From an optimization exercise on the open Yosys and OpenROAD flow, aimed at small area, a short achievable clock period and few clock cycles; shortcuts taken in it are not production practice.
Where RTL was checked, it was by simulation tests only, not by an equivalence proof against the original.
Some runs may be left out. An edit can pass the tests and still lose a function that they never use.
Only the layout flow was run in runs 2 to 5; the RTL was not checked for function there.
Power and IR drop assume default switching activity.

==> design/flow/config.mk <==
export PLATFORM = sky130hd
export DESIGN_NAME = PipelinedCPU
export DESIGN_NICKNAME = PipelinedCPU
export VERILOG_FILES = /design/flow/design.v
export SDC_FILE = /design/flow/constraint.sdc
export NUM_CORES = 4
export LEC_CHECK = 0
export CAP_MARGIN = 20
export CORE_MARGIN = 2
export CORE_UTILIZATION = 40
export SLEW_MARGIN = 20
==> design/flow/constraint.sdc <==
create_clock -name core_clock -period 8.0 [get_ports {clk}]
set_input_delay 1.6000 -clock core_clock [delete_from_list [all_inputs] [get_ports {clk}]]
set_output_delay 1.6000 -clock core_clock [all_outputs]
set_load 0.01 [all_outputs]
==> design/flow/design.v <==
module Register(clk, reset, wrtEn, dataIn, dataOut);
	parameter BIT_WIDTH = 32;
	parameter INST_BIT_WIDTH				 = 32;
	parameter RESET_VALUE = 0;
	input clk, reset, wrtEn;
	input[BIT_WIDTH - 1: 0] dataIn;
	output[BIT_WIDTH - 1: 0] dataOut;
	reg[BIT_WIDTH - 1: 0] dataOut;
	always @(posedge clk) begin
		if (reset == 1'b1)
			dataOut <= RESET_VALUE;
		else if (wrtEn == 1'b1)
			dataOut <= dataIn;
	end
endmodule
module Mux2(s, d0, d1, out);
	parameter BIT_WIDTH = 32;
	input s;
	input [BIT_WIDTH - 1 : 0] d0, d1;
	output [BIT_WIDTH - 1 : 0] out;
	assign out = (s == 0) ? d0 : d1;
endmodule
module Mux4(s, d0, d1, d2, d3, out);
	parameter BIT_WIDTH = 32;
	input [1 : 0] s;
	input [BIT_WIDTH - 1 : 0] d0, d1, d2, d3;
	output [BIT_WIDTH - 1 : 0] out;
	assign out = (s == 0) ? d0 : (s == 1) ? d1 : (s == 2) ? d2 : d3;
endmodule
module PCIncrementer(a, c);
	parameter BIT_WIDTH = 32;
	input[BIT_WIDTH - 1 : 0] a;
	output[BIT_WIDTH - 1 : 0] c;
	assign c = a + {{(BIT_WIDTH - 3){1'b0}}, 3'b100};
endmodule
module SignExtension (dIn, dOut);
  parameter IN_BIT_WIDTH = 16;
  parameter OUT_BIT_WIDTH = 32;
  input [(IN_BIT_WIDTH-1):0]  dIn;
  output[(OUT_BIT_WIDTH-1):0] dOut;
  assign dOut = {{(OUT_BIT_WIDTH - IN_BIT_WIDTH){dIn[IN_BIT_WIDTH-1]}}, dIn};
endmodule
module ALU(aluop, a, b, c, cmdflag);
	parameter BIT_WIDTH = 32;
	input[4 : 0] aluop;
	input[BIT_WIDTH - 1 : 0] a;
	input[BIT_WIDTH - 1 : 0] b;
	output reg[BIT_WIDTH - 1 : 0] c;
	output reg cmdflag;
	wire[BIT_WIDTH - 1 : 0] out_one = {{(BIT_WIDTH - 1){1'b0}}, 1'b1};
	wire[BIT_WIDTH - 1 : 0] out_zero = {BIT_WIDTH{1'b0}};
	wire lt, gt, eq;
	SignedComparator #(BIT_WIDTH) sc1(a, b, lt, gt, eq);
	wire ltz, gtz, eqz;
	SignedComparator #(BIT_WIDTH) sc2(a, out_zero, ltz, gtz, eqz);
	always @(aluop or a or b) begin
		case (aluop)
			5'b0: begin
				c <= {BIT_WIDTH{1'b0}};
				cmdflag <= 1'b0;
			end
			5'b1: begin
				c <= a + b;
				cmdflag <= 1'b0;
			end
			5'b10: begin
				c <= a - b;
				cmdflag <= 1'b0;
			end
			5'b11: begin
				c <= a & b;
				cmdflag <= 1'b0;
			end
			5'b100: begin
				c <= a | b;
				cmdflag <= 1'b0;
			end
			5'b101: begin
				c <= a ^ b;
				cmdflag <= 1'b0;
			end
			5'b110: begin
				c <= ~(a & b);
				cmdflag <= 1'b0;
			end
			5'b111: begin
				c <= ~(a | b);
				cmdflag <= 1'b0;
			end
			5'b1000: begin
				c <= a ^~ b;
				cmdflag <= 1'b0;
			end
			5'b1001: begin
				c <= ((b & ((1 << ((BIT_WIDTH >> 1) + 1))) - 1) << (BIT_WIDTH >> 1));
				cmdflag <= 1'b0;
			end
			5'b1010: begin
				c <= out_zero;
				cmdflag <= 1'b0;
			end
			5'b1011: begin
				if (eq) begin
					c <= out_one;
					cmdflag <= 1'b1;
				end else begin
					c <= out_zero;
					cmdflag <= 1'b0;
				end
			end
			5'b1100: begin
				if (lt) begin
					c <= out_one;
					cmdflag <= 1'b1;
				end else begin
					c <= out_zero;
					cmdflag <= 1'b0;
				end
			end
			5'b1101: begin
				if (lt || eq) begin
					c <= out_one;
					cmdflag <= 1'b1;
				end else begin
					c <= out_zero;
					cmdflag <= 1'b0;
				end
			end
			5'b1110: begin
				c <= out_one;
				cmdflag <= 1'b1;
			end
			5'b1111: begin
				if (a != b) begin
					c <= out_one;
					cmdflag <= 1'b1;
				end else begin
					c <= out_zero;
					cmdflag <= 1'b0;
				end
			end
			5'b10000: begin
				if (gt || eq) begin
					c <= out_one;
					cmdflag <= 1'b1;
				end else begin
					c <= out_zero;
					cmdflag <= 1'b0;
				end
			end
			5'b10001: begin
				if (gt) begin
					c <= out_one;
					cmdflag <= 1'b1;
				end else begin
					c <= out_zero;
					cmdflag <= 1'b0;
				end
			end
			5'b10010: begin
				if (eqz) begin
					c <= out_one;
					cmdflag <= 1'b1;
				end else begin
					c <= out_zero;
					cmdflag <= 1'b0;
				end
			end
			5'b10011: begin
				if (ltz) begin
					c <= out_one;
					cmdflag <= 1'b1;
				end else begin
					c <= out_zero;
					cmdflag <= 1'b0;
				end
			end
			5'b10100: begin
				if (ltz || eqz) begin
					c <= out_one;
					cmdflag <= 1'b1;
				end else begin
					c <= out_zero;
					cmdflag <= 1'b0;
				end
			end
			5'b10101: begin
				if (!eqz) begin
					c <= out_one;
					cmdflag <= 1'b1;
				end else begin
					c <= out_zero;
					cmdflag <= 1'b0;
				end
			end
			5'b10110: begin
				if (gtz || eqz) begin
					c <= out_one;
					cmdflag <= 1'b1;
				end else begin
					c <= out_zero;
					cmdflag <= 1'b0;
				end
			end
			5'b10111: begin
				if (gtz) begin
					c <= out_one;
					cmdflag <= 1'b1;
				end else begin
					c <= out_zero;
					cmdflag <= 1'b0;
				end
			end
			default: begin
				c <= {BIT_WIDTH{1'bx}};
				cmdflag <= 1'b0;
			end
		endcase
	end
endmodule
module SignedComparator(a, b, lt, gt, eq);
	parameter BIT_WIDTH = 32;
	input[BIT_WIDTH - 1 : 0] a;
	input[BIT_WIDTH  - 1: 0] b;
	output lt;
	output gt;
	output eq;
	wire[BIT_WIDTH - 1 : 0] delta = a - b;
	wire diff = delta[BIT_WIDTH - 1];
	assign eq = (a == b) ? 1'b1 : 1'b0;
	assign lt = (!eq && diff == 1'b1) ? 1'b1 : 1'b0;
	assign gt = (!eq && diff == 1'b0) ? 1'b1 : 1'b0;
endmodule
module Controller(in, src_index1, src_index2, dst_index, imm, alu_op, alu_mux, dstdata_mux, reg_wrt_en, mem_wrt_en, nextpc_mux, cmd_flag, fn_exe_in, fn_exe_out, jump_sel);
	parameter INST_BIT_WIDTH = 32;
	input [INST_BIT_WIDTH - 1 : 0] in;
	input cmd_flag;
	output[3:0] src_index1, src_index2, dst_index;
	output alu_mux, dstdata_mux;
	output[1:0] nextpc_mux;
	output reg_wrt_en, mem_wrt_en;
	output [4:0] alu_op;
	output[15:0] imm;
	input[3:0] fn_exe_in;
	output[3:0] fn_exe_out;
	output jump_sel;
	wire [3:0] op;
	wire [3:0] fn;
	wire [8:0] x;
	wire [8:0] out;
	assign fn = in[31:28];
	assign src_index1 = (fn == 4'b0010) ? in[23:20] : in[19:16];
	assign src_index2 = (fn == 4'b0010) ? in[19:16] : (fn == 4'b0011) ? in [23:20] : in[15:12];
	assign dst_index = in[23:20];
	assign imm = in[15:0];
	assign x = {in[INST_BIT_WIDTH - 1 : 24]};
	assign alu_op = out[8:4];
	assign alu_mux = out[3];
	assign dstdata_mux = out[2];
	assign reg_wrt_en = out[1];
	assign mem_wrt_en = out[0];
	assign fn_exe_out = fn;
	assign jump_sel = (fn_exe_in == 4'b0110) ? 1 : 0;
	assign nextpc_mux =	(fn_exe_in == 4'b0110) ? 2 :
						(cmd_flag == 1 & fn_exe_in == 4'b0010) ? 1 : 0;
	assign out =	(x == 8'b11000111) ? 9'b000010010 :
					(x == 8'b11000110) ? 9'b000100010 :
					(x == 8'b11000000) ? 9'b000110010 :
					(x == 8'b11000001) ? 9'b001000010 :
					(x == 8'b11000010) ? 9'b001010010 :
					(x == 8'b11001000) ? 9'b001100010 :
					(x == 8'b11001001) ? 9'b001110010 :
					(x == 8'b11001010) ? 9'b010000010 :
					(x == 8'b01000111) ? 9'b000011010 :
					(x == 8'b01000110) ? 9'b000101010 :
					(x == 8'b01000000) ? 9'b000111010 :
					(x == 8'b01000001) ? 9'b001001010 :
					(x == 8'b01000010) ? 9'b001011010 :
					(x == 8'b01001000) ? 9'b001101010 :
					(x == 8'b01001001) ? 9'b001111010 :
					(x == 8'b01001010) ? 9'b010001010 :
					(x == 8'b01001111) ? 9'b010011010 :
					(x == 8'b01110000) ? 9'b000011110 :
					(x == 8'b00110000) ? 9'b000011001 :
					(x == 8'b11010011) ? 9'b010100010 :
					(x == 8'b11010110) ? 9'b010110010 :
					(x == 8'b11011001) ? 9'b011000010 :
					(x == 8'b11011100) ? 9'b011010010 :
					(x == 8'b11010000) ? 9'b011100010 :
					(x == 8'b11010101) ? 9'b011110010 :
					(x == 8'b11011010) ? 9'b100000010 :
					(x == 8'b11011111) ? 9'b100010010 :
					(x == 8'b01010011) ? 9'b010101010 :
					(x == 8'b01010110) ? 9'b010111010 :
					(x == 8'b01011001) ? 9'b011001010 :
					(x == 8'b01011100) ? 9'b011011010 :
					(x == 8'b01010000) ? 9'b011101010 :
					(x == 8'b01010101) ? 9'b011111010 :
					(x == 8'b01011010) ? 9'b100001010 :
					(x == 8'b01011111) ? 9'b100011010 :
					(x == 8'b00100011) ? 9'b010100000 :
					(x == 8'b00100110) ? 9'b010110000 :
					(x == 8'b00101001) ? 9'b011000000 :
					(x == 8'b00101100) ? 9'b011010000 :
					(x == 8'b00100010) ? 9'b100100000 :
					(x == 8'b00101101) ? 9'b100110000 :
					(x == 8'b00101000) ? 9'b101000000 :
					(x == 8'b00100000) ? 9'b011100000 :
					(x == 8'b00100101) ? 9'b011110000 :
					(x == 8'b00101010) ? 9'b100000000 :
					(x == 8'b00101011) ? 9'b100010000 :
					(x == 8'b00100001) ? 9'b101010000 :
					(x == 8'b00101110) ? 9'b101100000 :
					(x == 8'b00101111) ? 9'b101110000 :
					(x == 8'b01100000) ? 9'b000011010 :
					(x == 8'b11000111) ? 9'b000010010 :
					(x == 8'b11000110) ? 9'b000100010 :
					(x == 8'b11000000) ? 9'b000110010 :
					(x == 8'b11000001) ? 9'b001000010 :
					(x == 8'b11000010) ? 9'b001010010 :
					(x == 8'b11001000) ? 9'b001100010 :
					(x == 8'b11001001) ? 9'b001110010 :
					(x == 8'b11001010) ? 9'b010000010 :
					(x == 8'b01000111) ? 9'b000011010 :
					(x == 8'b01000110) ? 9'b000101010 :
					(x == 8'b01000000) ? 9'b000111010 :
					(x == 8'b01000001) ? 9'b001001010 :
					(x == 8'b01000010) ? 9'b001011010 :
					(x == 8'b01001000) ? 9'b001101010 :
					(x == 8'b01001001) ? 9'b001111010 :
					(x == 8'b01001010) ? 9'b010001010 :
					(x == 8'b01001111) ? 9'b010011010 :
					(x == 8'b01110000) ? 9'b000011110 :
					(x == 8'b00110000) ? 9'b000011001 :
					(x == 8'b11010011) ? 9'b010100010 :
					(x == 8'b11010110) ? 9'b010110010 :
					(x == 8'b11011001) ? 9'b011000010 :
					(x == 8'b11011100) ? 9'b011010010 :
					(x == 8'b11010000) ? 9'b011100010 :
					(x == 8'b11010101) ? 9'b011110010 :
					(x == 8'b11011010) ? 9'b100000010 :
					(x == 8'b11011111) ? 9'b100010010 :
					(x == 8'b01010011) ? 9'b010101010 :
					(x == 8'b01010110) ? 9'b010111010 :
					(x == 8'b01011001) ? 9'b011001010 :
					(x == 8'b01011100) ? 9'b011011010 :
					(x == 8'b01010000) ? 9'b011101010 :
					(x == 8'b01010101) ? 9'b011111010 :
					(x == 8'b01011010) ? 9'b100001010 :
					(x == 8'b01011111) ? 9'b100011010 :
					(x == 8'b00100011) ? 9'b010100000 :
					(x == 8'b00100110) ? 9'b010110000 :
					(x == 8'b00101001) ? 9'b011000000 :
					(x == 8'b00101100) ? 9'b011010000 :
					(x == 8'b00100010) ? 9'b100100000 :
					(x == 8'b00101101) ? 9'b100110000 :
					(x == 8'b00101000) ? 9'b101000000 :
					(x == 8'b00100000) ? 9'b011100000 :
					(x == 8'b00100101) ? 9'b011110000 :
					(x == 8'b00101010) ? 9'b100000000 :
					(x == 8'b00101011) ? 9'b100010000 :
					(x == 8'b00100001) ? 9'b101010000 :
					(x == 8'b00101110) ? 9'b101100000 :
					(x == 8'b00101111) ? 9'b101110000 :
					(x == 8'b01100000) ? 9'b000011010 :
					{13{x}};
endmodule
module HazardControl(src1, src2, cmd_flag, dst_exe, wrt_en_exe, dst_data_mux_exe, dst_mem, wrt_en_mem, src1_sel, src2_sel,
    if_dec_reset, dec_exe_reset, if_dec_en, dec_exe_en, pc_wrt_en, dst_wb, wrt_en_wb, fn_exe_in);
    parameter BIT_WIDTH = 32;
    parameter REG_INDEX_BIT_WIDTH = 4;
    input [REG_INDEX_BIT_WIDTH - 1 : 0] src1, src2, dst_exe, dst_mem, dst_wb;
    input wrt_en_exe, wrt_en_mem, wrt_en_wb, cmd_flag;
    input dst_data_mux_exe;
    input [3:0] fn_exe_in;
    output reg[1 : 0] src1_sel, src2_sel;
    output reg if_dec_reset, if_dec_en, dec_exe_en, pc_wrt_en, dec_exe_reset;
    always @ (*) begin
        if (src1 == dst_exe & dst_data_mux_exe == 0 & wrt_en_exe == 1) begin
            src1_sel <= 1;
        end else if (src1 == dst_mem & wrt_en_mem == 1) begin
            src1_sel <= 2;
        end else if (src1 == dst_wb & wrt_en_wb == 1) begin
            src1_sel <= 3;
        end else begin
            src1_sel <= 0;
        end
        if (src2 == dst_exe & dst_data_mux_exe == 0 & wrt_en_exe == 1) begin
            src2_sel <= 1;
        end else if (src2 == dst_mem & wrt_en_mem == 1) begin
            src2_sel <= 2;
        end else if (src2 == dst_wb & wrt_en_wb == 1) begin
            src2_sel <= 3;
        end else begin
            src2_sel <= 0;
        end
        if ((src1 == dst_exe | src2 == dst_exe) & dst_data_mux_exe == 1 & wrt_en_exe == 1) begin
            if_dec_en <= 0;
            dec_exe_en <= 0;
            pc_wrt_en <= 0;
            if_dec_reset <= 0;
            dec_exe_reset <= 1;
        end else if ((cmd_flag == 1 & fn_exe_in == 4'b0010 ) | fn_exe_in == 4'b0110) begin
            dec_exe_en <= 1;
            if_dec_en <= 0;
            if_dec_reset <= 1;
            pc_wrt_en <= 1;
            dec_exe_reset <= 1;
        end else begin
            dec_exe_en <= 1;
            if_dec_en <= 1;
            if_dec_reset <= 0;
            pc_wrt_en <= 1;
            dec_exe_reset <= 0;
        end
    end
endmodule
module RegFile(clk, rst, src1, src2, dst, dst_data, src1_data, src2_data, wrt_en);
	parameter BIT_WIDTH = 32;
	input clk, rst;
	input [3:0] src1, src2, dst;
	input [BIT_WIDTH - 1 : 0] dst_data;
	input	wrt_en;
	output [BIT_WIDTH - 1 : 0] src1_data, src2_data;
	reg [BIT_WIDTH - 1 : 0]	file [0:15];
	assign src1_data = file[src1];
	assign src2_data = file[src2];
	integer i;
	always @ (posedge clk) begin
		if (rst) begin
			for (i = 0; i < 16; i = i + 1) begin
				file[i] <= 0;
			end
		end else if (wrt_en == 1'b1) begin
			file[dst] <= dst_data;
		end
	end
endmodule
module IF_DEC_Buffer(clk, reset, en, pc_in, pc_out, inst_in, inst_out);
	parameter BIT_WIDTH = 32;
	parameter INST_BIT_WIDTH				 = 32;
	input clk, reset, en;
	input[BIT_WIDTH-1 : 0] pc_in;
	input[INST_BIT_WIDTH-1 : 0] inst_in;
	output[BIT_WIDTH-1 : 0] pc_out;
	output[INST_BIT_WIDTH-1 : 0] inst_out;
	Register #(.BIT_WIDTH(BIT_WIDTH)) pc_reg(clk, reset, en, pc_in, pc_out);
	Register #(.BIT_WIDTH(INST_BIT_WIDTH)) inst_reg(clk, reset, en, inst_in, inst_out);
endmodule
module DEC_EXE_Buffer(clk, reset, en, pc_in, pc_out, src1_in, src1_out, src2_in,
	src2_out, imm_in, imm_out, alu_op_in, alu_op_out, alu_mux_in, alu_mux_out, dst_mux_in, 
	dst_mux_out, dst_ind_in, dst_ind_out, mem_wrt_en_in, mem_wrt_en_out, reg_file_wrt_en_in,
	reg_file_wrt_en_out, fn_exe_in, fn_exe_out);
	parameter BIT_WIDTH = 32;
	parameter REG_INDEX_BIT_WIDTH 		 = 4;
	input clk, reset, en, mem_wrt_en_in, reg_file_wrt_en_in;
	input[BIT_WIDTH-1 : 0] pc_in, imm_in;
	input[BIT_WIDTH-1 : 0] src1_in, src2_in;
	input[REG_INDEX_BIT_WIDTH-1: 0] dst_ind_in;
	input alu_mux_in;
	input[4:0] alu_op_in;
	input[3:0] fn_exe_in;
	input dst_mux_in;
	output mem_wrt_en_out, reg_file_wrt_en_out;
	output[BIT_WIDTH-1 : 0] pc_out, imm_out;
	output[BIT_WIDTH-1 : 0] src1_out, src2_out;
	output[REG_INDEX_BIT_WIDTH-1: 0] dst_ind_out;
	output alu_mux_out;
	output[4:0] alu_op_out;
	output[3:0] fn_exe_out;
	output dst_mux_out;
	Register #(.BIT_WIDTH(1)) mem_en_reg(clk, reset, en, mem_wrt_en_in, mem_wrt_en_out);
	Register #(.BIT_WIDTH(1)) reg_file_en_reg(clk, reset, en,
		reg_file_wrt_en_in, reg_file_wrt_en_out);
	Register #(.BIT_WIDTH(1)) alu_mux_reg(clk, reset, en, alu_mux_in, alu_mux_out);
	Register #(.BIT_WIDTH(BIT_WIDTH)) pc_reg(clk, reset, en, pc_in, pc_out);
	Register #(.BIT_WIDTH(5)) alu_op_reg(clk, reset, en, alu_op_in, alu_op_out);
	Register #(.BIT_WIDTH(BIT_WIDTH)) src1_reg(clk,
		reset, en, src1_in, src1_out);
	Register #(.BIT_WIDTH(BIT_WIDTH)) src2_reg(clk,
		reset, en, src2_in, src2_out);
	Register #(.BIT_WIDTH(BIT_WIDTH)) imm_reg(clk,
		reset, en, imm_in, imm_out);
	Register #(.BIT_WIDTH(REG_INDEX_BIT_WIDTH)) dst_reg(clk,
		reset, en, dst_ind_in, dst_ind_out);
	Register #(.BIT_WIDTH(1)) dst_mux_reg(clk, reset, en, dst_mux_in, dst_mux_out);
	Register #(.BIT_WIDTH(4)) fn_exe_reg(clk, reset, en, fn_exe_in, fn_exe_out);
endmodule
module EXE_MEM_Buffer(clk, reset, en, src1_in, src1_out, alu_res_in, alu_res_out, dst_ind_in,
	dst_ind_out, dst_mux_in, dst_mux_out, mem_wrt_en_in, mem_wrt_en_out, reg_file_wrt_en_in, reg_file_wrt_en_out, src2_in, src2_out);
	parameter BIT_WIDTH = 32;
	parameter REG_INDEX_BIT_WIDTH 		 = 4;
	input clk, reset, en, mem_wrt_en_in, reg_file_wrt_en_in;
	input[REG_INDEX_BIT_WIDTH-1 : 0] dst_ind_in;
	input[BIT_WIDTH-1 : 0] alu_res_in, src1_in, src2_in;
	input dst_mux_in;
	output mem_wrt_en_out, reg_file_wrt_en_out;
	output[REG_INDEX_BIT_WIDTH-1 : 0] dst_ind_out;
	output[BIT_WIDTH-1 : 0] alu_res_out, src1_out, src2_out;
	output dst_mux_out;
	Register #(.BIT_WIDTH(1)) mem_en_reg(clk, reset, en, mem_wrt_en_in, mem_wrt_en_out);
	Register #(.BIT_WIDTH(1)) reg_file_en_reg(clk, reset, en,
		reg_file_wrt_en_in, reg_file_wrt_en_out);
	Register #(.BIT_WIDTH(BIT_WIDTH)) alu_res_reg(clk, reset, en, alu_res_in,
		alu_res_out);
	Register #(.BIT_WIDTH(BIT_WIDTH)) src1_reg(clk,
		reset, en, src1_in, src1_out);
	Register #(.BIT_WIDTH(BIT_WIDTH)) src2_reg(clk,
		reset, en, src2_in, src2_out);
	Register #(.BIT_WIDTH(REG_INDEX_BIT_WIDTH)) dst_reg(clk,
		reset, en, dst_ind_in, dst_ind_out);
	Register #(.BIT_WIDTH(1)) dst_mux_reg(clk, reset, en, dst_mux_in, dst_mux_out);
endmodule
module MEM_WB_Buffer(clk, reset, en, reg_file_wrt_en_in, reg_file_wrt_en_out, dst_ind_in,
	dst_ind_out, end_res_in, end_res_out);
    parameter BIT_WIDTH = 32;
    parameter REG_INDEX_BIT_WIDTH        = 4;
    input clk, reset, en, reg_file_wrt_en_in;
    input[REG_INDEX_BIT_WIDTH-1 : 0] dst_ind_in;
    input[BIT_WIDTH-1 : 0] end_res_in;
    output reg_file_wrt_en_out;
    output[REG_INDEX_BIT_WIDTH-1 : 0] dst_ind_out;
    output[BIT_WIDTH-1 : 0] end_res_out;
    Register #(.BIT_WIDTH(1)) reg_file_en_reg(clk, reset, en,
        reg_file_wrt_en_in, reg_file_wrt_en_out);
    Register #(.BIT_WIDTH(REG_INDEX_BIT_WIDTH)) dst_reg(clk,
        reset, en, dst_ind_in, dst_ind_out);
    Register #(.BIT_WIDTH(BIT_WIDTH)) end_res(clk,
        reset, en, end_res_in, end_res_out);
endmodule
module PipelinedCPU(clk, reset, imem_addr, imem_data, dmem_addr, dmem_wdata, dmem_we, dmem_rdata);
	input  clk;
	input  reset;
	output [31:0] imem_addr;
	input  [31:0] imem_data;
	output [31:0] dmem_addr;
	output [31:0] dmem_wdata;
	output dmem_we;
	input  [31:0] dmem_rdata;
	parameter DBITS                        = 32;
	parameter INST_SIZE                    = 32'd4;
	parameter INST_BIT_WIDTH               = 32;
	parameter START_PC                     = 32'h40;
	parameter REG_INDEX_BIT_WIDTH          = 4;
	parameter ADDR_KEY                     = 32'hF0000010;
	parameter ADDR_SW                      = 32'hF0000014;
	parameter ADDR_HEX                     = 32'hF0000000;
	parameter ADDR_LEDR                    = 32'hF0000004;
	parameter IMEM_INIT_FILE               = "Sorter2.mif";
	parameter IMEM_ADDR_BIT_WIDTH          = 11;
	parameter IMEM_DATA_BIT_WIDTH          = INST_BIT_WIDTH;
	parameter IMEM_PC_BITS_HI              = IMEM_ADDR_BIT_WIDTH + 2;
	parameter IMEM_PC_BITS_LO              = 2;
	parameter DMEMADDRBITS                 = 13;
	parameter DMEMWORDBITS                 = 2;
	parameter DMEMTOTALBITS                = 32;
	parameter DMEMWORDS                    = 2048;
	parameter OP1_ALUR                     = 4'b0000;
	parameter OP1_ALUI                     = 4'b1000;
	parameter OP1_CMPR                     = 4'b0010;
	parameter OP1_CMPI                     = 4'b1010;
	parameter OP1_BCOND                    = 4'b0110;
	parameter OP1_SW                       = 4'b0101;
	parameter OP1_LW                       = 4'b1001;
	parameter OP1_JAL                      = 4'b1011;
	wire ifDecEn, decExeEn, exeMemEn, memWbEn;
	wire[DBITS - 1: 0] pcOutPlusOne;
	wire[DBITS - 1: 0] pcBranchIn;
	wire[DBITS - 1: 0] pcBufOut1;
	wire pcWrtEn;
	wire[DBITS - 1: 0] pcIn;
	wire[DBITS - 1: 0] pcOut;
	wire[IMEM_DATA_BIT_WIDTH - 1: 0] instOut;
	wire[IMEM_DATA_BIT_WIDTH - 1: 0] instBufOut;
	wire[15:0] imm;
	wire[DBITS-1: 0] imm_ext;
	wire alu_mux, dstdata_mux;
	wire[1:0] next_pc_mux;
	wire reg_wrt_en, mem_wrt_en;
	wire[REG_INDEX_BIT_WIDTH - 1: 0] src_index1, src_index2, dst_index;
	wire[4:0] alu_op;
	wire[DBITS - 1 : 0] src1_data, src2_data;
	wire[DBITS - 1 : 0] src1_forward, src2_forward;
	wire[DBITS - 1 : 0] pcBufOut2, src1_buf_out, src2_buf_out, imm_buf_out;
	wire reg_wrt_en_1;
	wire mem_wrt_en_1;
	wire[REG_INDEX_BIT_WIDTH - 1: 0] dst_index_1;
	wire[4:0] alu_op_buf_out;
	wire alu_mux_buf_out, dstdata_mux_1;
	wire[DBITS - 1 : 0] alu_b;
	wire[DBITS - 1 : 0] alu_out;
	wire[DBITS - 1 : 0] alu_res_in;
	wire cmd_flag;
	wire[DBITS - 1 : 0] alu_res_out, src1_buf_out_1, src2_buf_out_1;
	wire reg_wrt_en_2;
	wire mem_wrt_en_2;
	wire[REG_INDEX_BIT_WIDTH - 1: 0] dst_index_2;
	wire dstdata_mux_2;
	wire[DBITS - 1 : 0] mem_out;
	wire[DBITS - 1 : 0] end_res_in;
	wire[DBITS - 1 : 0] end_res_out; 
	wire reg_wrt_en_3;
	wire[REG_INDEX_BIT_WIDTH - 1: 0] dst_index_3;
	wire ifDecReset, decExeReset;
	wire isStalled = 1'b0;
	wire [1:0] src1_sel, src2_sel;
	wire[9:0] led_wire;
	wire[15:0] hex_wire;
	wire[3:0] fn_exe_out, fn_exe_in;
	wire jump_sel;
	assign exeMemEn = 1;
	assign memWbEn = 1;
	HazardControl #(.BIT_WIDTH(DBITS), .REG_INDEX_BIT_WIDTH(REG_INDEX_BIT_WIDTH)) hazardControl(src_index1, src_index2, cmd_flag,
		dst_index_1, reg_wrt_en_1, dstdata_mux_1, dst_index_2, reg_wrt_en_2, src1_sel, src2_sel,
		ifDecReset, decExeReset, ifDecEn, decExeEn, pcWrtEn, dst_index_3, reg_wrt_en_3, fn_exe_in);
	PCIncrementer #(.BIT_WIDTH(DBITS)) pcPlusOneAdder (pcOut, pcOutPlusOne);
	Mux4 #(.BIT_WIDTH(DBITS)) pcInMux (next_pc_mux, pcOutPlusOne, imm_buf_out * 4 + pcBufOut2, imm_buf_out * 4 + src1_buf_out, 0, pcIn);
	Register #(.BIT_WIDTH(DBITS), .RESET_VALUE(START_PC)) pc (clk, reset, pcWrtEn, pcIn, pcOut);
	assign imem_addr = pcOut;
	assign instOut = imem_data;
	IF_DEC_Buffer if_dec_buf(clk, ifDecReset | reset, ifDecEn, pcOutPlusOne, pcBufOut1, instOut, instBufOut);
	Controller #(.INST_BIT_WIDTH(DBITS)) control(instBufOut, src_index1, src_index2, dst_index, imm,
	  alu_op, alu_mux, dstdata_mux, reg_wrt_en, mem_wrt_en, next_pc_mux, cmd_flag, fn_exe_in, fn_exe_out, jump_sel);
	Mux4 #(.BIT_WIDTH(DBITS)) src1_mux(src1_sel, src1_data, alu_res_in, end_res_in, end_res_out, src1_forward);
	Mux4 #(.BIT_WIDTH(DBITS)) src2_mux(src2_sel, src2_data, alu_res_in, end_res_in, end_res_out, src2_forward);
	RegFile #(.BIT_WIDTH(DBITS)) regfile(clk, reset, src_index1, src_index2, dst_index_3, end_res_out, src1_data, src2_data, reg_wrt_en_3);
	DEC_EXE_Buffer dec_exe_buf(clk, decExeReset | reset, decExeEn, pcBufOut1, pcBufOut2, src1_forward, src1_buf_out, src2_forward, 
	  src2_buf_out, imm_ext, imm_buf_out, alu_op, alu_op_buf_out, alu_mux, alu_mux_buf_out, dstdata_mux, dstdata_mux_1,
	  dst_index, dst_index_1, mem_wrt_en, mem_wrt_en_1, reg_wrt_en, reg_wrt_en_1, fn_exe_out, fn_exe_in);
	Mux2 #(.BIT_WIDTH(DBITS)) aluSrc2Mux (alu_mux_buf_out, src2_buf_out, imm_buf_out, alu_b);
	SignExtension #(16, DBITS) sign_ext(imm, imm_ext);
	ALU #(.BIT_WIDTH(DBITS)) alu(alu_op_buf_out, src1_buf_out, alu_b, alu_out, cmd_flag);
	Mux2 #(.BIT_WIDTH(DBITS)) aluOut2Mux (jump_sel, alu_out, pcBufOut2, alu_res_in);
	EXE_MEM_Buffer exe_mem_buf(clk, reset, exeMemEn, src1_buf_out, src1_buf_out_1, alu_res_in, alu_res_out, dst_index_1, 
	  dst_index_2, dstdata_mux_1, dstdata_mux_2, mem_wrt_en_1, mem_wrt_en_2, reg_wrt_en_1, reg_wrt_en_2, src2_buf_out, src2_buf_out_1);
	assign dmem_addr = alu_res_out;
	assign dmem_wdata = src2_buf_out_1;
	assign dmem_we = mem_wrt_en_2;
	assign mem_out = dmem_rdata;
	Mux2 #(.BIT_WIDTH(DBITS)) registerDestMux (dstdata_mux_2, alu_res_out, mem_out, end_res_in);
	MEM_WB_Buffer mem_wb_buf(clk, reset, memWbEn, reg_wrt_en_2, reg_wrt_en_3, dst_index_2,
	  dst_index_3, end_res_in, end_res_out);
endmodule
==> design/flow/run.sh <==
#!/bin/bash
# synth_recipe.tcl (not shown) runs the flow's synth.tcl, then flattens the netlist and writes it again
# the make line also repeats each setting of config.mk as NAME=value (left out here)
make -C /OpenROAD-flow-scripts/flow DESIGN_CONFIG=/design/flow/config.mk WORK_HOME=/design/flow/orfs CLKGATE_MAP_FILE= SYNTH_SCRIPT=/design/flow/synth_recipe.tcl finish
run_1/final_all.png
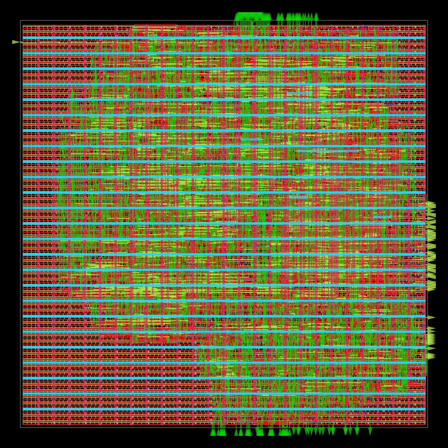
number of I/O pins: 163
DIE HEIGHT: 358.0 µm
Finished Layout Cells: 6504
total detailed-routing wirelength: 193800 µm

run_1/met3.png
Scale bar: 100 µm.
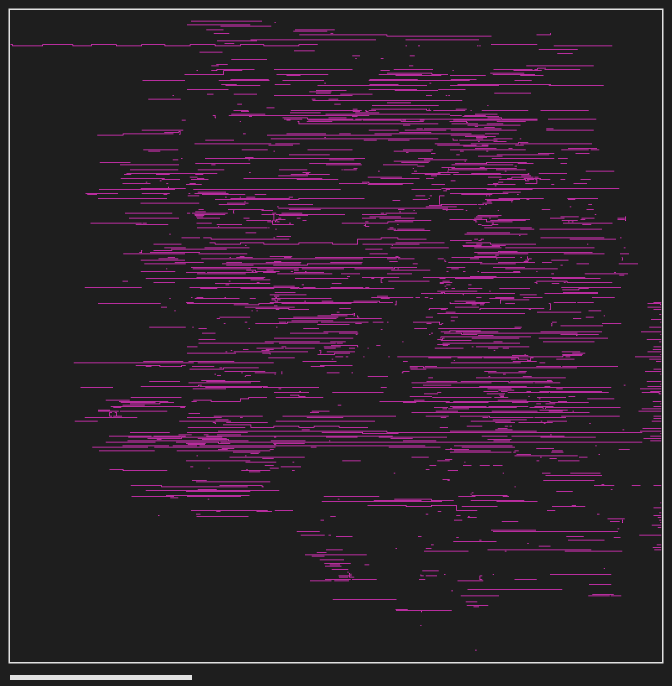
- share of all routed wire: 9.9%
- nets with wire on the layer: 564
- wire length on this layer: 19100 µm
- longest straight run: 231 µm
GR met3 Demand/Resource: 6.412%
number of vias in the routed layout: 40400

run_1/hierarchy.png
Scale bar: 100 µm. Other sequential cells in the stronger grey, the rest of the logic in the fainter grey.
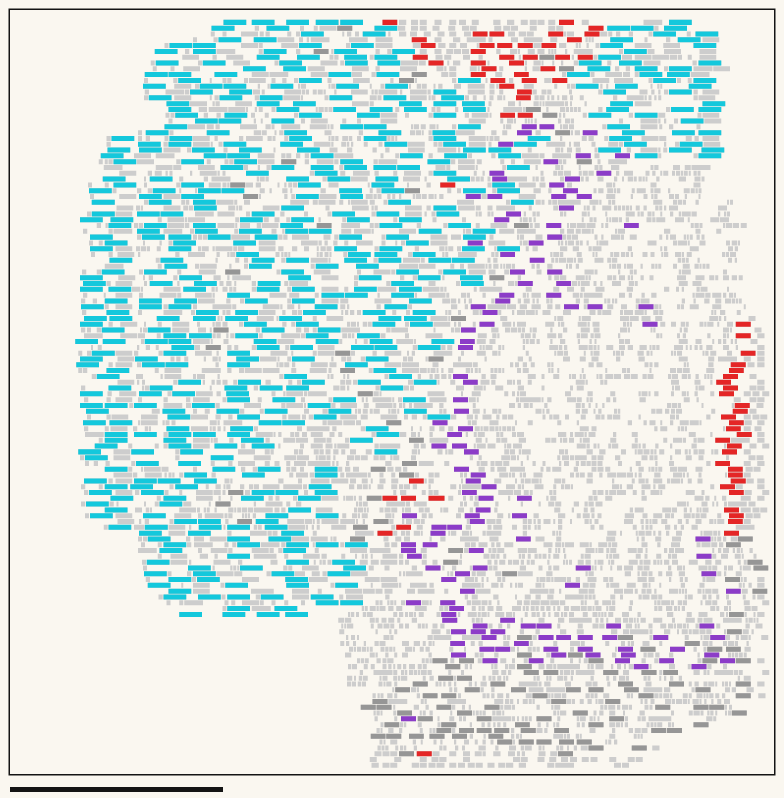
- cyan: regfile (placed flops 512)
- purple: dec_exe_buf (placed flops 129)
- red: exe_mem_buf (placed flops 71)
- not coloured: 133
area of the die: 128200 µm²
final cell utilization of the core: 45.66%

==> run notes, run 1 <==
Run status:
- The flow ran to the end and the layout has no timing, DRC or antenna violations.

Power and ir drop:
- VDD sags by at most 0.1704 mV.
- The total power per unit cell area is 219.3 nW/µm².
- The leakage power figure is 21.16 nW.

Clock tree:
- Hold repair after CTS inserted 0 buffers.
- The clock passes through at most 3 buffers.
- The TritonCTS sink count is 845.
- The tree is rooted in a clkbuf_16.
- The post-CTS repair timing setup buffer count is 0.
- The quantity of gates resized following cts is 0.
- The total CTS buffers is 93.
- The H-tree generated during clock tree synthesis spans 3 levels.
- After clock tree synthesis, the clock-pin slew on the worst setup and hold paths is 60 ps.
- The later pin in the worst-skew pair is clocked with a latency of 730 ps.
- The CTS tree is yes.

Final layout:
- The final net count is 5017.
- Counting flops per register, the top entry is regfile.file.
- The area growth from synthesis to layout is 13.03%.
- The register with the most flip-flops in the layout has 512 of them.
- Of the cells placed in the final design, the portion with a size suffix greater than 1 is 12.74%.

Floorplanning:
- The core region is 124100 µm².
- Once the floorplan was initialized, standard cells occupied 40.39% of the core.
- The floorplan row count is 129.
- The horizontal die dimension is 358.0 µm.

Logic synthesis:
- The average instance area after synthesis is 10.41 µm².
- Sorting the synthesized cells by how often they occur yields and2_1 (584), edfxtp_1 (512), a21oi_1 (346).
- The total of warnings raised by yosys is 8.
- After synthesis, flip-flops and latches occupy 43.96% of the total area.
- Yosys mapped a number of flops with a built-in enable equal to 512.
- After synthesis, the largest family of logic cells by area is simple AND/OR/NAND/NOR gates.
- Summing the areas of all xor and xnor instances in the mapped netlist gives 2.219% of the synthesized area.
- The cell area after technology mapping is 50140 µm².
- In the post-synthesis netlist, the biggest area contributors are edfxtp_1 (31%), dfxtp_1 (13%), mux4_2 (11%).
- The register bit total from synthesis is 845.
- The synthesized netlist devotes 4.003% of its cell area to adder and majority cells.
- The portion of synthesized cell area occupied by the leading cell type is 30.66%.
- The share of synthesized registers carrying an async set or reset is 0%.
- and2_1 is the most common cell in the netlist.
- The number of unique standard cell types used by synthesis is 92.
- Summing the areas of all compound-gate instances in the mapped netlist gives 13.49% of the synthesized area.
- The prevailing post-synth register cell is edfxtp_1.
- The largest total area in the synthesized netlist belongs to edfxtp_1.
- Of the total synthesized cell area, the portion taken by AND, OR, NAND and NOR gates is 17.80%.
- The cell count after synthesis is 4817.
- Multiplexer cells account for 14.26% of the synthesized area.

Run:
- Across the run, the number of max-cap violations was 0.

Critical path:
- The maximum fanout count along the critical path is 32.
- The kind of capture point of the worst setup path is a register.
- Following the worst setup path forward leads to its endpoint at pc.dataOut[7]$_SDFFE_PP0N_.
- The critical path class is register to register.
- The startpoint kind of the worst setup timing path is a register.
- The path depth of the worst reg2reg path is 14.
- In this run the worst setup path begins at dec_exe_buf.alu_mux_reg.dataOut$_SDFFE_PP0N_.
- The data arrival time of the worst path is 6630 ps.
- The register-to-register setup slack is 1980 ps.
- In this run the critical register-to-register path is launched from dec_exe_buf.alu_mux_reg.dataOut$_SDFFE_PP0N_.
- The endpoint of the lowest-slack register-to-register path is pc.dataOut[7]$_SDFFE_PP0N_.
- The worst path required time is 8610 ps.

GRT:
- The residual overflow from global routing is 0.
- The met1 track demand over resource in global routing is 37.98%.
- The met2 usage in global routing is 46.65%.
- The maximum number of pins on one net before global-route repair is 100.
- The first global-routing pass estimated 276700 µm of wire.
- In this run the most used layer during global routing was met2.
- Global routing used 29.72% of the available tracks across all layers.
- The number of antenna violations at the first check in global routing is 9.
- The number of global-route vias before repair is 38770.

Route:
- Dividing the detail-routed wire length by the instance count gives 29.79 µm.
- Using the TritonRoute via totals, the vias-per-cell ratio works out to 6.212.
- The first-pass iteration count of the detailed router is 6.
- The initial detailed-routing violation count is 4940.
- The DRC violation count after routing is 0.
- Once detail routing completed, the nets flagged for antenna violations numbered 0.

Timing:
- Counting I/O delays and the setup requirement, the final critical path takes 6021 ps.
- The clock arrives with 56.18 ps of skew.
- Dividing the final minimum period by the clock period gives 75.26%.
- Derived from the worst setup path, the maximum achievable clock frequency is 166.1 MHz.
- For the pin with the worst max-slew slack, the measured transition is 1221 ps.
- Summed over all failing endpoints, the final setup total negative slack is 0 ps.
- Setup repair after global routing left no endpoint under its margin.
- On the final layout, the worst hold slack is 445.7 ps.
- The final max-slew violation count came to 0.
- The count of endpoints failing hold in the final timing report came to 0.
- In this run the tightest slew margin relative to its limit is 16.28%.
- The final setup violation count is 0.

Placement:
- The last weighted congestion value of the routability-driven placer is 1.107.
- The detailed placer's ending HPWL is 128900 µm.
- The number of buffers inserted by port buffering is 162.

Hold path:
- The worst hold path terminates at if_dec_buf.pc_reg.dataOut[7]$_SDFFE_PP0P_.
- The type of the worst min-delay path is register to register.
- The worst hold path cell count is 2.
- The start point of the worst hold path is if_dec_buf.pc_reg.dataOut[7]$_SDFFE_PP0P_.
Testbench counts for the RTL of run 1, summed over its fixed seeds: cycles 43,327.
## run 1: critical path, stage by stage (launching register included)
cell and delay (ps):
dfxtp_1 340, buf_4 360, mux2i_1 400, ha_1 470
nor3_1 540, nand3_1 190, a311o_1 430, a211o_1 310
a21oi_1 480, nor3_1 160, or3_1 680, nor2_4 740
buf_4 440, a221oi_1 140, o21ai_0 170
## run 1: metrics by stage
step	cell area (µm²)	instances	setup slack (ps)	power (W)
global placement	53500	6334	2276	0.007963
global route	56670	6503	1675	0.01279
CTS	56630	6502	2090	0.01237
finish	56670	6504	1979	0.01243
floorplan	50140	4817	2891	0.006813
detailed placement	53500	6334	2126	0.007961
## run 1: power breakdown
group / leakage (nW) / switching, W / total, W / internal, W
logic: 11.6 / 0.00176 / 0.00281 / 0.00105
registers: 8.02 / 0.000328 / 0.00517 / 0.00484
clock network: 1.53 / 0.00192 / 0.00446 / 0.00254
total: 21.2 / 0.00401 / 0.0124 / 0.00842
## run 1: cells in the final DEF, fill, tap and decap left out, drive strengths merged, types with 18 or more instances in the layout
cell type | Yosys | final
and2 | 584 | 584
edfxtp | 512 | 512
a21oi | 346 | 346
nand2 | 345 | 345
dfxtp | 333 | 333
nor2 | 308 | 308
mux4 | 256 | 256
nand3 | 168 | 168
o21ai | 165 | 165
clkdlybuf4s50 | 0 | 161
ha | 154 | 154
inv | 147 | 152
clkbuf | 309 | 132
a211oi | 124 | 124
buf | 84 | 113
mux2i | 110 | 110
xnor2 | 86 | 86
nor2b | 70 | 70
nor3 | 59 | 59
a31oi | 53 | 53
nand2b | 42 | 42
xor2 | 41 | 41
nor4 | 33 | 33
o211ai | 31 | 31
o21a | 29 | 29
a21o | 29 | 29
and3 | 29 | 29
a221oi | 27 | 27
mux2 | 25 | 25
clkinv | 1 | 22
o22ai | 21 | 21
nand4 | 19 | 19
or3 | 19 | 19
o21bai | 18 | 18
## run 1: layout make-up
type / instances / area, µm²
tap: 1637 / 2048
clock inverter: 36 / 467.9
sequential: 845 / 22040
timing repair buffer: 274 / 2571
fill: 11420 / 67450
clock buffer: 132 / 2668
antenna: 1 / 2.502
inverter: 148 / 555.5
multi-input combinational: 3431 / 26320
## run 1: metal layers
metal / part of all wire (%) / up-vias
met3: 9.9 / 526
met5: 0.059 / -
met1: 38 / 19960
met4: 6.6 / 10
met2: 45 / 2269
li1: - / 17640
## Run 2: files that changed since run 1, shown whole
==> design/flow/design.v <==
module RegFile(clk, rst, src1, src2, src1_data, src2_data, wrt_en, dst, dst_data);
	input clk, rst;
	input [3:0] src1, src2, dst;
	input wrt_en;
	input [31:0] dst_data;
	output [31:0] src1_data, src2_data;
	wire [31:0] wdata = rst ? 32'b0 : dst_data;
	wire [31:0] q [0:15];
	genvar i;
	generate
		for (i = 0; i < 16; i = i + 1) begin : r
			reg [31:0] val;
			always @(posedge clk)
				if (rst | (wrt_en & (dst == i)))
					val <= wdata;
			assign q[i] = val;
		end
	endgenerate
	assign src1_data = q[src1];
	assign src2_data = q[src2];
endmodule
module PipelinedCPU(clk, reset, imem_addr, imem_data, dmem_addr, dmem_wdata, dmem_we, dmem_rdata);
	input  clk;
	input  reset;
	output [31:0] imem_addr;
	input  [31:0] imem_data;
	output [31:0] dmem_addr;
	output [31:0] dmem_wdata;
	output dmem_we;
	input  [31:0] dmem_rdata;
	parameter START_PC = 32'h40;
	wire [3:0]  f_cls = imem_data[31:28];
	wire [3:0]  f_op  = imem_data[27:24];
	wire [3:0]  f_a   = imem_data[23:20];
	wire [3:0]  f_b   = imem_data[19:16];
	wire [3:0]  f_c   = imem_data[15:12];
	wire [15:0] f_imm = imem_data[15:0];
	wire f_alur = (f_cls == 4'hC);
	wire f_alui = (f_cls == 4'h4);
	wire f_cmpr = (f_cls == 4'hD);
	wire f_cmpi = (f_cls == 4'h5);
	wire f_br   = (f_cls == 4'h2);
	wire f_jal  = (f_cls == 4'h6);
	wire f_lw   = (f_cls == 4'h7);
	wire f_sw   = (f_cls == 4'h3);
	wire f_mvhi = f_alui & (f_op == 4'hF);
	wire f_brz  = f_br & (f_op == 4'h2 | f_op == 4'hD | f_op == 4'h8 |
	                      f_op == 4'h1 | f_op == 4'hE | f_op == 4'hF);
	wire [3:0] idx1 = f_br ? f_a : f_b;
	wire [3:0] idx2 = f_br ? f_b : (f_sw ? f_a : f_c);
	wire [31:0] rf1, rf2;
	wire        x_we;
	wire [3:0]  x_dst;
	wire [31:0] x_res;
	RegFile regfile(clk, reset, idx1, idx2, rf1, rf2, x_we, x_dst, x_res);
	wire fwd1 = x_we & (x_dst == idx1);
	wire fwd2 = x_we & (x_dst == idx2);
	wire [31:0] f_simm = {{16{f_imm[15]}}, f_imm};
	wire [31:0] f_opa = fwd1 ? x_res : rf1;
	wire [31:0] f_opb = f_mvhi ? {f_imm, 16'b0} :
	                    (f_alui | f_cmpi) ? f_simm :
	                    f_brz ? 32'b0 :
	                    fwd2 ? x_res : rf2;
	reg [2:0] f_tt;
	always @(*) begin
		case (f_op)
			4'h0: f_tt = 3'b111;  
			4'h1: f_tt = 3'b011;  
			4'h2: f_tt = 3'b100;  
			4'h3: f_tt = 3'b000;  
			4'h5: f_tt = 3'b011;  
			4'h6: f_tt = 3'b100;  
			4'h8: f_tt = 3'b110;  
			4'h9: f_tt = 3'b010;  
			4'hA: f_tt = 3'b101;  
			4'hB: f_tt = 3'b001;  
			4'hC: f_tt = 3'b110;  
			4'hD: f_tt = 3'b010;  
			4'hE: f_tt = 3'b101;  
			default: f_tt = 3'b001;  
		endcase
	end
	wire f_isalu = f_alur | (f_alui & ~f_mvhi);
	wire f_radd  = f_isalu & (f_op == 4'h7);
	wire f_rsub  = f_isalu & (f_op == 4'h6);
	wire f_rlog  = f_isalu & ~(f_op == 4'h7) & ~(f_op == 4'h6);
	wire f_rcmp  = f_cmpr | f_cmpi;
	wire [17:0] f_immr = (f_lw | f_sw) ? {{2{f_imm[15]}}, f_imm} : {f_imm, 2'b00};
	reg  [31:0] opA, opB;
	reg  [31:0] pc4;       
	reg  [17:0] immr;
	reg  [3:0]  dst;
	reg         we, st, ld, br, jal;
	reg         radd, rsub, rlog, rcmp, rmvhi, rlink;
	reg  [2:0]  lop;       
	reg  [2:0]  tt;
	wire [31:0] next_pc;
	always @(posedge clk) begin
		opA  <= f_opa;
		opB  <= f_opb;
		immr <= f_immr;
		dst  <= f_a;
		lop  <= {f_op[3], f_op[1], f_op[0]};
		tt   <= f_tt;
		radd <= f_radd;
		rsub <= f_rsub;
		rlog <= f_rlog;
		rcmp <= f_rcmp;
		rmvhi <= f_mvhi;
		rlink <= f_jal;
		if (reset) begin
			pc4 <= START_PC;
			we  <= 1'b0;
			st  <= 1'b0;
			ld  <= 1'b0;
			br  <= 1'b0;
			jal <= 1'b0;
		end else begin
			pc4 <= next_pc + 32'd4;
			we  <= f_alur | f_alui | f_cmpr | f_cmpi | f_jal | f_lw;
			st  <= f_sw;
			ld  <= f_lw;
			br  <= f_br;
			jal <= f_jal;
		end
	end
	wire [31:0] simmr = {{14{immr[17]}}, immr};
	wire [31:0] addr  = opA + simmr;         
	wire [31:0] btgt  = pc4 + simmr;         
	wire [31:0] sum   = opA + opB;
	wire [31:0] diff  = opA - opB;
	wire        eq    = (opA == opB);
	wire        cond  = eq ? tt[2] : (diff[31] ? tt[1] : tt[0]);
	wire [31:0] lres0 = lop[1] ? (opA ^ opB) : lop[0] ? (opA | opB) : (opA & opB);
	wire [31:0] lres  = lres0 ^ {32{lop[2]}};
	assign x_res = ld    ? dmem_rdata :
	               rlink ? pc4 :
	               rmvhi ? opB :
	               radd  ? sum :
	               rsub  ? diff :
	               rlog  ? lres :
	               {31'b0, cond};
	assign x_we  = we;
	assign x_dst = dst;
	assign next_pc = (br & cond) ? btgt : jal ? addr : pc4;
	assign imem_addr  = next_pc;
	assign dmem_addr  = addr;
	assign dmem_wdata = opB;
	assign dmem_we    = st;
endmodule
run_2/final_all.png
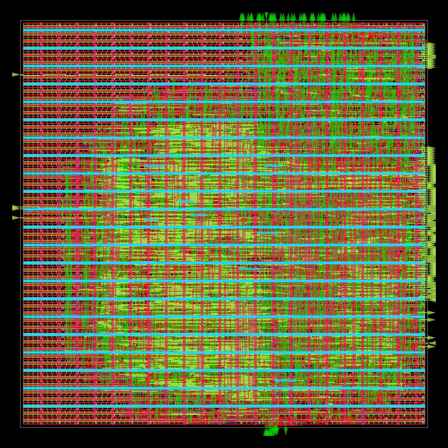
area of the die: 95750 µm²
final cell utilization of the core: 46.42%
total detailed-routing wirelength: 166700 µm
Finished Layout Cells: 5038

run_2/final_worst_path.png
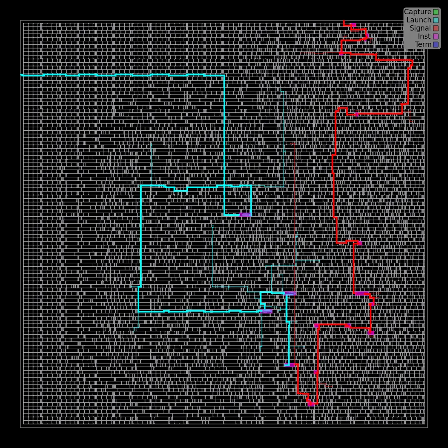
final critical-path required period: 7387 ps
post-layout worst setup margin: 612.8 ps
total negative slack: 0 ps

run_2/drive_strength.png
Scale bar: 100 µm.
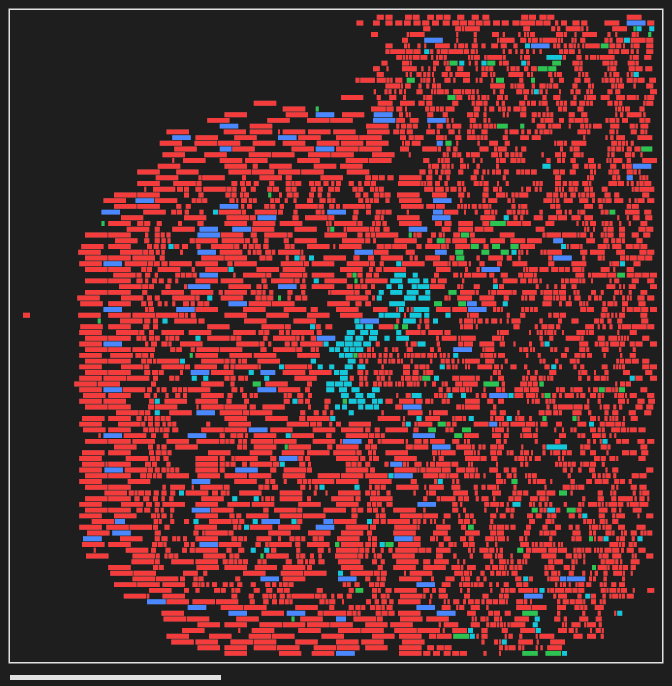
- red: drive 1 or less (cells 3447; share 91%; most used edfxtp_1)
- blue: drive 6 and up (cells 90; share 2.4%; most used clkbuf_16)
- green: drive 2 (cells 76; share 2.0%; most used mux2_2)
- cyan: drive 3 to 4 (cells 170; share 4.5%; most used buf_4)
layout buffer count excluding clock buffers: 273
Area Growth Syn to Fin: 15.56%
final instance area: 43120 µm²

==> run 2 against run 1 <==
Effect of this change: still clean; fmax shrank 18%; count of clock-buffer cells in the layout shrank 45; via count shrank 15%; sequential power shrank 15%; die area shrank 25%; clock power shrank 26%; final cell count shrank 23%; hold slack gained 220 ps; non-clock buffer count shrank 1; register-to-register slack lost 670 ps; critical path type is now register to primary output; largest cell class unchanged.
==> run notes, run 2 <==
Run status:
- The flow ran to the end and the layout has no timing, DRC or antenna violations.

Final layout:
- The library cell used most frequently in the layout, excluding fill and tap cells, is edfxtp_1.
- The area taken by multi-input logic gates is 18210 µm² (-31%).
- Counting flops per register, the top entry is regfile.r.val.
- The flip-flop count of the largest register after layout is 512 (unchanged).
- The fraction of final layout cells sized beyond drive strength 1 is 8.882% (-3.9 points).
- The footprint of the flip-flops and latches came to 18060 µm² (-18%).
- The count of filler cells inserted in the layout is 8627 (-24%).
- Leaving out fill and tap cells, the most frequent cells in the layout are edfxtp_1 (512), a22oi_1 (348), a21oi_1 (277), nor2_1 (211), nand2_1 (182).
- The final net count is 3963 (-21%).

Critical path:
- The maximum fanout count along the critical path was 18 (-44%).
- The endpoint identified for the worst register-to-register timing path is pc4[30]$_SDFF_PP0_.
- The worst path required time came to 6400 ps (-2210 ps).
- The launch point of the critical path is opA[4]$_DFF_P_.
- The most critical setup path has its endpoint at imem_addr[18].
- STA classifies the critical path startpoint as a register.
- The worst setup path is of the register to primary output kind.
- The startpoint identified for the worst register-to-register timing path is opA[19]$_DFF_P_.
- The path depth of the worst reg2reg path was 21 (+7).
- STA classifies the critical path endpoint as a primary output.
- The data arrival time of the worst path came to 5790 ps (-840 ps).
- The register-to-register setup slack is 1310 ps (-670 ps).

Placement:
- The detailed placer's ending HPWL came to 112500 µm (-13%).
- The setup slack after placement is 1359 ps (-766.9 ps).
- The number of instances in the placed design was 4911 (-22%).
- The number of buffers inserted by port buffering is 162 (unchanged).
- The last weighted congestion value of the routability-driven placer is 1.062 (-4.1%).

Logic synthesis:
- The cell count after synthesis came to 3632 (-25%).
- The number of unique standard cell types used by synthesis is 86 (-6.5%).
- The prevailing post-synth register cell is edfxtp_1.
- The cell area after technology mapping is 37320 µm² (-26%).
- The number of flops mapped to enable cells by yosys is 512 (unchanged).
- The share of synthesized registers carrying an async set or reset is 0% (unchanged).
- The sequential share of the synthesized area is 48.39% (+4.4 points).
- The portion of synthesized cell area occupied by the leading cell type was 41.20% (+11 points).
- Ranked by instance count, the synthesized netlist is headed by edfxtp_1 (512), a22oi_1 (348), a21oi_1 (277).
- The most numerous cell in the Yosys netlist is edfxtp_1.
- The cell type contributing the most total cell area after synthesis is edfxtp_1.
- The total of warnings raised by yosys was 2 (-6).
- The register bit total from synthesis is 646 (-24%).
- By area the synthesized netlist is led by edfxtp_1 (41%), dfxtp_1 (7.2%), a22oi_1 (7.0%).
- The average instance area after synthesis is 10.27 µm² (-1.3%).

Power and ir drop:
- The leakage power figure is 15.53 nW (-27%).
- The total power per unit cell area is 251.9 nW/µm² (+15%).
- The post-layout total power is 0.01086 W (-13%).
- The largest vdd supply drop is 0.1335 mV (-22%).

Route:
- The overall via count from detail_route is 34340 (-15%).
- The number of nets with antenna violations after routing came to 0 (unchanged).
- The average via count per standard cell is 6.816 (+9.7%).
- The average routed wire per standard cell came to 33.10 µm (+11%).
- The initial detailed-routing violation count came to 5307 (+7.4%).
- The first-pass iteration count of the detailed router came to 8 (+2).
- The DRC violation count after routing is 0 (unchanged).

Timing:
- The final max-slew violation count was 0 (unchanged).
- The max-slew headroom at the worst pin is 21.20% (+4.9 points).
- The largest clock skew in the final design came to 60.53 ps (+4.353 ps).
- The count of endpoints failing hold in the final timing report is 0 (unchanged).
- The slew of the pin with the lowest slew margin is 1174 ps (-46.73 ps).
- The final setup violation count is 0 (unchanged).
- Setup repair after global routing left no endpoint under its margin.
- The part of the cycle the worst path needs came to 92.34% (+17 points).
- The maximum clock rate came to 135.4 MHz (-18%).
- The worst hold slack was 665.9 ps (+220.2 ps).

GRT:
- The residual overflow from global routing was 0 (unchanged).
- The number of global-route vias before repair was 32140 (-17%).
- The number of antenna violations at the first check in global routing was 8 (-1).
- The total track usage is 33.78% (+4.1 points).
- The first-pass GRT wire length is 232300 µm (-16%).
- The maximum number of pins on one net before global-route repair was 64 (-36%).

Clock tree:
- The maximum buffer depth of the clock tree is 3 (unchanged).
- The source-to-sink clock delay at the later pin of the worst-skew pair came to 660 ps (-70 ps).
- The deepest level of the CTS H-tree is 3 (unchanged).
- The clock transition at the registers of the reported paths came to 70 ps (about the same).
- The total CTS buffers is 69 (-26%).
- The number of hold buffers added after CTS is 0 (unchanged).
- The CTS tree is yes.
- Clock tree synthesis selected as its root buffer the cell clkbuf_16.
- The quantity of gates resized following cts is 0 (unchanged).
- The TritonCTS sink count is 646 (-24%).
- The post-CTS repair timing setup buffer count was 0 (unchanged).

Floorplanning:
- The horizontal die dimension is 309.4 µm (-14%).
- The number of I/O pins is 163 (unchanged).
- The initial cell density of the core is 40.17% (-0.23 points).
- The floorplan row count is 112 (-13%).
- The height of the die came to 309.4 µm (-14%).
- The total core area is 92910 µm² (-25%).

Run:
- The number of max-cap violations is 0 (unchanged).

Hold path:
- In this run the worst hold path is classified as register to register.
run 2: per-stage QoR:
stage,util [%],cell area [µm²]
after floorplan,-,37320
after global placement,43.94,40830
after detailed placement,43.94,40830
after CTS,46.39,43100
after global routing,46.42,43120
final,46.42,43120
run 2: logic make-up after synthesis:
logic type                 after synthesis  synth area share [%]
AOI/OAI and AO/OA                     1319                 24.49
and+or+nand+nor                        866                 11.38
DFF                                    646                 48.39
buffers and inverters                  393                 4.007
adders and majority gates              168                 5.713
xor gates and xnor gates               153                 3.591
muxes                                   87                 2.427
run 2: how the worst min path moves through the flow:
stage,from,to,cells after the start
2_1_floorplan,regfile.r[0].val[18]$_DFFE_PP_,opA[18]$_DFF_P_,2
3_3_place_gp,regfile.r[0].val[19]$_DFFE_PP_,opA[19]$_DFF_P_,2
3_5_place_dp,regfile.r[0].val[19]$_DFFE_PP_,opA[19]$_DFF_P_,2
4_1_cts,regfile.r[0].val[19]$_DFFE_PP_,opA[19]$_DFF_P_,2
5_1_grt,regfile.r[0].val[19]$_DFFE_PP_,opA[19]$_DFF_P_,2
6_report,regfile.r[0].val[19]$_DFFE_PP_,opA[19]$_DFF_P_,2
run 2: worst max-delay path, cell delays in order, from the launching register on:
cell and delay [ps]:
dfxtp_1 620, inv_1 90, ha_1 380, nor4_1 600, o311a_1 310, o41a_1 230
nor4_2 90, or2_1 320, a2111oi_4 380, buf_4 260, or2_1 590, buf_4 280
nor2_1 50, a21oi_1 310, clkdlybuf4s50_1 610
run 2: per-layer routing:
metal  vias to the layer above  GRT usage [%]  part of all wire, %
li1                      14360              -                    -
met1                     16440          40.91                   35
met2                      2824          51.06                   43
met3                       698          11.52                   14
met4                        16          22.28                  7.7
met5                         -              0                0.056
run 2: cell type report:
cell class	instances	area share, %
multi-input cells	2593	42.22
flip-flops and latches	646	41.89
repair buffers	273	5.710
clock buffers	87	4.399
well taps	1254	3.638
inverters	146	1.271
clock inverters	38	0.8704
diodes	1	0.005803
run 2: power by group:
group,total (W),internal (W),switching [W],leakage [nW]
clock network,0.00328,0.00186,0.00142,1.10
logic,0.00317,0.00115,0.00201,8.03
registers,0.00441,0.00404,0.000373,6.39
--- run 3 (diff from run 2) ---
--- a/design/flow/config.mk
+++ b/design/flow/config.mk
@@ -8,4 +8,5 @@
 export CAP_MARGIN = 20
 export CORE_MARGIN = 2
 export CORE_UTILIZATION = 40
+export SETUP_SLACK_MARGIN = 3.5
 export SLEW_MARGIN = 20
run_3/met2.png
Scale bar: 100 µm.
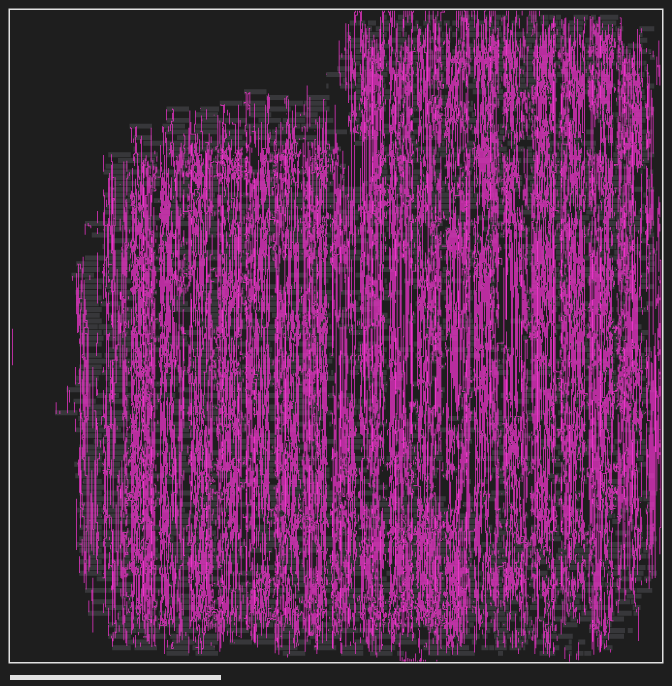
- longest straight run: 149 µm
- share of all routed wire: 43%
- nets with wire on the layer: 3648
met2 Use GR: 55.56%
total detailed-routing wirelength: 186500 µm
number of vias in the routed layout: 36430

run_3/cell_classes.png
Scale bar: 100 µm.
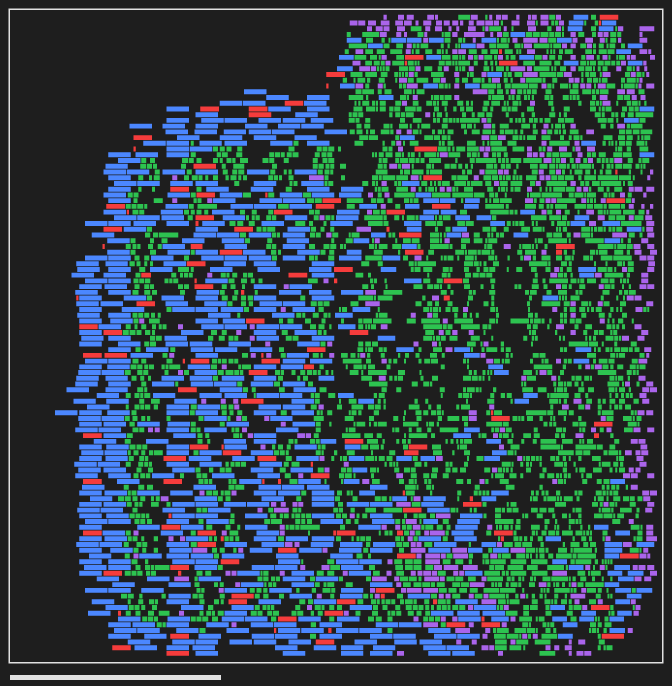
- purple: other buffers and delay cells (cells 546; share of their area 11%)
- red: clock drivers and dummy loads (cells 129; share of their area 5.2%)
- blue: flip-flops (cells 646; share of their area 39%)
- green: all other logic (cells 2749; share of their area 45%)

run_3/final_all.png
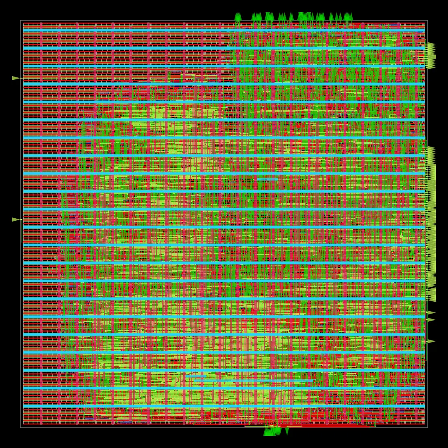
final cell utilization of the core: 52.20%
Die Width: 309.4 µm
final instance area: 48500 µm²
Finished Layout Cells: 5334
floorplan row count: 112

==> run 3 against run 2 <==
Effect of this change: still clean on timing, DRC and antenna; non-clock buffer count is 273 higher; sequential power shrank 1%; final cell count is 5.9% higher; flip-flop and latch count unchanged; count of clock-buffer cells in the layout rose by 3; combinational power is about 30% higher; wire length increased by 12%; area after synthesis is the same; die area stayed put; largest power group unchanged.
==> run notes, run 3 <==
Final layout:
- The register ranked first by flip-flop count is regfile.r.val.
- The area taken by multi-input logic gates is 20720 µm² (+14%).
- The final net count is 4249 (+7.2%).
- The footprint of the flip-flops and latches was 18170 µm² (+0.60%).
- The flip-flop count of the largest register after layout is 512 (unchanged).
- Leaving out fill and tap cells, the most frequent cell in the layout is edfxtp_1.
- The count of filler cells inserted in the layout is 8117 (-5.9%).
- The area growth from synthesis to layout is 29.96%.
- In the layout the commonest cells are edfxtp_1 (512), a22oi_1 (348), buf_4 (301), a21oi_1 (248), nor2_1 (185).
- The fraction of final layout cells sized beyond drive strength 1 is 25.45% (+17 points).

Critical path:
- The cell family contributing the most delay on the critical path is simple AND/OR/NAND/NOR gates.
- The maximum fanout count along the critical path is 7 (-11).
- The kind of capture point of the worst setup path is a primary output.
- The count of buffer and inverter cells on the critical path was 4 (unchanged).
- The data arrival time of the worst path came to 4140 ps (-1650 ps).
- The startpoint kind of the worst setup timing path is a register.
- The worst setup path is of the register to primary output kind.
- The worst path required time is 6400 ps (about the same).
- In this run the critical register-to-register path is launched from opA[7]$_DFF_P_.
- The stage delay of the slowest cell on the critical path is 550 ps (-70 ps).
- Traced cell by cell, the critical path runs through inv_4 > ha_4 > or4_4 > or3_4 > a21oi_4 > nor4_4 > or2_4 > a2111oi_4 > buf_6 > or2_4 > buf_6 > nand2_4 > o21ai_2 > o22ai_2 > nor2_1 > buf_2.
- The endpoint identified for the worst register-to-register timing path is pc4[30]$_SDFF_PP0_.
- The largest individual stage delay along the critical path comes from the cell or4_4.
- The path depth of the worst reg2reg path is 23 (+9.5%).
- The register-to-register setup slack is 2790 ps (+1480 ps).

Logic synthesis:
- The register bit total from synthesis came to 646 (unchanged).
- The synthesized design spends more area on one cell type than any other, namely edfxtp_1.
- The synthesized-area fraction occupied by xor and xnor cells is 3.591% (unchanged).
- After synthesis, the cell types taking the most area are edfxtp_1 (41%), dfxtp_1 (7.2%), a22oi_1 (7.0%).
- The adder and majority cell fraction of the synthesized area is 5.713% (unchanged).
- The commonest cells after synthesis are edfxtp_1 (512), a22oi_1 (348), a21oi_1 (277).
- The total of warnings raised by yosys was 2 (unchanged).
- The average instance area after synthesis is 10.27 µm² (unchanged).
- The sequential share of the synthesized area is 48.39% (unchanged).
- The number of flops mapped to enable cells by yosys came to 512 (unchanged).
- The prevailing post-synth register cell is edfxtp_1.
- The compound-cell area share of the yosys netlist is 24.49% (unchanged).
- The share of synthesized registers carrying an async set or reset is 0% (unchanged).
- The post-synthesis mux area share is 2.427% (unchanged).
- The portion of synthesized cell area occupied by the leading cell type is 41.20% (unchanged).
- The number of unique standard cell types used by synthesis came to 86 (unchanged).
- The share of synthesized cell area in and, or, nand and nor gates is 11.38% (unchanged).
- After synthesis, the largest family of logic cells by area is compound AO/OA/AOI/OAI gates.
- Yosys instantiated no cell more often than edfxtp_1.
- The cell area after technology mapping is 37320 µm² (unchanged).
- The cell count after synthesis was 3632 (unchanged).

Timing:
- The final max-slew violation count came to 0 (unchanged).
- Setup repair after global routing could not meet its margin everywhere.
- The setup TNS is 0 ps (unchanged).
- The maximum clock rate is 174.1 MHz (+29%).
- The max-slew headroom at the worst pin is 21.40% (+0.21 points).
- The part of the cycle the worst path needs is 71.80% (-21 points).
- The final setup violation count came to 0 (unchanged).
- The final period demand of the worst path is 5744 ps (-1643 ps).
- The slew of the pin with the lowest slew margin came to 1178 ps (+3.548 ps).
- The largest clock skew in the final design is 43.26 ps (-17.27 ps).
- The count of endpoints failing hold in the final timing report is 0 (unchanged).

Placement:
- The last weighted congestion value of the routability-driven placer is 1.020 (-3.9%).
- The detailed placer's ending HPWL is 118000 µm (+5.0%).
- The number of buffers inserted by port buffering was 162 (unchanged).

Clock tree:
- The TritonCTS sink count is 646 (unchanged).
- The clock transition at the registers of the reported paths was 70 ps (about the same).
- The deepest level of the CTS H-tree is 3 (unchanged).
- The maximum buffer depth of the clock tree was 3 (unchanged).
- The number of hold buffers added after CTS is 0 (unchanged).
- The source-to-sink clock delay at the later pin of the worst-skew pair is 660 ps (about the same).
- The clock root buffer master is clkbuf_16.
- TritonCTS built the clock tree.
- The total CTS buffers came to 72 (+4.3%).

Power and ir drop:
- The power share of the sequential group came to 36.4% (-4.2 points).
- The reported net switching power is 0.004301 W (+13%).
- The clock power share came to 29.3% (-0.9 points).
- The post-layout total power is 0.01200 W (+10%).
- The combinational group share of total power was 34.3% (+5.1 points).
- The total power per unit cell area is 247.4 nW/µm² (-1.8%).
- The cell-internal power is 0.007699 W (+9.2%).
- The switching share of power is 35.84% (+0.77 points).
- The leakage power figure is 17.84 nW (+15%).
- The largest vdd supply drop is 0.1565 mV (+17%).

Hold path:
- The worst hold path cell count is 2 (unchanged).
- The path class of the tightest hold or removal check is register to register.
- The destination of the worst hold path is opA[15]$_DFF_P_.
- The start point of the worst hold path is regfile.r[0].val[15]$_DFFE_PP_.

Floorplanning:
- The total core area is 92910 µm² (unchanged).
- The die outline area was 95750 µm² (unchanged).
- The number of I/O pins came to 163 (unchanged).
- The initial cell density of the core is 40.17% (unchanged).

Route:
- The met3 layer wire length in the routed design is 25490 µm (+9.7%).
- The sum of met2 wire segment lengths after detailed routing is 79660 µm (+11%).
- The average routed wire per standard cell is 34.97 µm (+5.7%).
- The number of nets with antenna violations after routing is 0 (unchanged).
- The average via count per standard cell is 6.829 (+0.19%).
- The DRC violation count after routing is 0 (unchanged).
- The highest layer used for signal routing is met5.
- The total routed wire length on the met1 layer is 66670 µm (+14%).
- The first-pass iteration count of the detailed router is 10 (+2).
- The initial detailed-routing violation count is 6429 (+21%).

GRT:
- The total track usage was 37.46% (+3.7 points).
- The maximum number of pins on one net before global-route repair is 58 (-9.4%).
- The residual overflow from global routing is 0 (unchanged).
- The first-pass GRT wire length is 253600 µm (+9.2%).
- The number of global-route vias before repair was 33820 (+5.2%).
- The number of antenna violations at the first check in global routing is 12 (+4).

Run:
- The number of max-cap violations came to 0 (unchanged).

Run status:
- The run finished with no timing, DRC or antenna violations.
run 3: cell counts after synthesis:
Identical to the previous run, type by type.
run 3: cell type report:
| cell class | count | share of cell area, % |
|---|---|---|
| repair buffers | 546 | 10.29 |
| inverters | 146 | 1.153 |
| multi-input cells | 2603 | 42.73 |
| diodes | 10 | 0.05160 |
| clock buffers | 90 | 4.030 |
| flip-flops and latches | 646 | 37.47 |
| clock inverters | 39 | 1.042 |
| well taps | 1254 | 3.235 |
run 3: kinds of logic after synthesis:
family	count (synthesis)
compound gates	1319
flops	646
fa+ha+maj	168
mux	87
simple gates	866
buf+inv	393
xor+xnor	153
run 3: routing by layer:
layer  up-vias  track usage, %
met4         6           25.55
met1     17610           45.97
li1      14940               -
met5         -               0
met3       800           12.77
met2      3070           55.56
run 3: per-stage QoR:
step           std cells  setup slack, ps  area [µm²]  hold slack, ps
2_1_floorplan       3632             2953       37690           532.3
3_3_place_gp        4921             1568       41220           646.4
3_5_place_dp        4922             1484       41230           657.8
4_1_cts             5214             2253       46590           674.5
5_1_grt             5329             2169       48490           732.9
6_report            5334             2256       48500           697.9
run 3: tightest hold or removal path, cell delays in order (launching register included):
cell      delay (ps)
edfxtp_1         350
o22ai_1          150
o21ai_0          160
run 3: power by group through the flow:
stage	clock network (W)	registers, W	logic, W
2_1_floorplan	0	0.00429	0.00193
3_3_place_gp	0	0.00440	0.00322
3_5_place_dp	0	0.00440	0.00321
4_1_cts	0.00352	0.00433	0.00364
5_1_grt	0.00365	0.00438	0.00430
6_report	0.00352	0.00436	0.00412
run 3: worst max path at each step:
stage / start / end / slack, ps / cells after the start
finish: opA[7]$_DFF_P_ / imem_addr[31] / 2260 / 16
CTS: opB[7]$_SDFF_PP0_ / imem_addr[31] / 2250 / 16
global placement: opA[1]$_DFF_P_ / imem_addr[10] / 1570 / 14
floorplan: opB[9]$_SDFF_PP0_ / imem_addr[1] / 2950 / 16
detailed placement: opA[1]$_DFF_P_ / imem_addr[10] / 1480 / 14
global route: opA[10]$_DFF_P_ / imem_addr[31] / 2170 / 16
run 3: repair_timing:
item | in CTS | in global routing
gates cloned | 10 | 1
resized for setup | 527 | 280
endpoints found under the setup margin | 469 | 450
pin swaps | 94 | 108
endpoints found under the hold margin | 0 | 0
setup buffers | 153 | 109
--- run 4 (diff from run 3) ---
--- a/design/flow/config.mk
+++ b/design/flow/config.mk
@@ -5,6 +5,7 @@
 export SDC_FILE = /design/flow/constraint.sdc
 export NUM_CORES = 4
 export LEC_CHECK = 0
+export ABC_AREA = 1
 export CAP_MARGIN = 20
 export CORE_MARGIN = 2
 export CORE_UTILIZATION = 40
==> run 4 against run 3 <==
Effect of this change: critical path depth is 4 higher; first-iteration DRC count is 6.1% higher; non-clock buffer count is 55 higher; sequential power is 4% lower; register-to-register slack better by 630 ps; flip-flop and latch count stayed put; hold slack worse by 190 ps; power is 5.0% higher; via count is 16% higher; count of clock-buffer cells in the layout is 7 higher; sequential share of layout area is 2.6 points lower; critical path type unchanged; highest routed layer unchanged.
==> run notes, run 4 <==
Final layout:
- The library cell used most frequently in the layout, excluding fill and tap cells, is nand2_1.
- The count of filler cells inserted in the layout is 9166 (+13%).
- The share of the core filled with cells in the final layout was 52.52% (+0.32 points).
- The area growth from synthesis to layout is 30.84%.
- The flip-flop count of the largest register after layout is 512 (unchanged).
- Leaving out fill and tap cells, the most frequent cells in the layout are nand2_1 (975), inv_1 (599), edfxtp_1 (512), buf_4 (331), o21ai_0 (322).
- The fraction of final layout cells sized beyond drive strength 1 is 23.75% (-1.7 points).
- The register ranked first by flip-flop count is regfile.r.val.
- The final net count was 5680 (+34%).

Timing:
- The slew of the pin with the lowest slew margin was 1365 ps (+187.6 ps).
- The largest clock skew in the final design was 45.63 ps (+2.365 ps).
- The final setup violation count is 0 (unchanged).
- Setup repair after global routing could not meet its margin everywhere.
- The max-slew headroom at the worst pin is 8.020% (-13 points).
- The part of the cycle the worst path needs came to 62.76% (-9.0 points).
- The count of endpoints failing hold in the final timing report is 0 (unchanged).
- The final max-slew violation count is 0 (unchanged).
- The setup TNS is 0 ps (unchanged).
- The final period demand of the worst path is 5021 ps (-722.7 ps).
- The maximum clock rate is 199.2 MHz (+14%).

Run status:
- The run finished with no timing, DRC or antenna violations.

Floorplanning:
- The initial cell density of the core is 40.14% (about the same).
- The horizontal die dimension was 320.3 µm (+3.5%).
- The die is 320.3 µm tall.
- The die outline area is 102600 µm² (+7.2%).
- The number of I/O pins is 163 (unchanged).
- The total core area is 99710 µm² (+7.3%).

Critical path:
- Grouping stages by cell kind, the critical path spends the most delay in buffers and inverters.
- The critical path class is register to primary output.
- The worst path required time is 6400 ps (about the same).
- The critical path's slowest cell is dfxtp_4.
- The cell with the most instances on the worst path is nand2_4.
- The startpoint kind of the worst setup timing path is a register.
- The data arrival time of the worst path is 3420 ps (-720 ps).
- The signal on the critical path passes through inv_1 > ha_4 > nor2_4 > inv_1 > nor2_4 > nand2_1 > nand2_2 > a21oi_4 > nand2_4 > nand2_4 > nand3_4 > nand3_4 > buf_12 > nand3_4 > buf_12 > buf_6 > buf_6 > nand2_4 > nand2_4 > buf_6.
- The stage delay of the slowest cell on the critical path came to 420 ps (-130 ps).
- The count of buffer and inverter cells on the critical path came to 7 (+3).
- The kind of capture point of the worst setup path is a primary output.
- The maximum fanout count along the critical path is 6 (-1).

Logic synthesis:
- The cell count after synthesis is 4957 (+36%).
- The register bit total from synthesis is 646 (unchanged).
- The most numerous cell in the Yosys netlist is nand2_1.
- The cell area after technology mapping is 40030 µm² (+7.3%).
- The portion of synthesized cell area occupied by the leading cell type is 38.41% (-2.8 points).
- After synthesis, the cell types taking the most area are edfxtp_1 (38%), nand2_1 (10%), dfxtp_1 (6.7%).
- Of all cell types, the one taking the most synthesized area is edfxtp_1.
- The prevailing post-synth register cell is edfxtp_1.
- The total of warnings raised by yosys is 2 (unchanged).
- The sequential share of the synthesized area is 45.11% (-3.3 points).
- The number of flops mapped to enable cells by yosys was 512 (unchanged).
- The share of synthesized registers carrying an async set or reset is 0% (unchanged).
- By count the netlist is led by nand2_1 (1084), inv_1 (659), edfxtp_1 (512).
- The number of unique standard cell types used by synthesis is 66 (-23%).
- The average instance area after synthesis is 8.075 µm² (-21%).

Power and ir drop:
- The total power per unit cell area is 240.5 nW/µm² (-2.8%).
- The leakage power figure is 21.24 nW (+19%).
- The largest vdd supply drop is 0.2192 mV (+40%).

Clock tree:
- The TritonCTS sink count is 646 (unchanged).
- In this run the clock root is driven by a clkbuf_16.
- The total CTS buffers came to 75 (+4.2%).
- The deepest level of the CTS H-tree is 3 (unchanged).
- The maximum buffer depth of the clock tree was 3 (unchanged).
- The number of hold buffers added after CTS is 0 (unchanged).
- The clock transition at the registers of the reported paths is 60 ps (about the same).
- The source-to-sink clock delay at the later pin of the worst-skew pair is 670 ps (about the same).
- TritonCTS built the clock tree.

Route:
- The DRC violation count after routing is 0 (unchanged).
- The initial detailed-routing violation count is 6819 (+6.1%).
- The average via count per standard cell was 6.186 (-9.4%).
- The first-pass iteration count of the detailed router is 8 (-2).
- The overall via count from detail_route was 42120 (+16%).
- The number of nets with antenna violations after routing is 0 (unchanged).
- The average routed wire per standard cell is 29.89 µm (-15%).

Hold path:
- The type of the worst min-delay path is register to register.

GRT:
- The total track usage is 37.95% (+0.49 points).
- The number of global-route vias before repair came to 38630 (+14%).
- The maximum number of pins on one net before global-route repair is 52 (-10%).
- The first-pass GRT wire length is 278700 µm (+9.9%).
- The residual overflow from global routing is 0 (unchanged).
- The number of antenna violations at the first check in global routing is 8 (-4).

Run:
- The number of max-cap violations was 0 (unchanged).

Placement:
- The number of buffers inserted by port buffering is 162 (unchanged).
- The detailed placer's ending HPWL is 134300 µm (+14%).
- The last weighted congestion value of the routability-driven placer is 1.039 (+1.8%).
## run 4: changes by cell type after synthesis, moves of 107 or more
cell     before   now
nand2_1     183  1084
inv_1       145   659
a22oi_1     348     2
o21ai_0     143   382
nand3_1      98   211
nor2_1      249   356
## run 4: power breakdown
group	internal, W	switching, W
registers	0.00395	0.000255
clock network	0.00217	0.00154
logic	0.00178	0.00290
## run 4: per-stage QoR
stage / hold slack, ps / power, W / cell area (µm²) / setup slack (ps) / cells
3_5_place_dp: 514.8 / 0.007467 / 43350 / 1760 / 6322
2_1_floorplan: 493.3 / 0.006065 / 40030 / 3823 / 4957
3_3_place_gp: 508.7 / 0.007469 / 43350 / 1731 / 6322
4_1_cts: 501.1 / 0.01195 / 50080 / 2895 / 6691
5_1_grt: 573.1 / 0.01295 / 52360 / 2902 / 6806
6_report: 510.7 / 0.01259 / 52370 / 2979 / 6808
## run 4: kinds of logic (layout without fill, tap and decap cells)
kind of cell	count (synthesis)	in the layout	share of synthesized area [%]
AOI/OAI and AO/OA	1227	1227	18.25
xor gates and xnor gates	69	69	1.510
adders and majority gates	168	168	5.327
buffers and inverters	891	1435	8.809
DFF	646	646	45.11
muxes	1	1	0.02501
other	0	2	0
and+or+nand+nor	1955	1962	20.97
## run 4: repair_timing
action | CTS | global route
pin swaps | 106 | 137
gates resized for setup | 785 | 388
setup buffers | 223 | 111
setup endpoints to repair | 378 | 398
gates cloned | 7 | 4
## run 4: metal layers
metal	wire (µm)	track usage, %	share of wire [%]
met4	16750	24.85	8.2
met2	87110	57.90	43
met1	72560	46.47	36
met5	67	0	0.033
met3	26970	11.57	13
## run 4: area by class of cell
class | instances | area (µm²) | share of cell area (%)
Timing Repair Buffer | 601 | 5577 | 10.65
Clock inverter | 42 | 601.8 | 1.149
Inverter | 695 | 2741 | 5.235
Antenna cell | 2 | 5.005 | 0.009557
Clock buffer | 97 | 2052 | 3.918
Multi-Input combinational cell | 3427 | 21510 | 41.07
Tap cell | 1298 | 1624 | 3.101
Sequential cell | 646 | 18260 | 34.87
## run 4: worst paths after layout
check,start,slack [ps],to,cells past startpoint
max,opA[21]$_DFF_P_,2980,imem_addr[12],20
min,regfile.r[0].val[13]$_DFFE_PP_,510,opA[13]$_DFF_P_,2
max reg2reg,opB[18]$_DFF_P_,3420,regfile.r[2].val[23]$_DFFE_PP_,31
min reg2reg,regfile.r[0].val[13]$_DFFE_PP_,510,opA[13]$_DFF_P_,2
run_4/cell_classes.png
Scale bar: 100 µm.
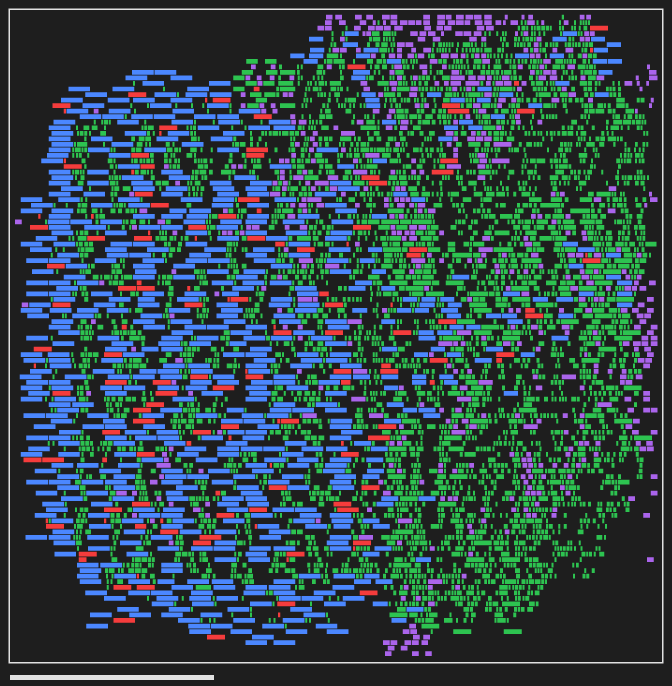
sequential share of cell area: 34.87%
final instance area: 52370 µm²
floorplan row count: 116

run_4/met2.png
Scale bar: 100 µm.
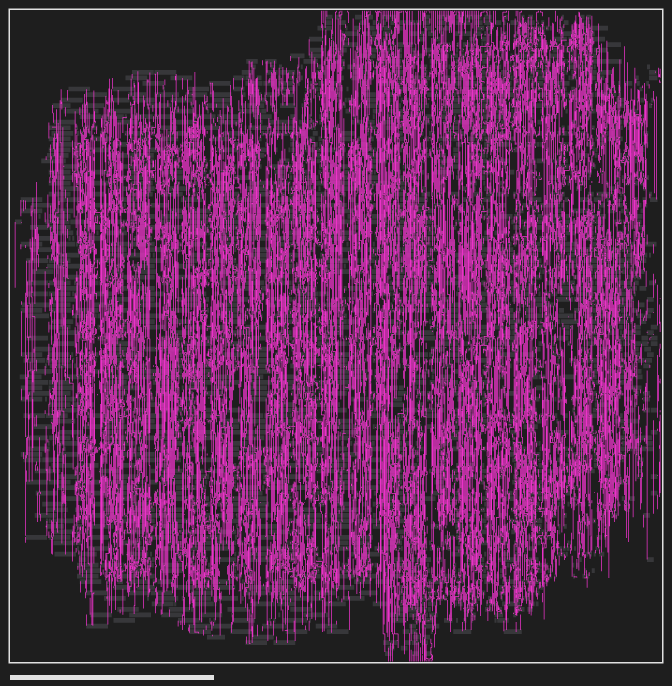
- longest straight run: 141 µm
- nets with wire on the layer: 4640

run_4/met3.png
Scale bar: 100 µm.
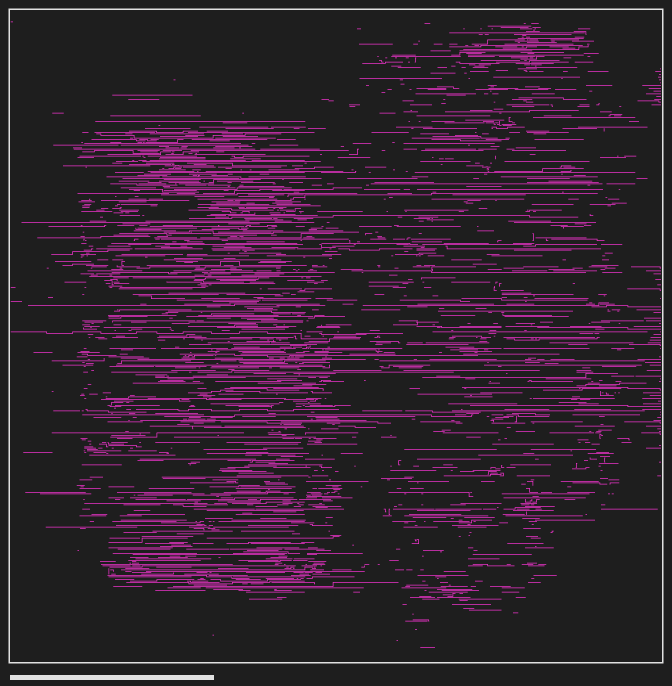
GR met3 Demand/Resource: 11.57%
total detailed-routing wirelength: 203500 µm

run_4/final_worst_path.png
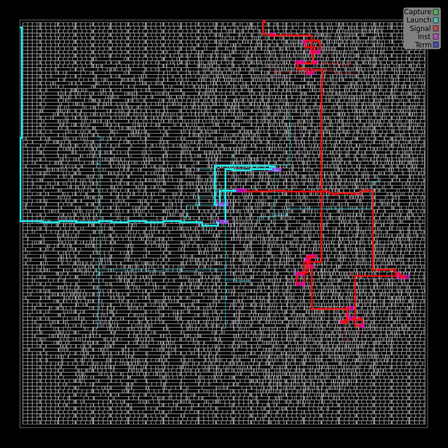

--- run 5 (diff from run 4) ---
--- a/design/flow/config.mk
+++ b/design/flow/config.mk
@@ -9,5 +9,6 @@
 export CAP_MARGIN = 20
 export CORE_MARGIN = 2
 export CORE_UTILIZATION = 40
-export SETUP_SLACK_MARGIN = 3.5
+export SETUP_SLACK_MARGIN = 4.0
 export SLEW_MARGIN = 20
+export TNS_END_PERCENT = 20
run_5/final_worst_path.png
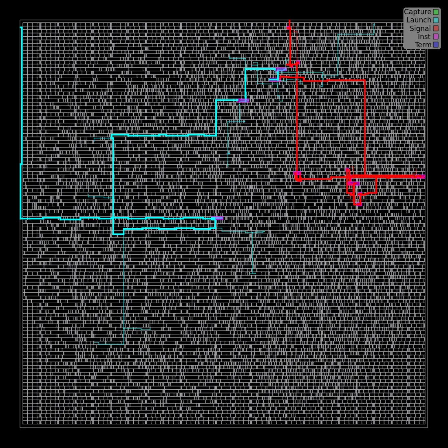
post-layout worst setup margin: 2962 ps
Finished Layout Cells: 6811

run_5/met3.png
Scale bar: 100 µm.
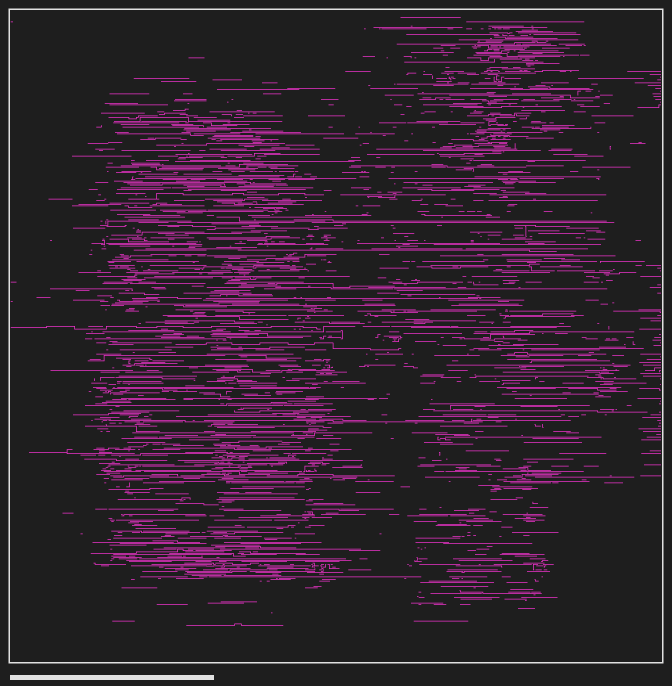
- share of all routed wire: 13%
- main direction: horizontal
- nets with wire on the layer: 949
- longest straight run: 148 µm
- wire length on this layer: 26.1 mm
GR met3 Demand/Resource: 10.65%
total detailed-routing wirelength: 201800 µm
number of vias in the routed layout: 42380

==> run 5 against run 4 <==
Effect of this change: still clean; area after synthesis unchanged; largest power group unchanged; critical path depth decreased by 5; die area unchanged; sequential power about the same.
==> run notes, run 5 <==
Run status:
- The run finished with no timing, DRC or antenna violations.

Power and ir drop:
- The switching share of power was 37.32% (+0.047 points).
- The total power per unit cell area is 237.0 nW/µm² (-1.5%).
- The post-layout total power came to 0.01236 W (-1.9%).
- The combinational group share of total power was 38.3% (+1.1 points).
- The reported net switching power is 0.004611 W (-1.8%).
- The clock power share is 27.5% (-1.9 points).
- The cell-internal power came to 0.007745 W (-2.0%).
- The largest vdd supply drop is 0.1484 mV (-32%).
- The power share of the sequential group came to 34.2% (+0.8 points).
- The leakage power figure is 21.20 nW (-0.17%).

GRT:
- The met1 track demand over resource in global routing is 46.83% (+0.37 points).
- The first-pass GRT wire length is 280300 µm (+0.56%).
- The busiest metal layer after global routing is met2.
- The number of global-route vias before repair was 39370 (+1.9%).
- The total track usage is 37.91% (-0.044 points).
- The number of antenna violations at the first check in global routing was 12 (+4).
- The residual overflow from global routing is 0 (unchanged).
- The maximum number of pins on one net before global-route repair is 61 (+17%).

Route:
- The first-pass iteration count of the detailed router is 7 (-1).
- The number of nets with antenna violations after routing is 0 (unchanged).
- The initial detailed-routing violation count is 7330 (+7.5%).
- The average routed wire per standard cell is 29.64 µm (-0.84%).
- The DRC violation count after routing is 0 (unchanged).
- The average via count per standard cell was 6.222 (+0.58%).

Logic synthesis:
- The largest total area in the synthesized netlist belongs to edfxtp_1.
- The cell count after synthesis is 4957 (unchanged).
- The number of flops mapped to enable cells by yosys came to 512 (unchanged).
- The cell area after technology mapping is 40030 µm² (unchanged).
- The prevailing post-synth register cell is edfxtp_1.
- The share of synthesized registers carrying an async set or reset is 0% (unchanged).
- The most common cell in the synthesized netlist is nand2_1.
- In the post-synthesis netlist, the biggest area contributors are edfxtp_1 (38%), nand2_1 (10%), dfxtp_1 (6.7%).
- The average instance area after synthesis came to 8.075 µm² (unchanged).
- The portion of synthesized cell area occupied by the leading cell type was 38.41% (unchanged).
- The register bit total from synthesis is 646 (unchanged).
- Counting instances in the post-synthesis netlist gives the leading cell types as nand2_1 (1084), inv_1 (659), edfxtp_1 (512).
- The total of warnings raised by yosys is 2 (unchanged).
- The number of unique standard cell types used by synthesis is 66 (unchanged).
- The sequential share of the synthesized area is 45.11% (unchanged).

Critical path:
- The stage delay of the slowest cell on the critical path is 410 ps (about the same).
- The data arrival time of the worst path came to 3440 ps (+20 ps).
- The count of buffer and inverter cells on the critical path is 5 (-2).
- STA classifies the critical path startpoint as a register.
- The critical path class is register to primary output.
- For this design, the slowest cell found on the critical path is dfxtp_4.
- The kind of cell with the highest combined delay along the critical path is buffers and inverters.
- Walking the worst path, the cells encountered are buf_4 > buf_6 > ha_4 > nand2_1 > nor2_2 > nand2_1 > o21a_1 > nand2_1 > inv_1 > o21ai_4 > xor2_2 > buf_4 > o21bai_1 > nand2_1 > buf_2.
- Among the stages of the critical path, the cell type that occurs most often is nand2_1.
- The kind of capture point of the worst setup path is a primary output.
- The maximum fanout count along the critical path came to 8 (+2).
- The worst path required time is 6400 ps (about the same).

Final layout:
- The register ranked first by flip-flop count is regfile.r.val.
- From synthesis to final layout, the design area changed by 30.27%.
- The final net count is 5688 (+0.14%).
- Leaving out fill and tap cells, the most frequent cell in the layout is nand2_1.
- In the layout the commonest cells are nand2_1 (979), inv_1 (586), edfxtp_1 (512), buf_4 (336), o21ai_0 (330).
- The fraction of final layout cells sized beyond drive strength 1 is 23.31% (-0.44 points).
- The final design instance area without fill is 52140 µm² (-0.44%).
- The count of filler cells inserted in the layout is 9260 (+1.0%).
- The flip-flop count of the largest register after layout came to 512 (unchanged).

Floorplanning:
- The floorplan row count came to 116 (unchanged).
- The initial cell density of the core is 40.14% (unchanged).
- The number of I/O pins is 163 (unchanged).
- The horizontal die dimension is 320.3 µm (unchanged).
- The total core area is 99710 µm² (unchanged).
- The die outline area is 102600 µm² (unchanged).
- The height of the die is 320.3 µm (unchanged).

Clock tree:
- The number of hold buffers added after CTS is 0 (unchanged).
- The total CTS buffers was 71 (-5.3%).
- The source-to-sink clock delay at the later pin of the worst-skew pair is 670 ps (about the same).
- The deepest level of the CTS H-tree is 3 (unchanged).
- The maximum buffer depth of the clock tree is 3 (unchanged).
- The CTS tree is yes.
- The clock transition at the registers of the reported paths is 60 ps (about the same).
- The tree is rooted in a clkbuf_16.
- The post-CTS repair timing setup buffer count is 271 (+22%).
- The quantity of gates resized following cts came to 787 (+0.25%).
- The TritonCTS sink count is 646 (unchanged).

Timing:
- Setup repair after global routing could not meet its margin everywhere.
- The largest clock skew in the final design came to 48.12 ps (+2.494 ps).
- The final setup violation count is 0 (unchanged).
- The final period demand of the worst path was 5038 ps (+16.85 ps).
- The max-slew headroom at the worst pin is 25.07% (+17 points).
- The final max-slew violation count is 0 (unchanged).
- The slew of the pin with the lowest slew margin is 1124 ps (-241.3 ps).
- The maximum clock rate is 198.5 MHz (-0.33%).
- The setup TNS is 0 ps (unchanged).
- The part of the cycle the worst path needs was 62.97% (+0.21 points).
- The count of endpoints failing hold in the final timing report was 0 (unchanged).

Placement:
- The area after detailed placement is 43760 µm² (+0.95%).
- The last weighted congestion value of the routability-driven placer is 1.031 (-0.71%).
- The number of buffers inserted by port buffering came to 162 (unchanged).
- The detailed placer's ending HPWL is 133500 µm (-0.58%).
- The number of instances in the placed design is 6324 (+0.032%).

Run:
- The number of max-cap violations is 0 (unchanged).

Hold path:
- The path class of the tightest hold or removal check is register to register.
run_5/met2.png
Scale bar: 100 µm.
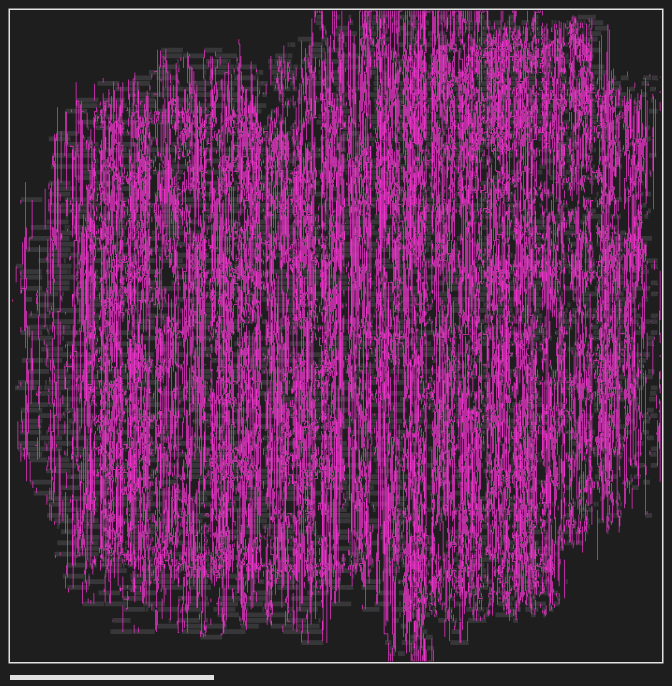
met2 Use GR: 57.21%

-- run 5: cell counts after synthesis --
No cell type changed its count.
-- run 5: worst paths after layout --
kind / startpoint / endpoint / slack [ps] / depth (start not counted)
setup / recovery: immr[17]$_DFF_P_ / imem_addr[31] / 2960 / 15
hold reg to reg: regfile.r[0].val[17]$_DFFE_PP_ / opA[17]$_DFF_P_ / 540 / 2
hold / removal: regfile.r[0].val[17]$_DFFE_PP_ / opA[17]$_DFF_P_ / 540 / 2
setup reg to reg: opB[26]$_DFF_P_ / pc4[12]$_SDFF_PP0_ / 3240 / 36
-- run 5: layout make-up --
class	instances	area, µm²	share of cell area [%]
Inverter	695	2743	5.260
Sequential cell	646	18300	35.09
Clock buffer	92	1939	3.720
Antenna cell	5	12.51	0.02400
Tap cell	1298	1624	3.115
Timing Repair Buffer	611	5829	11.18
Multi-Input combinational cell	3429	21280	40.80
Clock inverter	35	421.7	0.8087
-- run 5: power by group through the flow --
stage | sequential, W | combinational [W] | clock, W
floorplan | 0.00415 | 0.00205 | 0
global placement | 0.00429 | 0.00331 | 0
detailed placement | 0.00430 | 0.00331 | 0
CTS | 0.00421 | 0.00424 | 0.00340
global route | 0.00423 | 0.00496 | 0.00354
finish | 0.00423 | 0.00474 | 0.00339
-- run 5: through the flow --
step	worst slack [ps]	hold WS, ps	utilization, %
after detailed placement	1602	521.6	43.89
after global placement	1647	515.4	43.87
after floorplan	4000	493.2	-
after global routing	2918	563.0	52.28
final	2962	543.3	52.29
after CTS	2992	541.5	50.85
-- run 5: worst min-delay path, cell delays in order (launching register included) --
cell      delay [ps]
edfxtp_1         350
o211ai_1          90
o21ai_0           70
-- run 5: metal layers --
metal	wire length (µm)	up-vias
met3	26140	924
met5	73	-
li1	-	18120
met1	72460	19890
met4	17680	10
met2	85490	3438
-- run 5: kinds of logic (layout without fill, tap and decap cells) --
kind of cell / after synthesis / in the layout / share of synthesized area [%]
xor+xnor: 69 / 69 / 1.510
other cells: 0 / 5 / 0
buf+inv: 891 / 1433 / 8.809
mux: 1 / 1 / 0.02501
simple gates: 1955 / 1964 / 20.97
compound gates: 1227 / 1227 / 18.25
fa+ha+maj: 168 / 168 / 5.327
flops: 646 / 646 / 45.11
==> run 6: a larger rewrite; changed files in full <==
==> design/flow/design.v <==
module RegFile(clk, rst, src1, src2, byp1, byp2, byp_data, src1_data, src2_data, wrt_en, dst, dst_data);
	input clk, rst;
	input [3:0] src1, src2, dst;
	input byp1, byp2;
	input [31:0] byp_data;
	input wrt_en;
	input [31:0] dst_data;
	output reg [31:0] src1_data, src2_data;
	wire [31:0] wdata = rst ? 32'b0 : dst_data;
	wire [31:0] q [0:15];
	genvar i;
	generate
		for (i = 0; i < 16; i = i + 1) begin : r
			reg [31:0] val;
			always @(posedge clk)
				if (rst | (wrt_en & (dst == i)))
					val <= wdata;
			assign q[i] = val;
		end
	endgenerate
	integer k;
	always @(*) begin
		src1_data = byp_data & {32{byp1}};
		src2_data = byp_data & {32{byp2}};
		for (k = 0; k < 16; k = k + 1) begin
			src1_data = src1_data | (q[k] & {32{~byp1 & (src1 == k)}});
			src2_data = src2_data | (q[k] & {32{~byp2 & (src2 == k)}});
		end
	end
endmodule
module PipelinedCPU(clk, reset, imem_addr, imem_data, dmem_addr, dmem_wdata, dmem_we, dmem_rdata);
	input  clk;
	input  reset;
	output [31:0] imem_addr;
	input  [31:0] imem_data;
	output [31:0] dmem_addr;
	output [31:0] dmem_wdata;
	output dmem_we;
	input  [31:0] dmem_rdata;
	parameter START_PC = 32'h40;
	wire [3:0]  f_cls = imem_data[31:28];
	wire [3:0]  f_op  = imem_data[27:24];
	wire [3:0]  f_a   = imem_data[23:20];
	wire [3:0]  f_b   = imem_data[19:16];
	wire [3:0]  f_c   = imem_data[15:12];
	wire [15:0] f_imm = imem_data[15:0];
	wire f_alur = (f_cls == 4'hC);
	wire f_alui = (f_cls == 4'h4);
	wire f_cmpr = (f_cls == 4'hD);
	wire f_cmpi = (f_cls == 4'h5);
	wire f_br   = (f_cls == 4'h2);
	wire f_jal  = (f_cls == 4'h6);
	wire f_lw   = (f_cls == 4'h7);
	wire f_sw   = (f_cls == 4'h3);
	wire f_mvhi = f_alui & (f_op == 4'hF);
	wire f_brz  = f_br & (f_op == 4'h2 | f_op == 4'hD | f_op == 4'h8 |
	                      f_op == 4'h1 | f_op == 4'hE | f_op == 4'hF);
	wire [3:0] idx1 = f_br ? f_a : f_b;
	wire [3:0] idx2 = f_br ? f_b : (f_sw ? f_a : f_c);
	wire       use2 = f_alur | f_cmpr | f_sw | (f_br & ~f_brz);
	wire [31:0] rf1, rf2;
	wire        x_we;
	wire [3:0]  x_dst;
	wire [31:0] x_res;
	wire byp1 = x_we & (x_dst == idx1);
	wire byp2 = x_we & (x_dst == idx2) & use2;
	RegFile regfile(clk, reset, idx1, idx2, byp1, byp2, x_res, rf1, rf2, x_we, x_dst, x_res);
	wire [31:0] f_simm = {{16{f_imm[15]}}, f_imm};
	wire [31:0] f_bval = f_mvhi ? {f_imm, 16'b0} :
	                     (f_alui | f_cmpi) ? f_simm :
	                     use2 ? rf2 : 32'b0;
	reg [2:0] f_tt;
	always @(*) begin
		case (f_op)
			4'h0: f_tt = 3'b111;  
			4'h1: f_tt = 3'b011;  
			4'h2: f_tt = 3'b100;  
			4'h3: f_tt = 3'b000;  
			4'h5: f_tt = 3'b011;  
			4'h6: f_tt = 3'b100;  
			4'h8: f_tt = 3'b110;  
			4'h9: f_tt = 3'b010;  
			4'hA: f_tt = 3'b101;  
			4'hB: f_tt = 3'b001;  
			4'hC: f_tt = 3'b110;  
			4'hD: f_tt = 3'b010;  
			4'hE: f_tt = 3'b101;  
			default: f_tt = 3'b001;  
		endcase
	end
	wire f_isalu = f_alur | (f_alui & ~f_mvhi);
	wire f_radd  = f_isalu & (f_op == 4'h7);
	wire f_rsub  = f_isalu & (f_op == 4'h6);
	wire f_rlog  = f_isalu & ~(f_op == 4'h7) & ~(f_op == 4'h6);
	wire f_cmp   = f_cmpr | f_cmpi;
	wire f_sub   = f_rsub | f_cmp | f_br;
	wire [18:0] f_imm4 = {f_imm[15], f_imm, 2'b00};
	wire [18:0] f_immr = (f_lw | f_sw) ? {{3{f_imm[15]}}, f_imm} :
	                     f_br ? f_imm4 + 19'd4 : f_imm4;
	reg  [31:0] opA, opB;
	reg  [31:2] pc;        
	reg  [18:0] immr;
	reg  [3:0]  dst;
	reg         we, st, ld, br, jal;
	reg         sub, rarith, rlog, rmvhi, rlink;
	reg  [2:0]  lop;       
	reg  [2:0]  tt;
	wire [31:2] next_pc;
	always @(posedge clk) begin
		opA  <= rf1;
		opB  <= f_bval ^ {32{f_sub}};
		immr <= f_immr;
		dst  <= f_a;
		lop  <= {f_op[3], f_op[1], f_op[0]};
		tt   <= f_tt;
		sub  <= f_sub;
		rarith <= f_radd | f_rsub;
		rlog <= f_rlog;
		rmvhi <= f_mvhi;
		rlink <= f_jal;
		if (reset) begin
			pc  <= (START_PC >> 2) - 30'd1;
			we  <= 1'b0;
			st  <= 1'b0;
			ld  <= 1'b0;
			br  <= 1'b0;
			jal <= 1'b0;
		end else begin
			pc  <= next_pc;
			we  <= f_alur | f_alui | f_cmpr | f_cmpi | f_jal | f_lw;
			st  <= f_sw;
			ld  <= f_lw;
			br  <= f_br;
			jal <= f_jal;
		end
	end
	wire [31:0] simmr = {{13{immr[18]}}, immr};
	wire [31:0] as    = opA + opB + {31'b0, sub};   
	wire [31:0] addr  = opA + simmr;                
	wire [31:2] pc4   = pc + 30'd1;
	wire [31:2] btgt  = pc + simmr[31:2];           
	wire        eq    = &(opA ^ opB);               
	wire        cond  = eq ? tt[2] : (as[31] ? tt[1] : tt[0]);
	wire [31:0] lres0 = lop[1] ? (opA ^ opB) : lop[0] ? (opA | opB) : (opA & opB);
	wire [31:0] lres  = lres0 ^ {32{lop[2]}};
	assign x_res = ld     ? dmem_rdata :
	               rlink  ? {pc4, 2'b00} :
	               rmvhi  ? opB :
	               rarith ? as :
	               rlog   ? lres :
	               {31'b0, cond};
	assign x_we  = we;
	assign x_dst = dst;
	assign next_pc = (br & cond) ? btgt : jal ? addr[31:2] : pc4;
	assign imem_addr  = {next_pc, 2'b00};
	assign dmem_addr  = addr;
	assign dmem_wdata = opB;
	assign dmem_we    = st;
endmodule
==> design/flow/config.mk <==
export PLATFORM = sky130hd
export DESIGN_NAME = PipelinedCPU
export DESIGN_NICKNAME = PipelinedCPU
export VERILOG_FILES = /design/flow/design.v
export SDC_FILE = /design/flow/constraint.sdc
export NUM_CORES = 4
export LEC_CHECK = 0
export CAP_MARGIN = 20
export CORE_MARGIN = 2
export CORE_UTILIZATION = 40
export SETUP_SLACK_MARGIN = 3.5
export SLEW_MARGIN = 20
run_6/final_worst_path.png
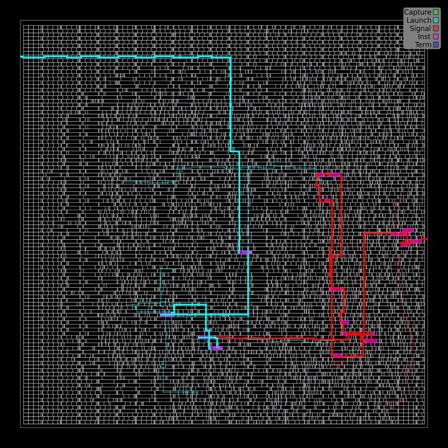
Finished Layout Cells: 4767
final cell utilization of the core: 50.60%
final critical-path required period: 6142 ps

run_6/met3.png
Scale bar: 100 µm.
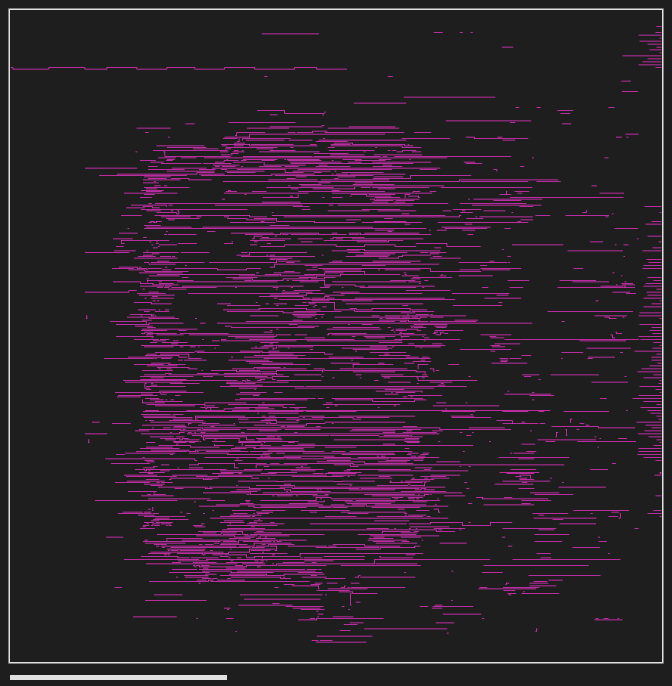
- longest straight run: 146 µm
- main direction: horizontal
- share of all routed wire: 13%

==> run 6 against run 5 <==
Effect of this change: critical path depth rose by 1; final cell count fell by 30%; sequential power fell by 1%; sequential share of layout area rose by 6.1 points; non-clock buffer count fell by 191.
==> run notes, run 6 <==
Run status:
- The run finished with no timing, DRC or antenna violations.

Power and ir drop:
- The clock power share is 33.9% (+6.4 points).
- The leakage power figure is 16.12 nW (-24%).
- The post-layout total power was 0.01006 W (-19%).
- The combinational group share of total power is 24.5% (-14 points).
- The reported net switching power is 0.003210 W (-30%).
- The largest vdd supply drop was 0.1550 mV (+4.4%).
- The switching share of power is 31.89% (-5.4 points).
- The power share of the sequential group is 41.6% (+7.4 points).

Timing:
- The final critical-path setup slack was 1858 ps (-1104 ps).
- The count of endpoints failing hold in the final timing report came to 0 (unchanged).
- The maximum clock rate is 162.8 MHz (-18%).
- The max-slew headroom at the worst pin was 27.54% (+2.5 points).
- Setup repair after global routing could not meet its margin everywhere.
- The worst hold slack came to 636.5 ps (+93.22 ps).
- The setup TNS is 0 ps (unchanged).
- The final setup violation count is 0 (unchanged).

GRT:
- The total track usage is 34.92% (-3.0 points).
- The residual overflow from global routing is 0 (unchanged).
- The number of antenna violations at the first check in global routing is 8 (-4).
- The number of global-route vias before repair is 30870 (-22%).
- The first-pass GRT wire length is 225900 µm (-19%).
- The maximum number of pins on one net before global-route repair is 52 (-15%).

Final layout:
- The fraction of final layout cells sized beyond drive strength 1 is 21.00% (-2.3 points).
- The area growth from synthesis to layout is 25.23%.
- The flip-flop count of the largest register after layout came to 512 (unchanged).
- Leaving out fill and tap cells, the most frequent cell in the layout is edfxtp_1.
- The final design instance area without fill came to 43970 µm² (-16%).
- The count of filler cells inserted in the layout was 7641 (-17%).
- The footprint of the flip-flops and latches was 18130 µm² (-0.92%).
- The final net count is 3748 (-34%).
- The area taken by multi-input logic gates is 17450 µm² (-18%).

Logic synthesis:
- The cell area after technology mapping is 35110 µm² (-12%).
- The largest total area in the synthesized netlist belongs to edfxtp_1.
- The cell count after synthesis was 3264 (-34%).
- By area the synthesized netlist is led by edfxtp_1 (44%), a22oi_1 (8.1%), dfxtp_1 (7.6%).
- The share of synthesized registers carrying an async set or reset is 0% (unchanged).
- The average instance area after synthesis is 10.76 µm² (+33%).
- The prevailing post-synth register cell is edfxtp_1.
- The number of unique standard cell types used by synthesis is 88 (+33%).
- The register bit total from synthesis is 645 (-0.15%).
- The most numerous cell in the Yosys netlist is edfxtp_1.

Route:
- The number of nets with antenna violations after routing is 0 (unchanged).
- The average routed wire per standard cell was 34.21 µm (+15%).
- The first-pass iteration count of the detailed router is 10 (+3).
- The total detailed-routing wirelength came to 163100 µm (-19%).
- The initial detailed-routing violation count is 5823 (-21%).
- The overall via count from detail_route is 32430 (-23%).

Placement:
- The area after detailed placement came to 38780 µm² (-11%).
- The detailed placer's ending HPWL was 102100 µm (-24%).
- The number of instances in the placed design is 4474 (-29%).
- The number of buffers inserted by port buffering is 160 (-1.2%).
- The last weighted congestion value of the routability-driven placer was 0.9790 (-5.1%).
- The setup slack after placement came to 1265 ps (-337.0 ps).

Clock tree:
- The deepest level of the CTS H-tree is 3 (unchanged).
- The TritonCTS sink count is 645 (-0.15%).
- The source-to-sink clock delay at the later pin of the worst-skew pair is 650 ps (-20 ps).
- The tree is rooted in a clkbuf_16.
- The CTS tree is yes.
- The total CTS buffers is 73 (+2.8%).
- The maximum buffer depth of the clock tree came to 3 (unchanged).

Floorplanning:
- The total core area is 86890 µm² (-13%).
- The horizontal die dimension is 300.3 µm (-6.3%).
- The number of I/O pins is 163 (unchanged).
- The initial cell density of the core is 40.41% (+0.27 points).
- The die outline area is 90170 µm² (-12%).

Critical path:
- The data arrival time of the worst path is 4540 ps (+1100 ps).
- The worst path required time was 6400 ps (about the same).
- The critical path class is register to primary output.
- The register-to-register setup slack is 3580 ps (+340 ps).
- The startpoint kind of the worst setup timing path is a register.
- The kind of capture point of the worst setup path is a primary output.
- The maximum fanout count along the critical path is 9 (+1).

Run:
- The number of max-cap violations is 0 (unchanged).
Testbench counts for the RTL of run 6, summed over its fixed seeds: cycles 34,244.
run_6/final_all.png
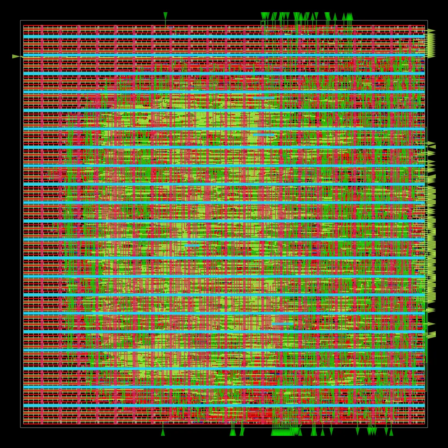
DIE HEIGHT: 300.3 µm
floorplan row count: 108

==> run 6: worst max-delay path: stages (launching register included) <==
cell           delay (ps)
dfxtp_4               400
inv_4                  50
ha_4                  210
a21o_1                180
a221oi_2              310
o211ai_1              160
o211ai_2              270
a21oi_2               110
a221o_2               410
a31oi_4               350
a21oi_4               150
buf_6                 150
or4b_4                510
buf_12                180
nor2_4                120
a21oi_4                30
dlygate4sd2_1         280
==> run 6: cells by family (layout without fill, tap and decap cells) <==
logic type / Yosys count / count (layout) / share of synthesized area [%]
AOI/OAI and AO/OA: 1143 / 1143 / 22.81
xor gates and xnor gates: 184 / 184 / 4.590
adders and majority gates: 130 / 130 / 4.718
buffers and inverters: 327 / 666 / 3.774
DFF: 645 / 645 / 51.37
muxes: 49 / 49 / 1.511
other: 1 / 4 / 0.01068
and+or+nand+nor: 785 / 791 / 11.22
==> run 6: path summary, 6_finish.rpt <==
kind,from,endpoint,cells after the start
min,regfile.r[3].val[11]$_DFFE_PP_,opA[11]$_DFF_P_,3
max,opB[6]$_DFF_P_,imem_addr[14],16
min reg2reg,regfile.r[3].val[11]$_DFFE_PP_,opA[11]$_DFF_P_,3
max reg2reg,opB[0]$_DFF_P_,opA[28]$_DFF_P_,15
==> run 6: layer usage <==
layer	part of all wire, %	vias up	GRT usage, %
met3	13	798	10.55
met5	0.031	-	0
met1	35	15480	42.36
met2	44	2838	53.81
li1	-	13310	-
met4	8.1	8	23.07
==> run 6: cell type report <==
cell class	count	area share (%)
antenna	2	0.01138
clock inverter	40	1.056
sequential	645	41.23
tap	1155	3.287
timing repair buffer	420	9.388
clock buffer	93	4.371
multi-input combinational	2299	39.68
inverter	113	0.9789
==> run 6: power by group through the flow <==
| stage | Clock [W] | Combinational [W] | Sequential, W |
|---|---|---|---|
| 3_5_place_dp | 0 | 0.00210 | 0.00423 |
| 2_1_floorplan | 0 | 0.00125 | 0.00410 |
| 6_report | 0.00342 | 0.00247 | 0.00418 |
| 5_1_grt | 0.00356 | 0.00259 | 0.00419 |
| 3_3_place_gp | 0 | 0.00209 | 0.00423 |
| 4_1_cts | 0.00342 | 0.00229 | 0.00416 |
==> run 6: timing repair <==
action,in CTS,in global routing
gates cloned,7,3
pin swaps,71,76
setup endpoints to repair,242,264
buffers inserted,90,58
gates resized for setup,492,152
hold buffers,0,0
run_6/cell_classes.png
Scale bar: 100 µm.
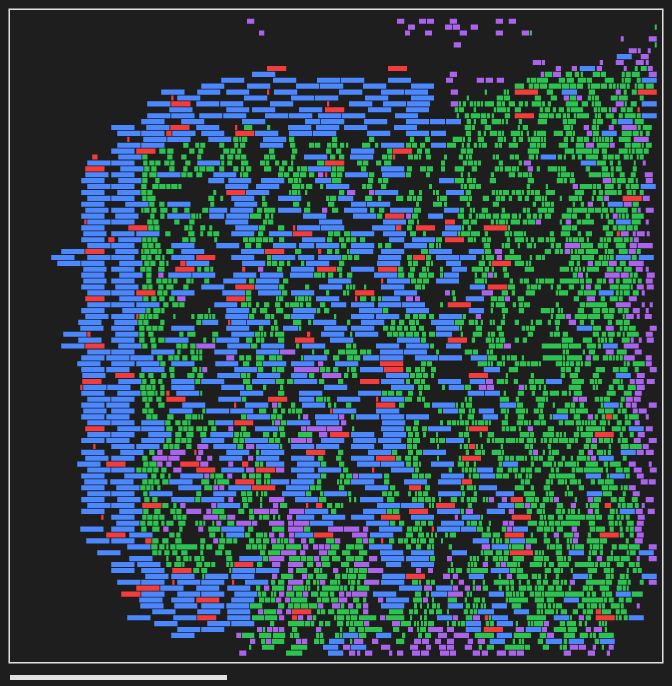

--- run 7 (diff from run 6) ---
--- a/design/flow/config.mk
+++ b/design/flow/config.mk
@@ -5,6 +5,7 @@
 export SDC_FILE = /design/flow/constraint.sdc
 export NUM_CORES = 4
 export LEC_CHECK = 0
+export ABC_AREA = 1
 export CAP_MARGIN = 20
 export CORE_MARGIN = 2
 export CORE_UTILIZATION = 40
run_7/cell_classes.png
Scale bar: 100 µm.
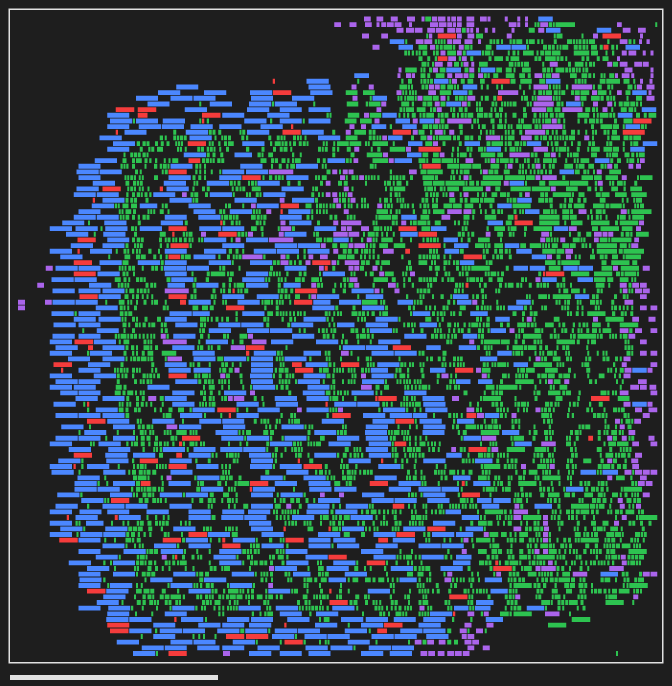
- red: clock drivers and dummy loads (cells 136; share of their area 5.2%)
- purple: other buffers and delay cells (cells 447; share of their area 9.3%)
- blue: flip-flops (cells 645; share of their area 39%)
- green: all other logic (cells 3979; share of their area 47%)

run_7/final_worst_path.png
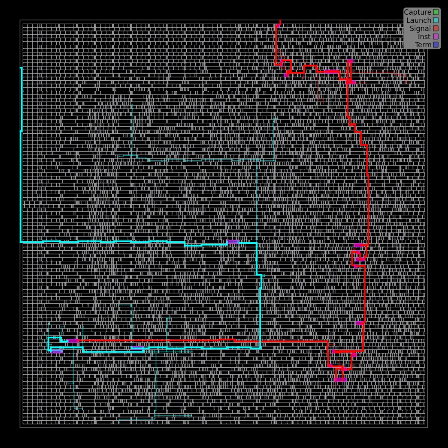
final critical-path required period: 5131 ps
final cell utilization of the core: 50.92%
post-layout worst setup margin: 2869 ps
Finished Layout Cells: 6477

run_7/drive_strength.png
Scale bar: 100 µm.
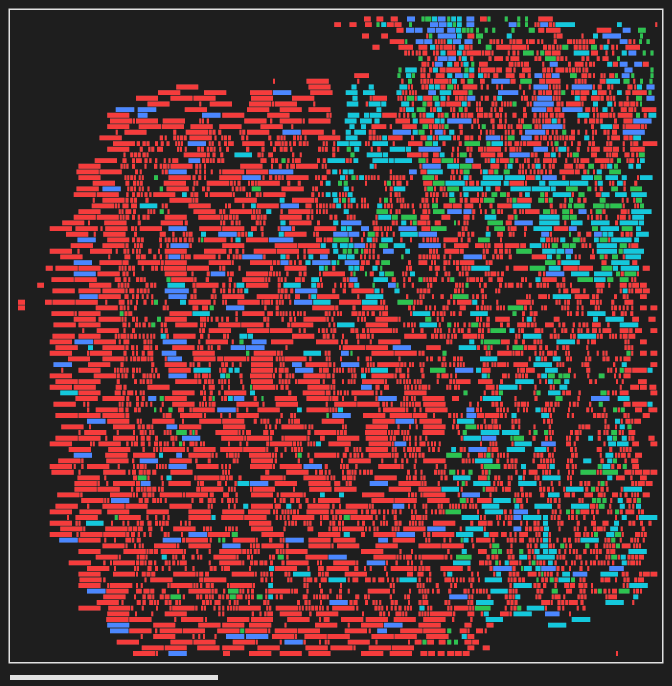
layout buffer count excluding clock buffers: 447
Area Growth Syn to Fin: 26.47%
final instance area: 48310 µm²

==> run 7 against run 6 <==
Effect of this change: critical endpoint is now imem_addr[29]; design area grew 9.9%; sequential power is essentially flat; combinational power grew 23%; highest routed layer unchanged; worst setup slack gained 1000 ps; register-to-register slack lost 700 ps; area after synthesis grew 8.8%; utilization grew 0.32 points; first-iteration DRC count grew 8.7%; clock power is essentially flat.
==> run notes, run 7 <==
Run status:
- The flow ran to the end and the layout has no timing, DRC or antenna violations.

Timing:
- The maximum clock rate was 194.9 MHz (+20%).
- The final max-slew violation count was 0.
- The final setup violation count was 0 (unchanged).
- The max-slew headroom at the worst pin is 23.82% (-3.7 points).
- The setup TNS is 0 ps (unchanged).
- The largest clock skew in the final design is 39.76 ps.
- The count of endpoints failing hold in the final timing report is 0 (unchanged).
- Setup repair after global routing could not meet its margin everywhere.
- After layout, the worst path uses 64.13% of the clock period.
- For the pin with the worst max-slew slack, the measured transition is 1139 ps.

Floorplanning:
- The initial cell density of the core was 40.26% (-0.15 points).
- The total core area is 94870 µm² (+9.2%).
- The die outline area is 97980 µm² (+8.7%).
- The number of I/O pins is 163 (unchanged).
- The floorplan row count was 113 (+4.6%).
- The height of the die is 313.0 µm (+4.2%).
- The horizontal die dimension is 313.0 µm (+4.2%).

Route:
- The number of nets with antenna violations after routing is 0 (unchanged).
- The total detailed-routing wirelength was 190900 µm (+17%).
- For this run, design rule violations remaining after detail routing come to 0.
- The initial detailed-routing violation count is 6330 (+8.7%).
- The first-pass iteration count of the detailed router is 7 (-3).
- The average routed wire per standard cell is 29.47 µm (-14%).
- The average via count per standard cell is 6.093.
- The overall via count from detail_route is 39470 (+22%).

Placement:
- The area after detailed placement is 41630 µm² (+7.4%).
- The detailed placer's ending HPWL was 122900 µm (+20%).
- The number of instances in the placed design is 6151 (+37%).
- The setup slack after placement is 1729 ps (+463.7 ps).
- The last weighted congestion value of the routability-driven placer was 1.042 (+6.5%).
- The number of buffers inserted by port buffering is 160 (unchanged).

Final layout:
- The largest registers in the layout are regfile.r.val (512), opA (32), opB (32).
- The count of filler cells inserted in the layout came to 8901 (+16%).
- The final net count came to 5342 (+43%).
- The fraction of final layout cells sized beyond drive strength 1 was 18.00% (-3.0 points).
- The register ranked first by flip-flop count is regfile.r.val.
- The flip-flop count of the largest register after layout is 512 (unchanged).
- The most common cell after layout, fill and taps aside is nand2_1.

Power and ir drop:
- The power attributed to sequential cells is 0.00415 W (about the same).
- The largest vdd supply drop was 0.1470 mV (-5.1%).
- The leakage power figure is 20.36 nW (+26%).
- The clock power share is 32.3% (-1.6 points).
- The switching share of power is 34.25% (+2.4 points).
- The total power per unit cell area is 220.3 nW/µm².
- Internal power comes to 0.006997 W.
- The post-layout total power is 0.01064 W (+5.7%).
- The combinational group share of total power came to 28.6% (+4.1 points).
- The largest share of the power goes to sequential cells.
- The reported net switching power is 0.003645 W (+14%).
- The clock group power was 0.00344 W (about the same).
- The power attributed to combinational cells was 0.00305 W (+23%).
- The power share of the sequential group is 39.0% (-2.6 points).

Hold path:
- The tightest min-delay check is of the register to register type.

Clock tree:
- The total CTS buffers is 73 (unchanged).
- The clock root buffer master is clkbuf_16.
- The TritonCTS sink count came to 645 (unchanged).
- The clock transition at the registers of the reported paths is 60 ps.
- The deepest level of the CTS H-tree is 3 (unchanged).
- The source-to-sink clock delay at the later pin of the worst-skew pair was 680 ps (+30 ps).
- The CTS tree is yes.
- The maximum buffer depth of the clock tree is 3 (unchanged).

Logic synthesis:
- Sorting the synthesized cells by area gives the leading types as edfxtp_1 (40%), nand2_1 (13%), dfxtp_1 (7.0%).
- The share of synthesized registers carrying an async set or reset is 0% (unchanged).
- The sequential share of the synthesized area is 47.22%.
- The register bit total from synthesis is 645 (unchanged).
- The cell area after technology mapping is 38200 µm² (+8.8%).
- The number of unique standard cell types used by synthesis came to 56 (-36%).
- The average instance area after synthesis was 7.965 µm² (-26%).
- In this run, synthesis inferred 512 flip-flops with an integrated enable.
- In the synthesized netlist, the cells that appear most often are nand2_1 (1330), inv_1 (514), edfxtp_1 (512).
- The most common cell in the synthesized netlist is nand2_1.
- The portion of synthesized cell area occupied by the leading cell type is 40.25%.
- The cell type contributing the most total cell area after synthesis is edfxtp_1.
- The total of warnings raised by yosys is 2.
- In the synthesized netlist the dominant register cell turns out to be edfxtp_1.
- The cell count after synthesis is 4796 (+47%).

GRT:
- The total track usage is 37.51% (+2.6 points).
- The residual overflow from global routing is 0 (unchanged).
- The first-pass GRT wire length is 262100 µm (+16%).
- The number of global-route vias before repair came to 35960 (+16%).
- The maximum number of pins on one net before global-route repair is 50 (-3.8%).
- The number of antenna violations at the first check in global routing is 7 (-1).

Critical path:
- The critical path class is register to primary output.
- The data arrival time of the worst path is 3530 ps (-1010 ps).
- The startpoint kind of the worst setup timing path is a register.
- The worst path required time is 6400 ps (about the same).
- The maximum fanout count along the critical path is 9 (unchanged).
- The worst setup path is captured at a primary output.

Run:
- The number of max-cap violations is 0 (unchanged).
-- run 7: final cells by class --
type / count / area [µm²] / share of cell area (%)
inverters: 540 / 2072 / 4.289
clock inverters: 33 / 399.1 / 0.8262
flip-flops and latches: 645 / 18230 / 37.74
repair buffers: 447 / 4334 / 8.972
clock buffers: 103 / 2009 / 4.160
multi-input cells: 3439 / 19670 / 40.71
diodes: 5 / 12.51 / 0.02590
well taps: 1265 / 1583 / 3.276
-- run 7: timing repair --
| action | 4_1_cts | 5_1_grt |
|---|---|---|
| hold endpoints to repair | 0 | 0 |
| setup buffers | 110 | 62 |
| resized for setup | 689 | 201 |
| pin swaps | 99 | 91 |
| hold buffers | 0 | 0 |
| gates cloned | 13 | 0 |
| setup endpoints to repair | 123 | 165 |
-- run 7: path summary, 6_finish.rpt --
path                                         from           endpoint  slack (ps)  cells after the start
hold / removal    regfile.r[13].val[18]$_DFFE_PP_    opA[18]$_DFF_P_         540                      2
hold reg to reg   regfile.r[13].val[18]$_DFFE_PP_    opA[18]$_DFF_P_         540                      2
setup / recovery                   opA[4]$_DFF_P_      imem_addr[29]        2870                     17
setup reg to reg                   opA[4]$_DFF_P_  pc[26]$_SDFF_PP0_        2880                     34
-- run 7: logic make-up after synthesis --
family	share of synthesized area (%)
other	0.009817
XOR/XNOR	2.109
flip-flops	47.22
AO/OA/AOI/OAI	13.45
buffers and inverters	7.317
adder cells (fa/ha/maj)	4.337
AND/OR/NAND/NOR	25.56
-- run 7: critical path, stage by stage, from the launching register on --
cell and delay [ps]:
dfxtp_4 450, inv_4 50, ha_4 300, nand2_4 60, nor2_4 110, nand4_1 200
nor3_4 220, nand4_1 160, buf_4 180, nand3_4 70, nand3_4 150, buf_6 170
buf_12 130, buf_16 150, a21oi_2 120, o21ai_1 100, nand2_1 100, buf_2 130
-- run 7: per-layer routing --
metal | track usage, % | up-vias | part of all wire (%)
li1 | - | 17000 | -
met1 | 47.59 | 18470 | 36
met2 | 56.03 | 3249 | 42
met3 | 10.99 | 748 | 14
met4 | 23.79 | 4 | 7.7
met5 | 0 | - | 0.012
-- run 7: metrics by stage --
step                hold WS, ps  utilization [%]
floorplan                 464.0                -
global placement          504.6            43.88
detailed placement        510.0            43.88
CTS                       525.8            49.73
global route              544.2            50.91
finish                    536.9            50.92

==> layout pictures side by side <==
M2 wires.
Scale bar: 100 µm.
picture 1
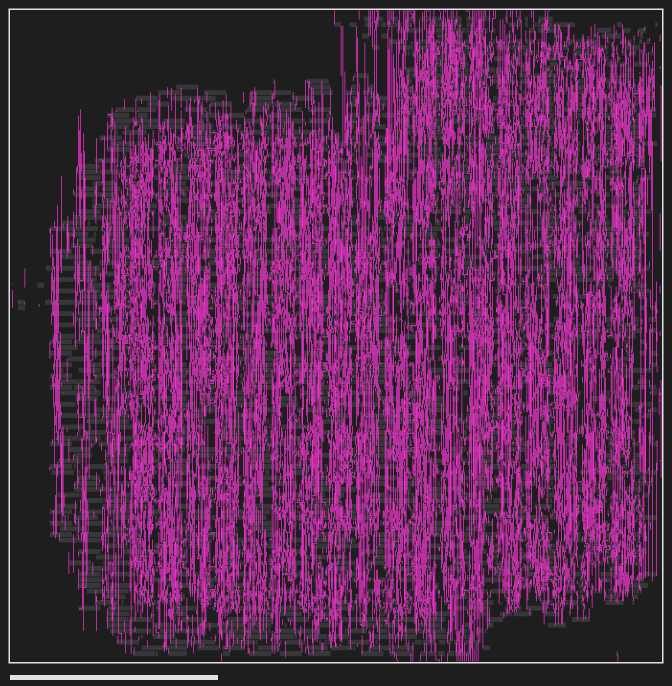
picture 2
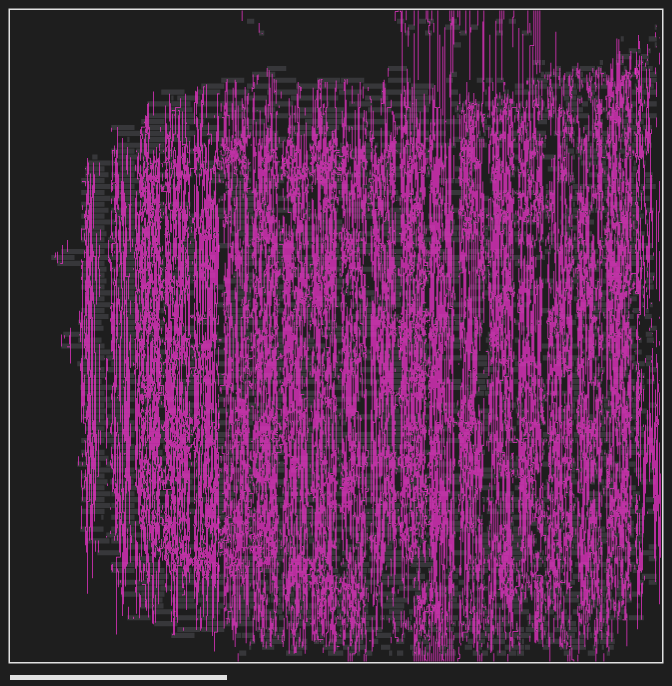
picture 3
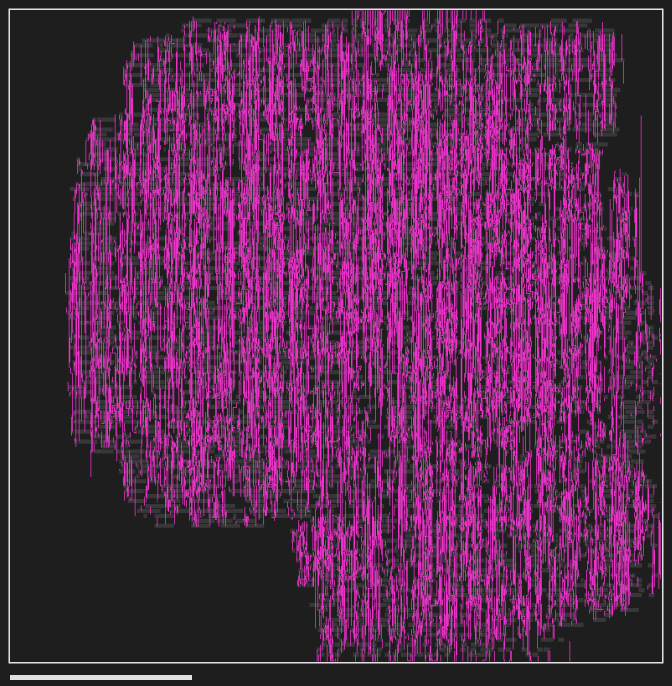
picture 3: run 1
picture 2: run 6
picture 1: run 7
The one with the largest die is picture 3.


==> screenshots <==
Signal wires on met3.
Scale bar: 100 µm.
(a)
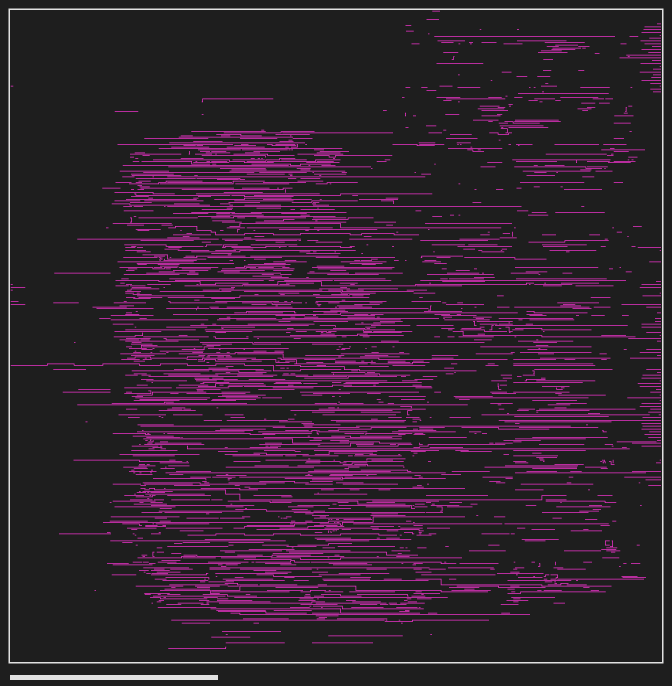
(b)
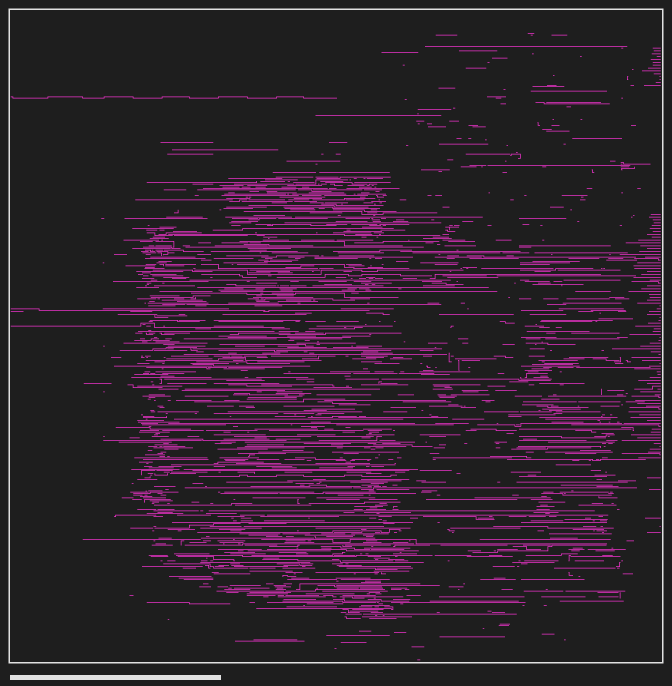
- run 7 = (a)
- run 2 = (b)

[re-timing with driven ports]
The flow's constraints put no driver on any port. The routed layouts listed below were extracted and timed again, unchanged, in two steps. Step 1 sets driving cells, clkbuf_16 on the clock port and buf_2 on the other inputs (assumed; they add their load-dependent delay and slew). Step 2 moves the port delays by t, midway between the first and last clock arrival at a register: inputs arrive t later, outputs are due t later. That takes back most of the time a late clock gives input paths. Slacks: ideal / step 1 / step 2; pairs: ideal / step 1.
run | t, ns | setup WS [ns] | worst setup path after step 2 | cell pins on the clock port's net
run 1 | 0.790 | 1.979 / 1.979 / 1.979 | register to register | 1
run 2 | 0.691 | 0.613 / 0.549 / 1.239 | register to output | 1
run 3 | 0.708 | 2.256 / 2.193 / 2.616 | input to register | 1
run 4 | 0.714 | 2.979 / 2.910 / 2.856 | input to register | 1
run 5 | 0.712 | 2.962 / 2.893 / 3.123 | input to register | 1
run 6 | 0.701 | 1.858 / 1.789 / 2.490 | register to output | 1
run 7 | 0.722 | 2.869 / 2.803 / 2.882 | register to register | 1
After both steps every run listed still meets setup and hold. For run 4, which loses most, drivers alone change the setup slack by -0.069 ns; drivers and shift together by -0.123 ns.
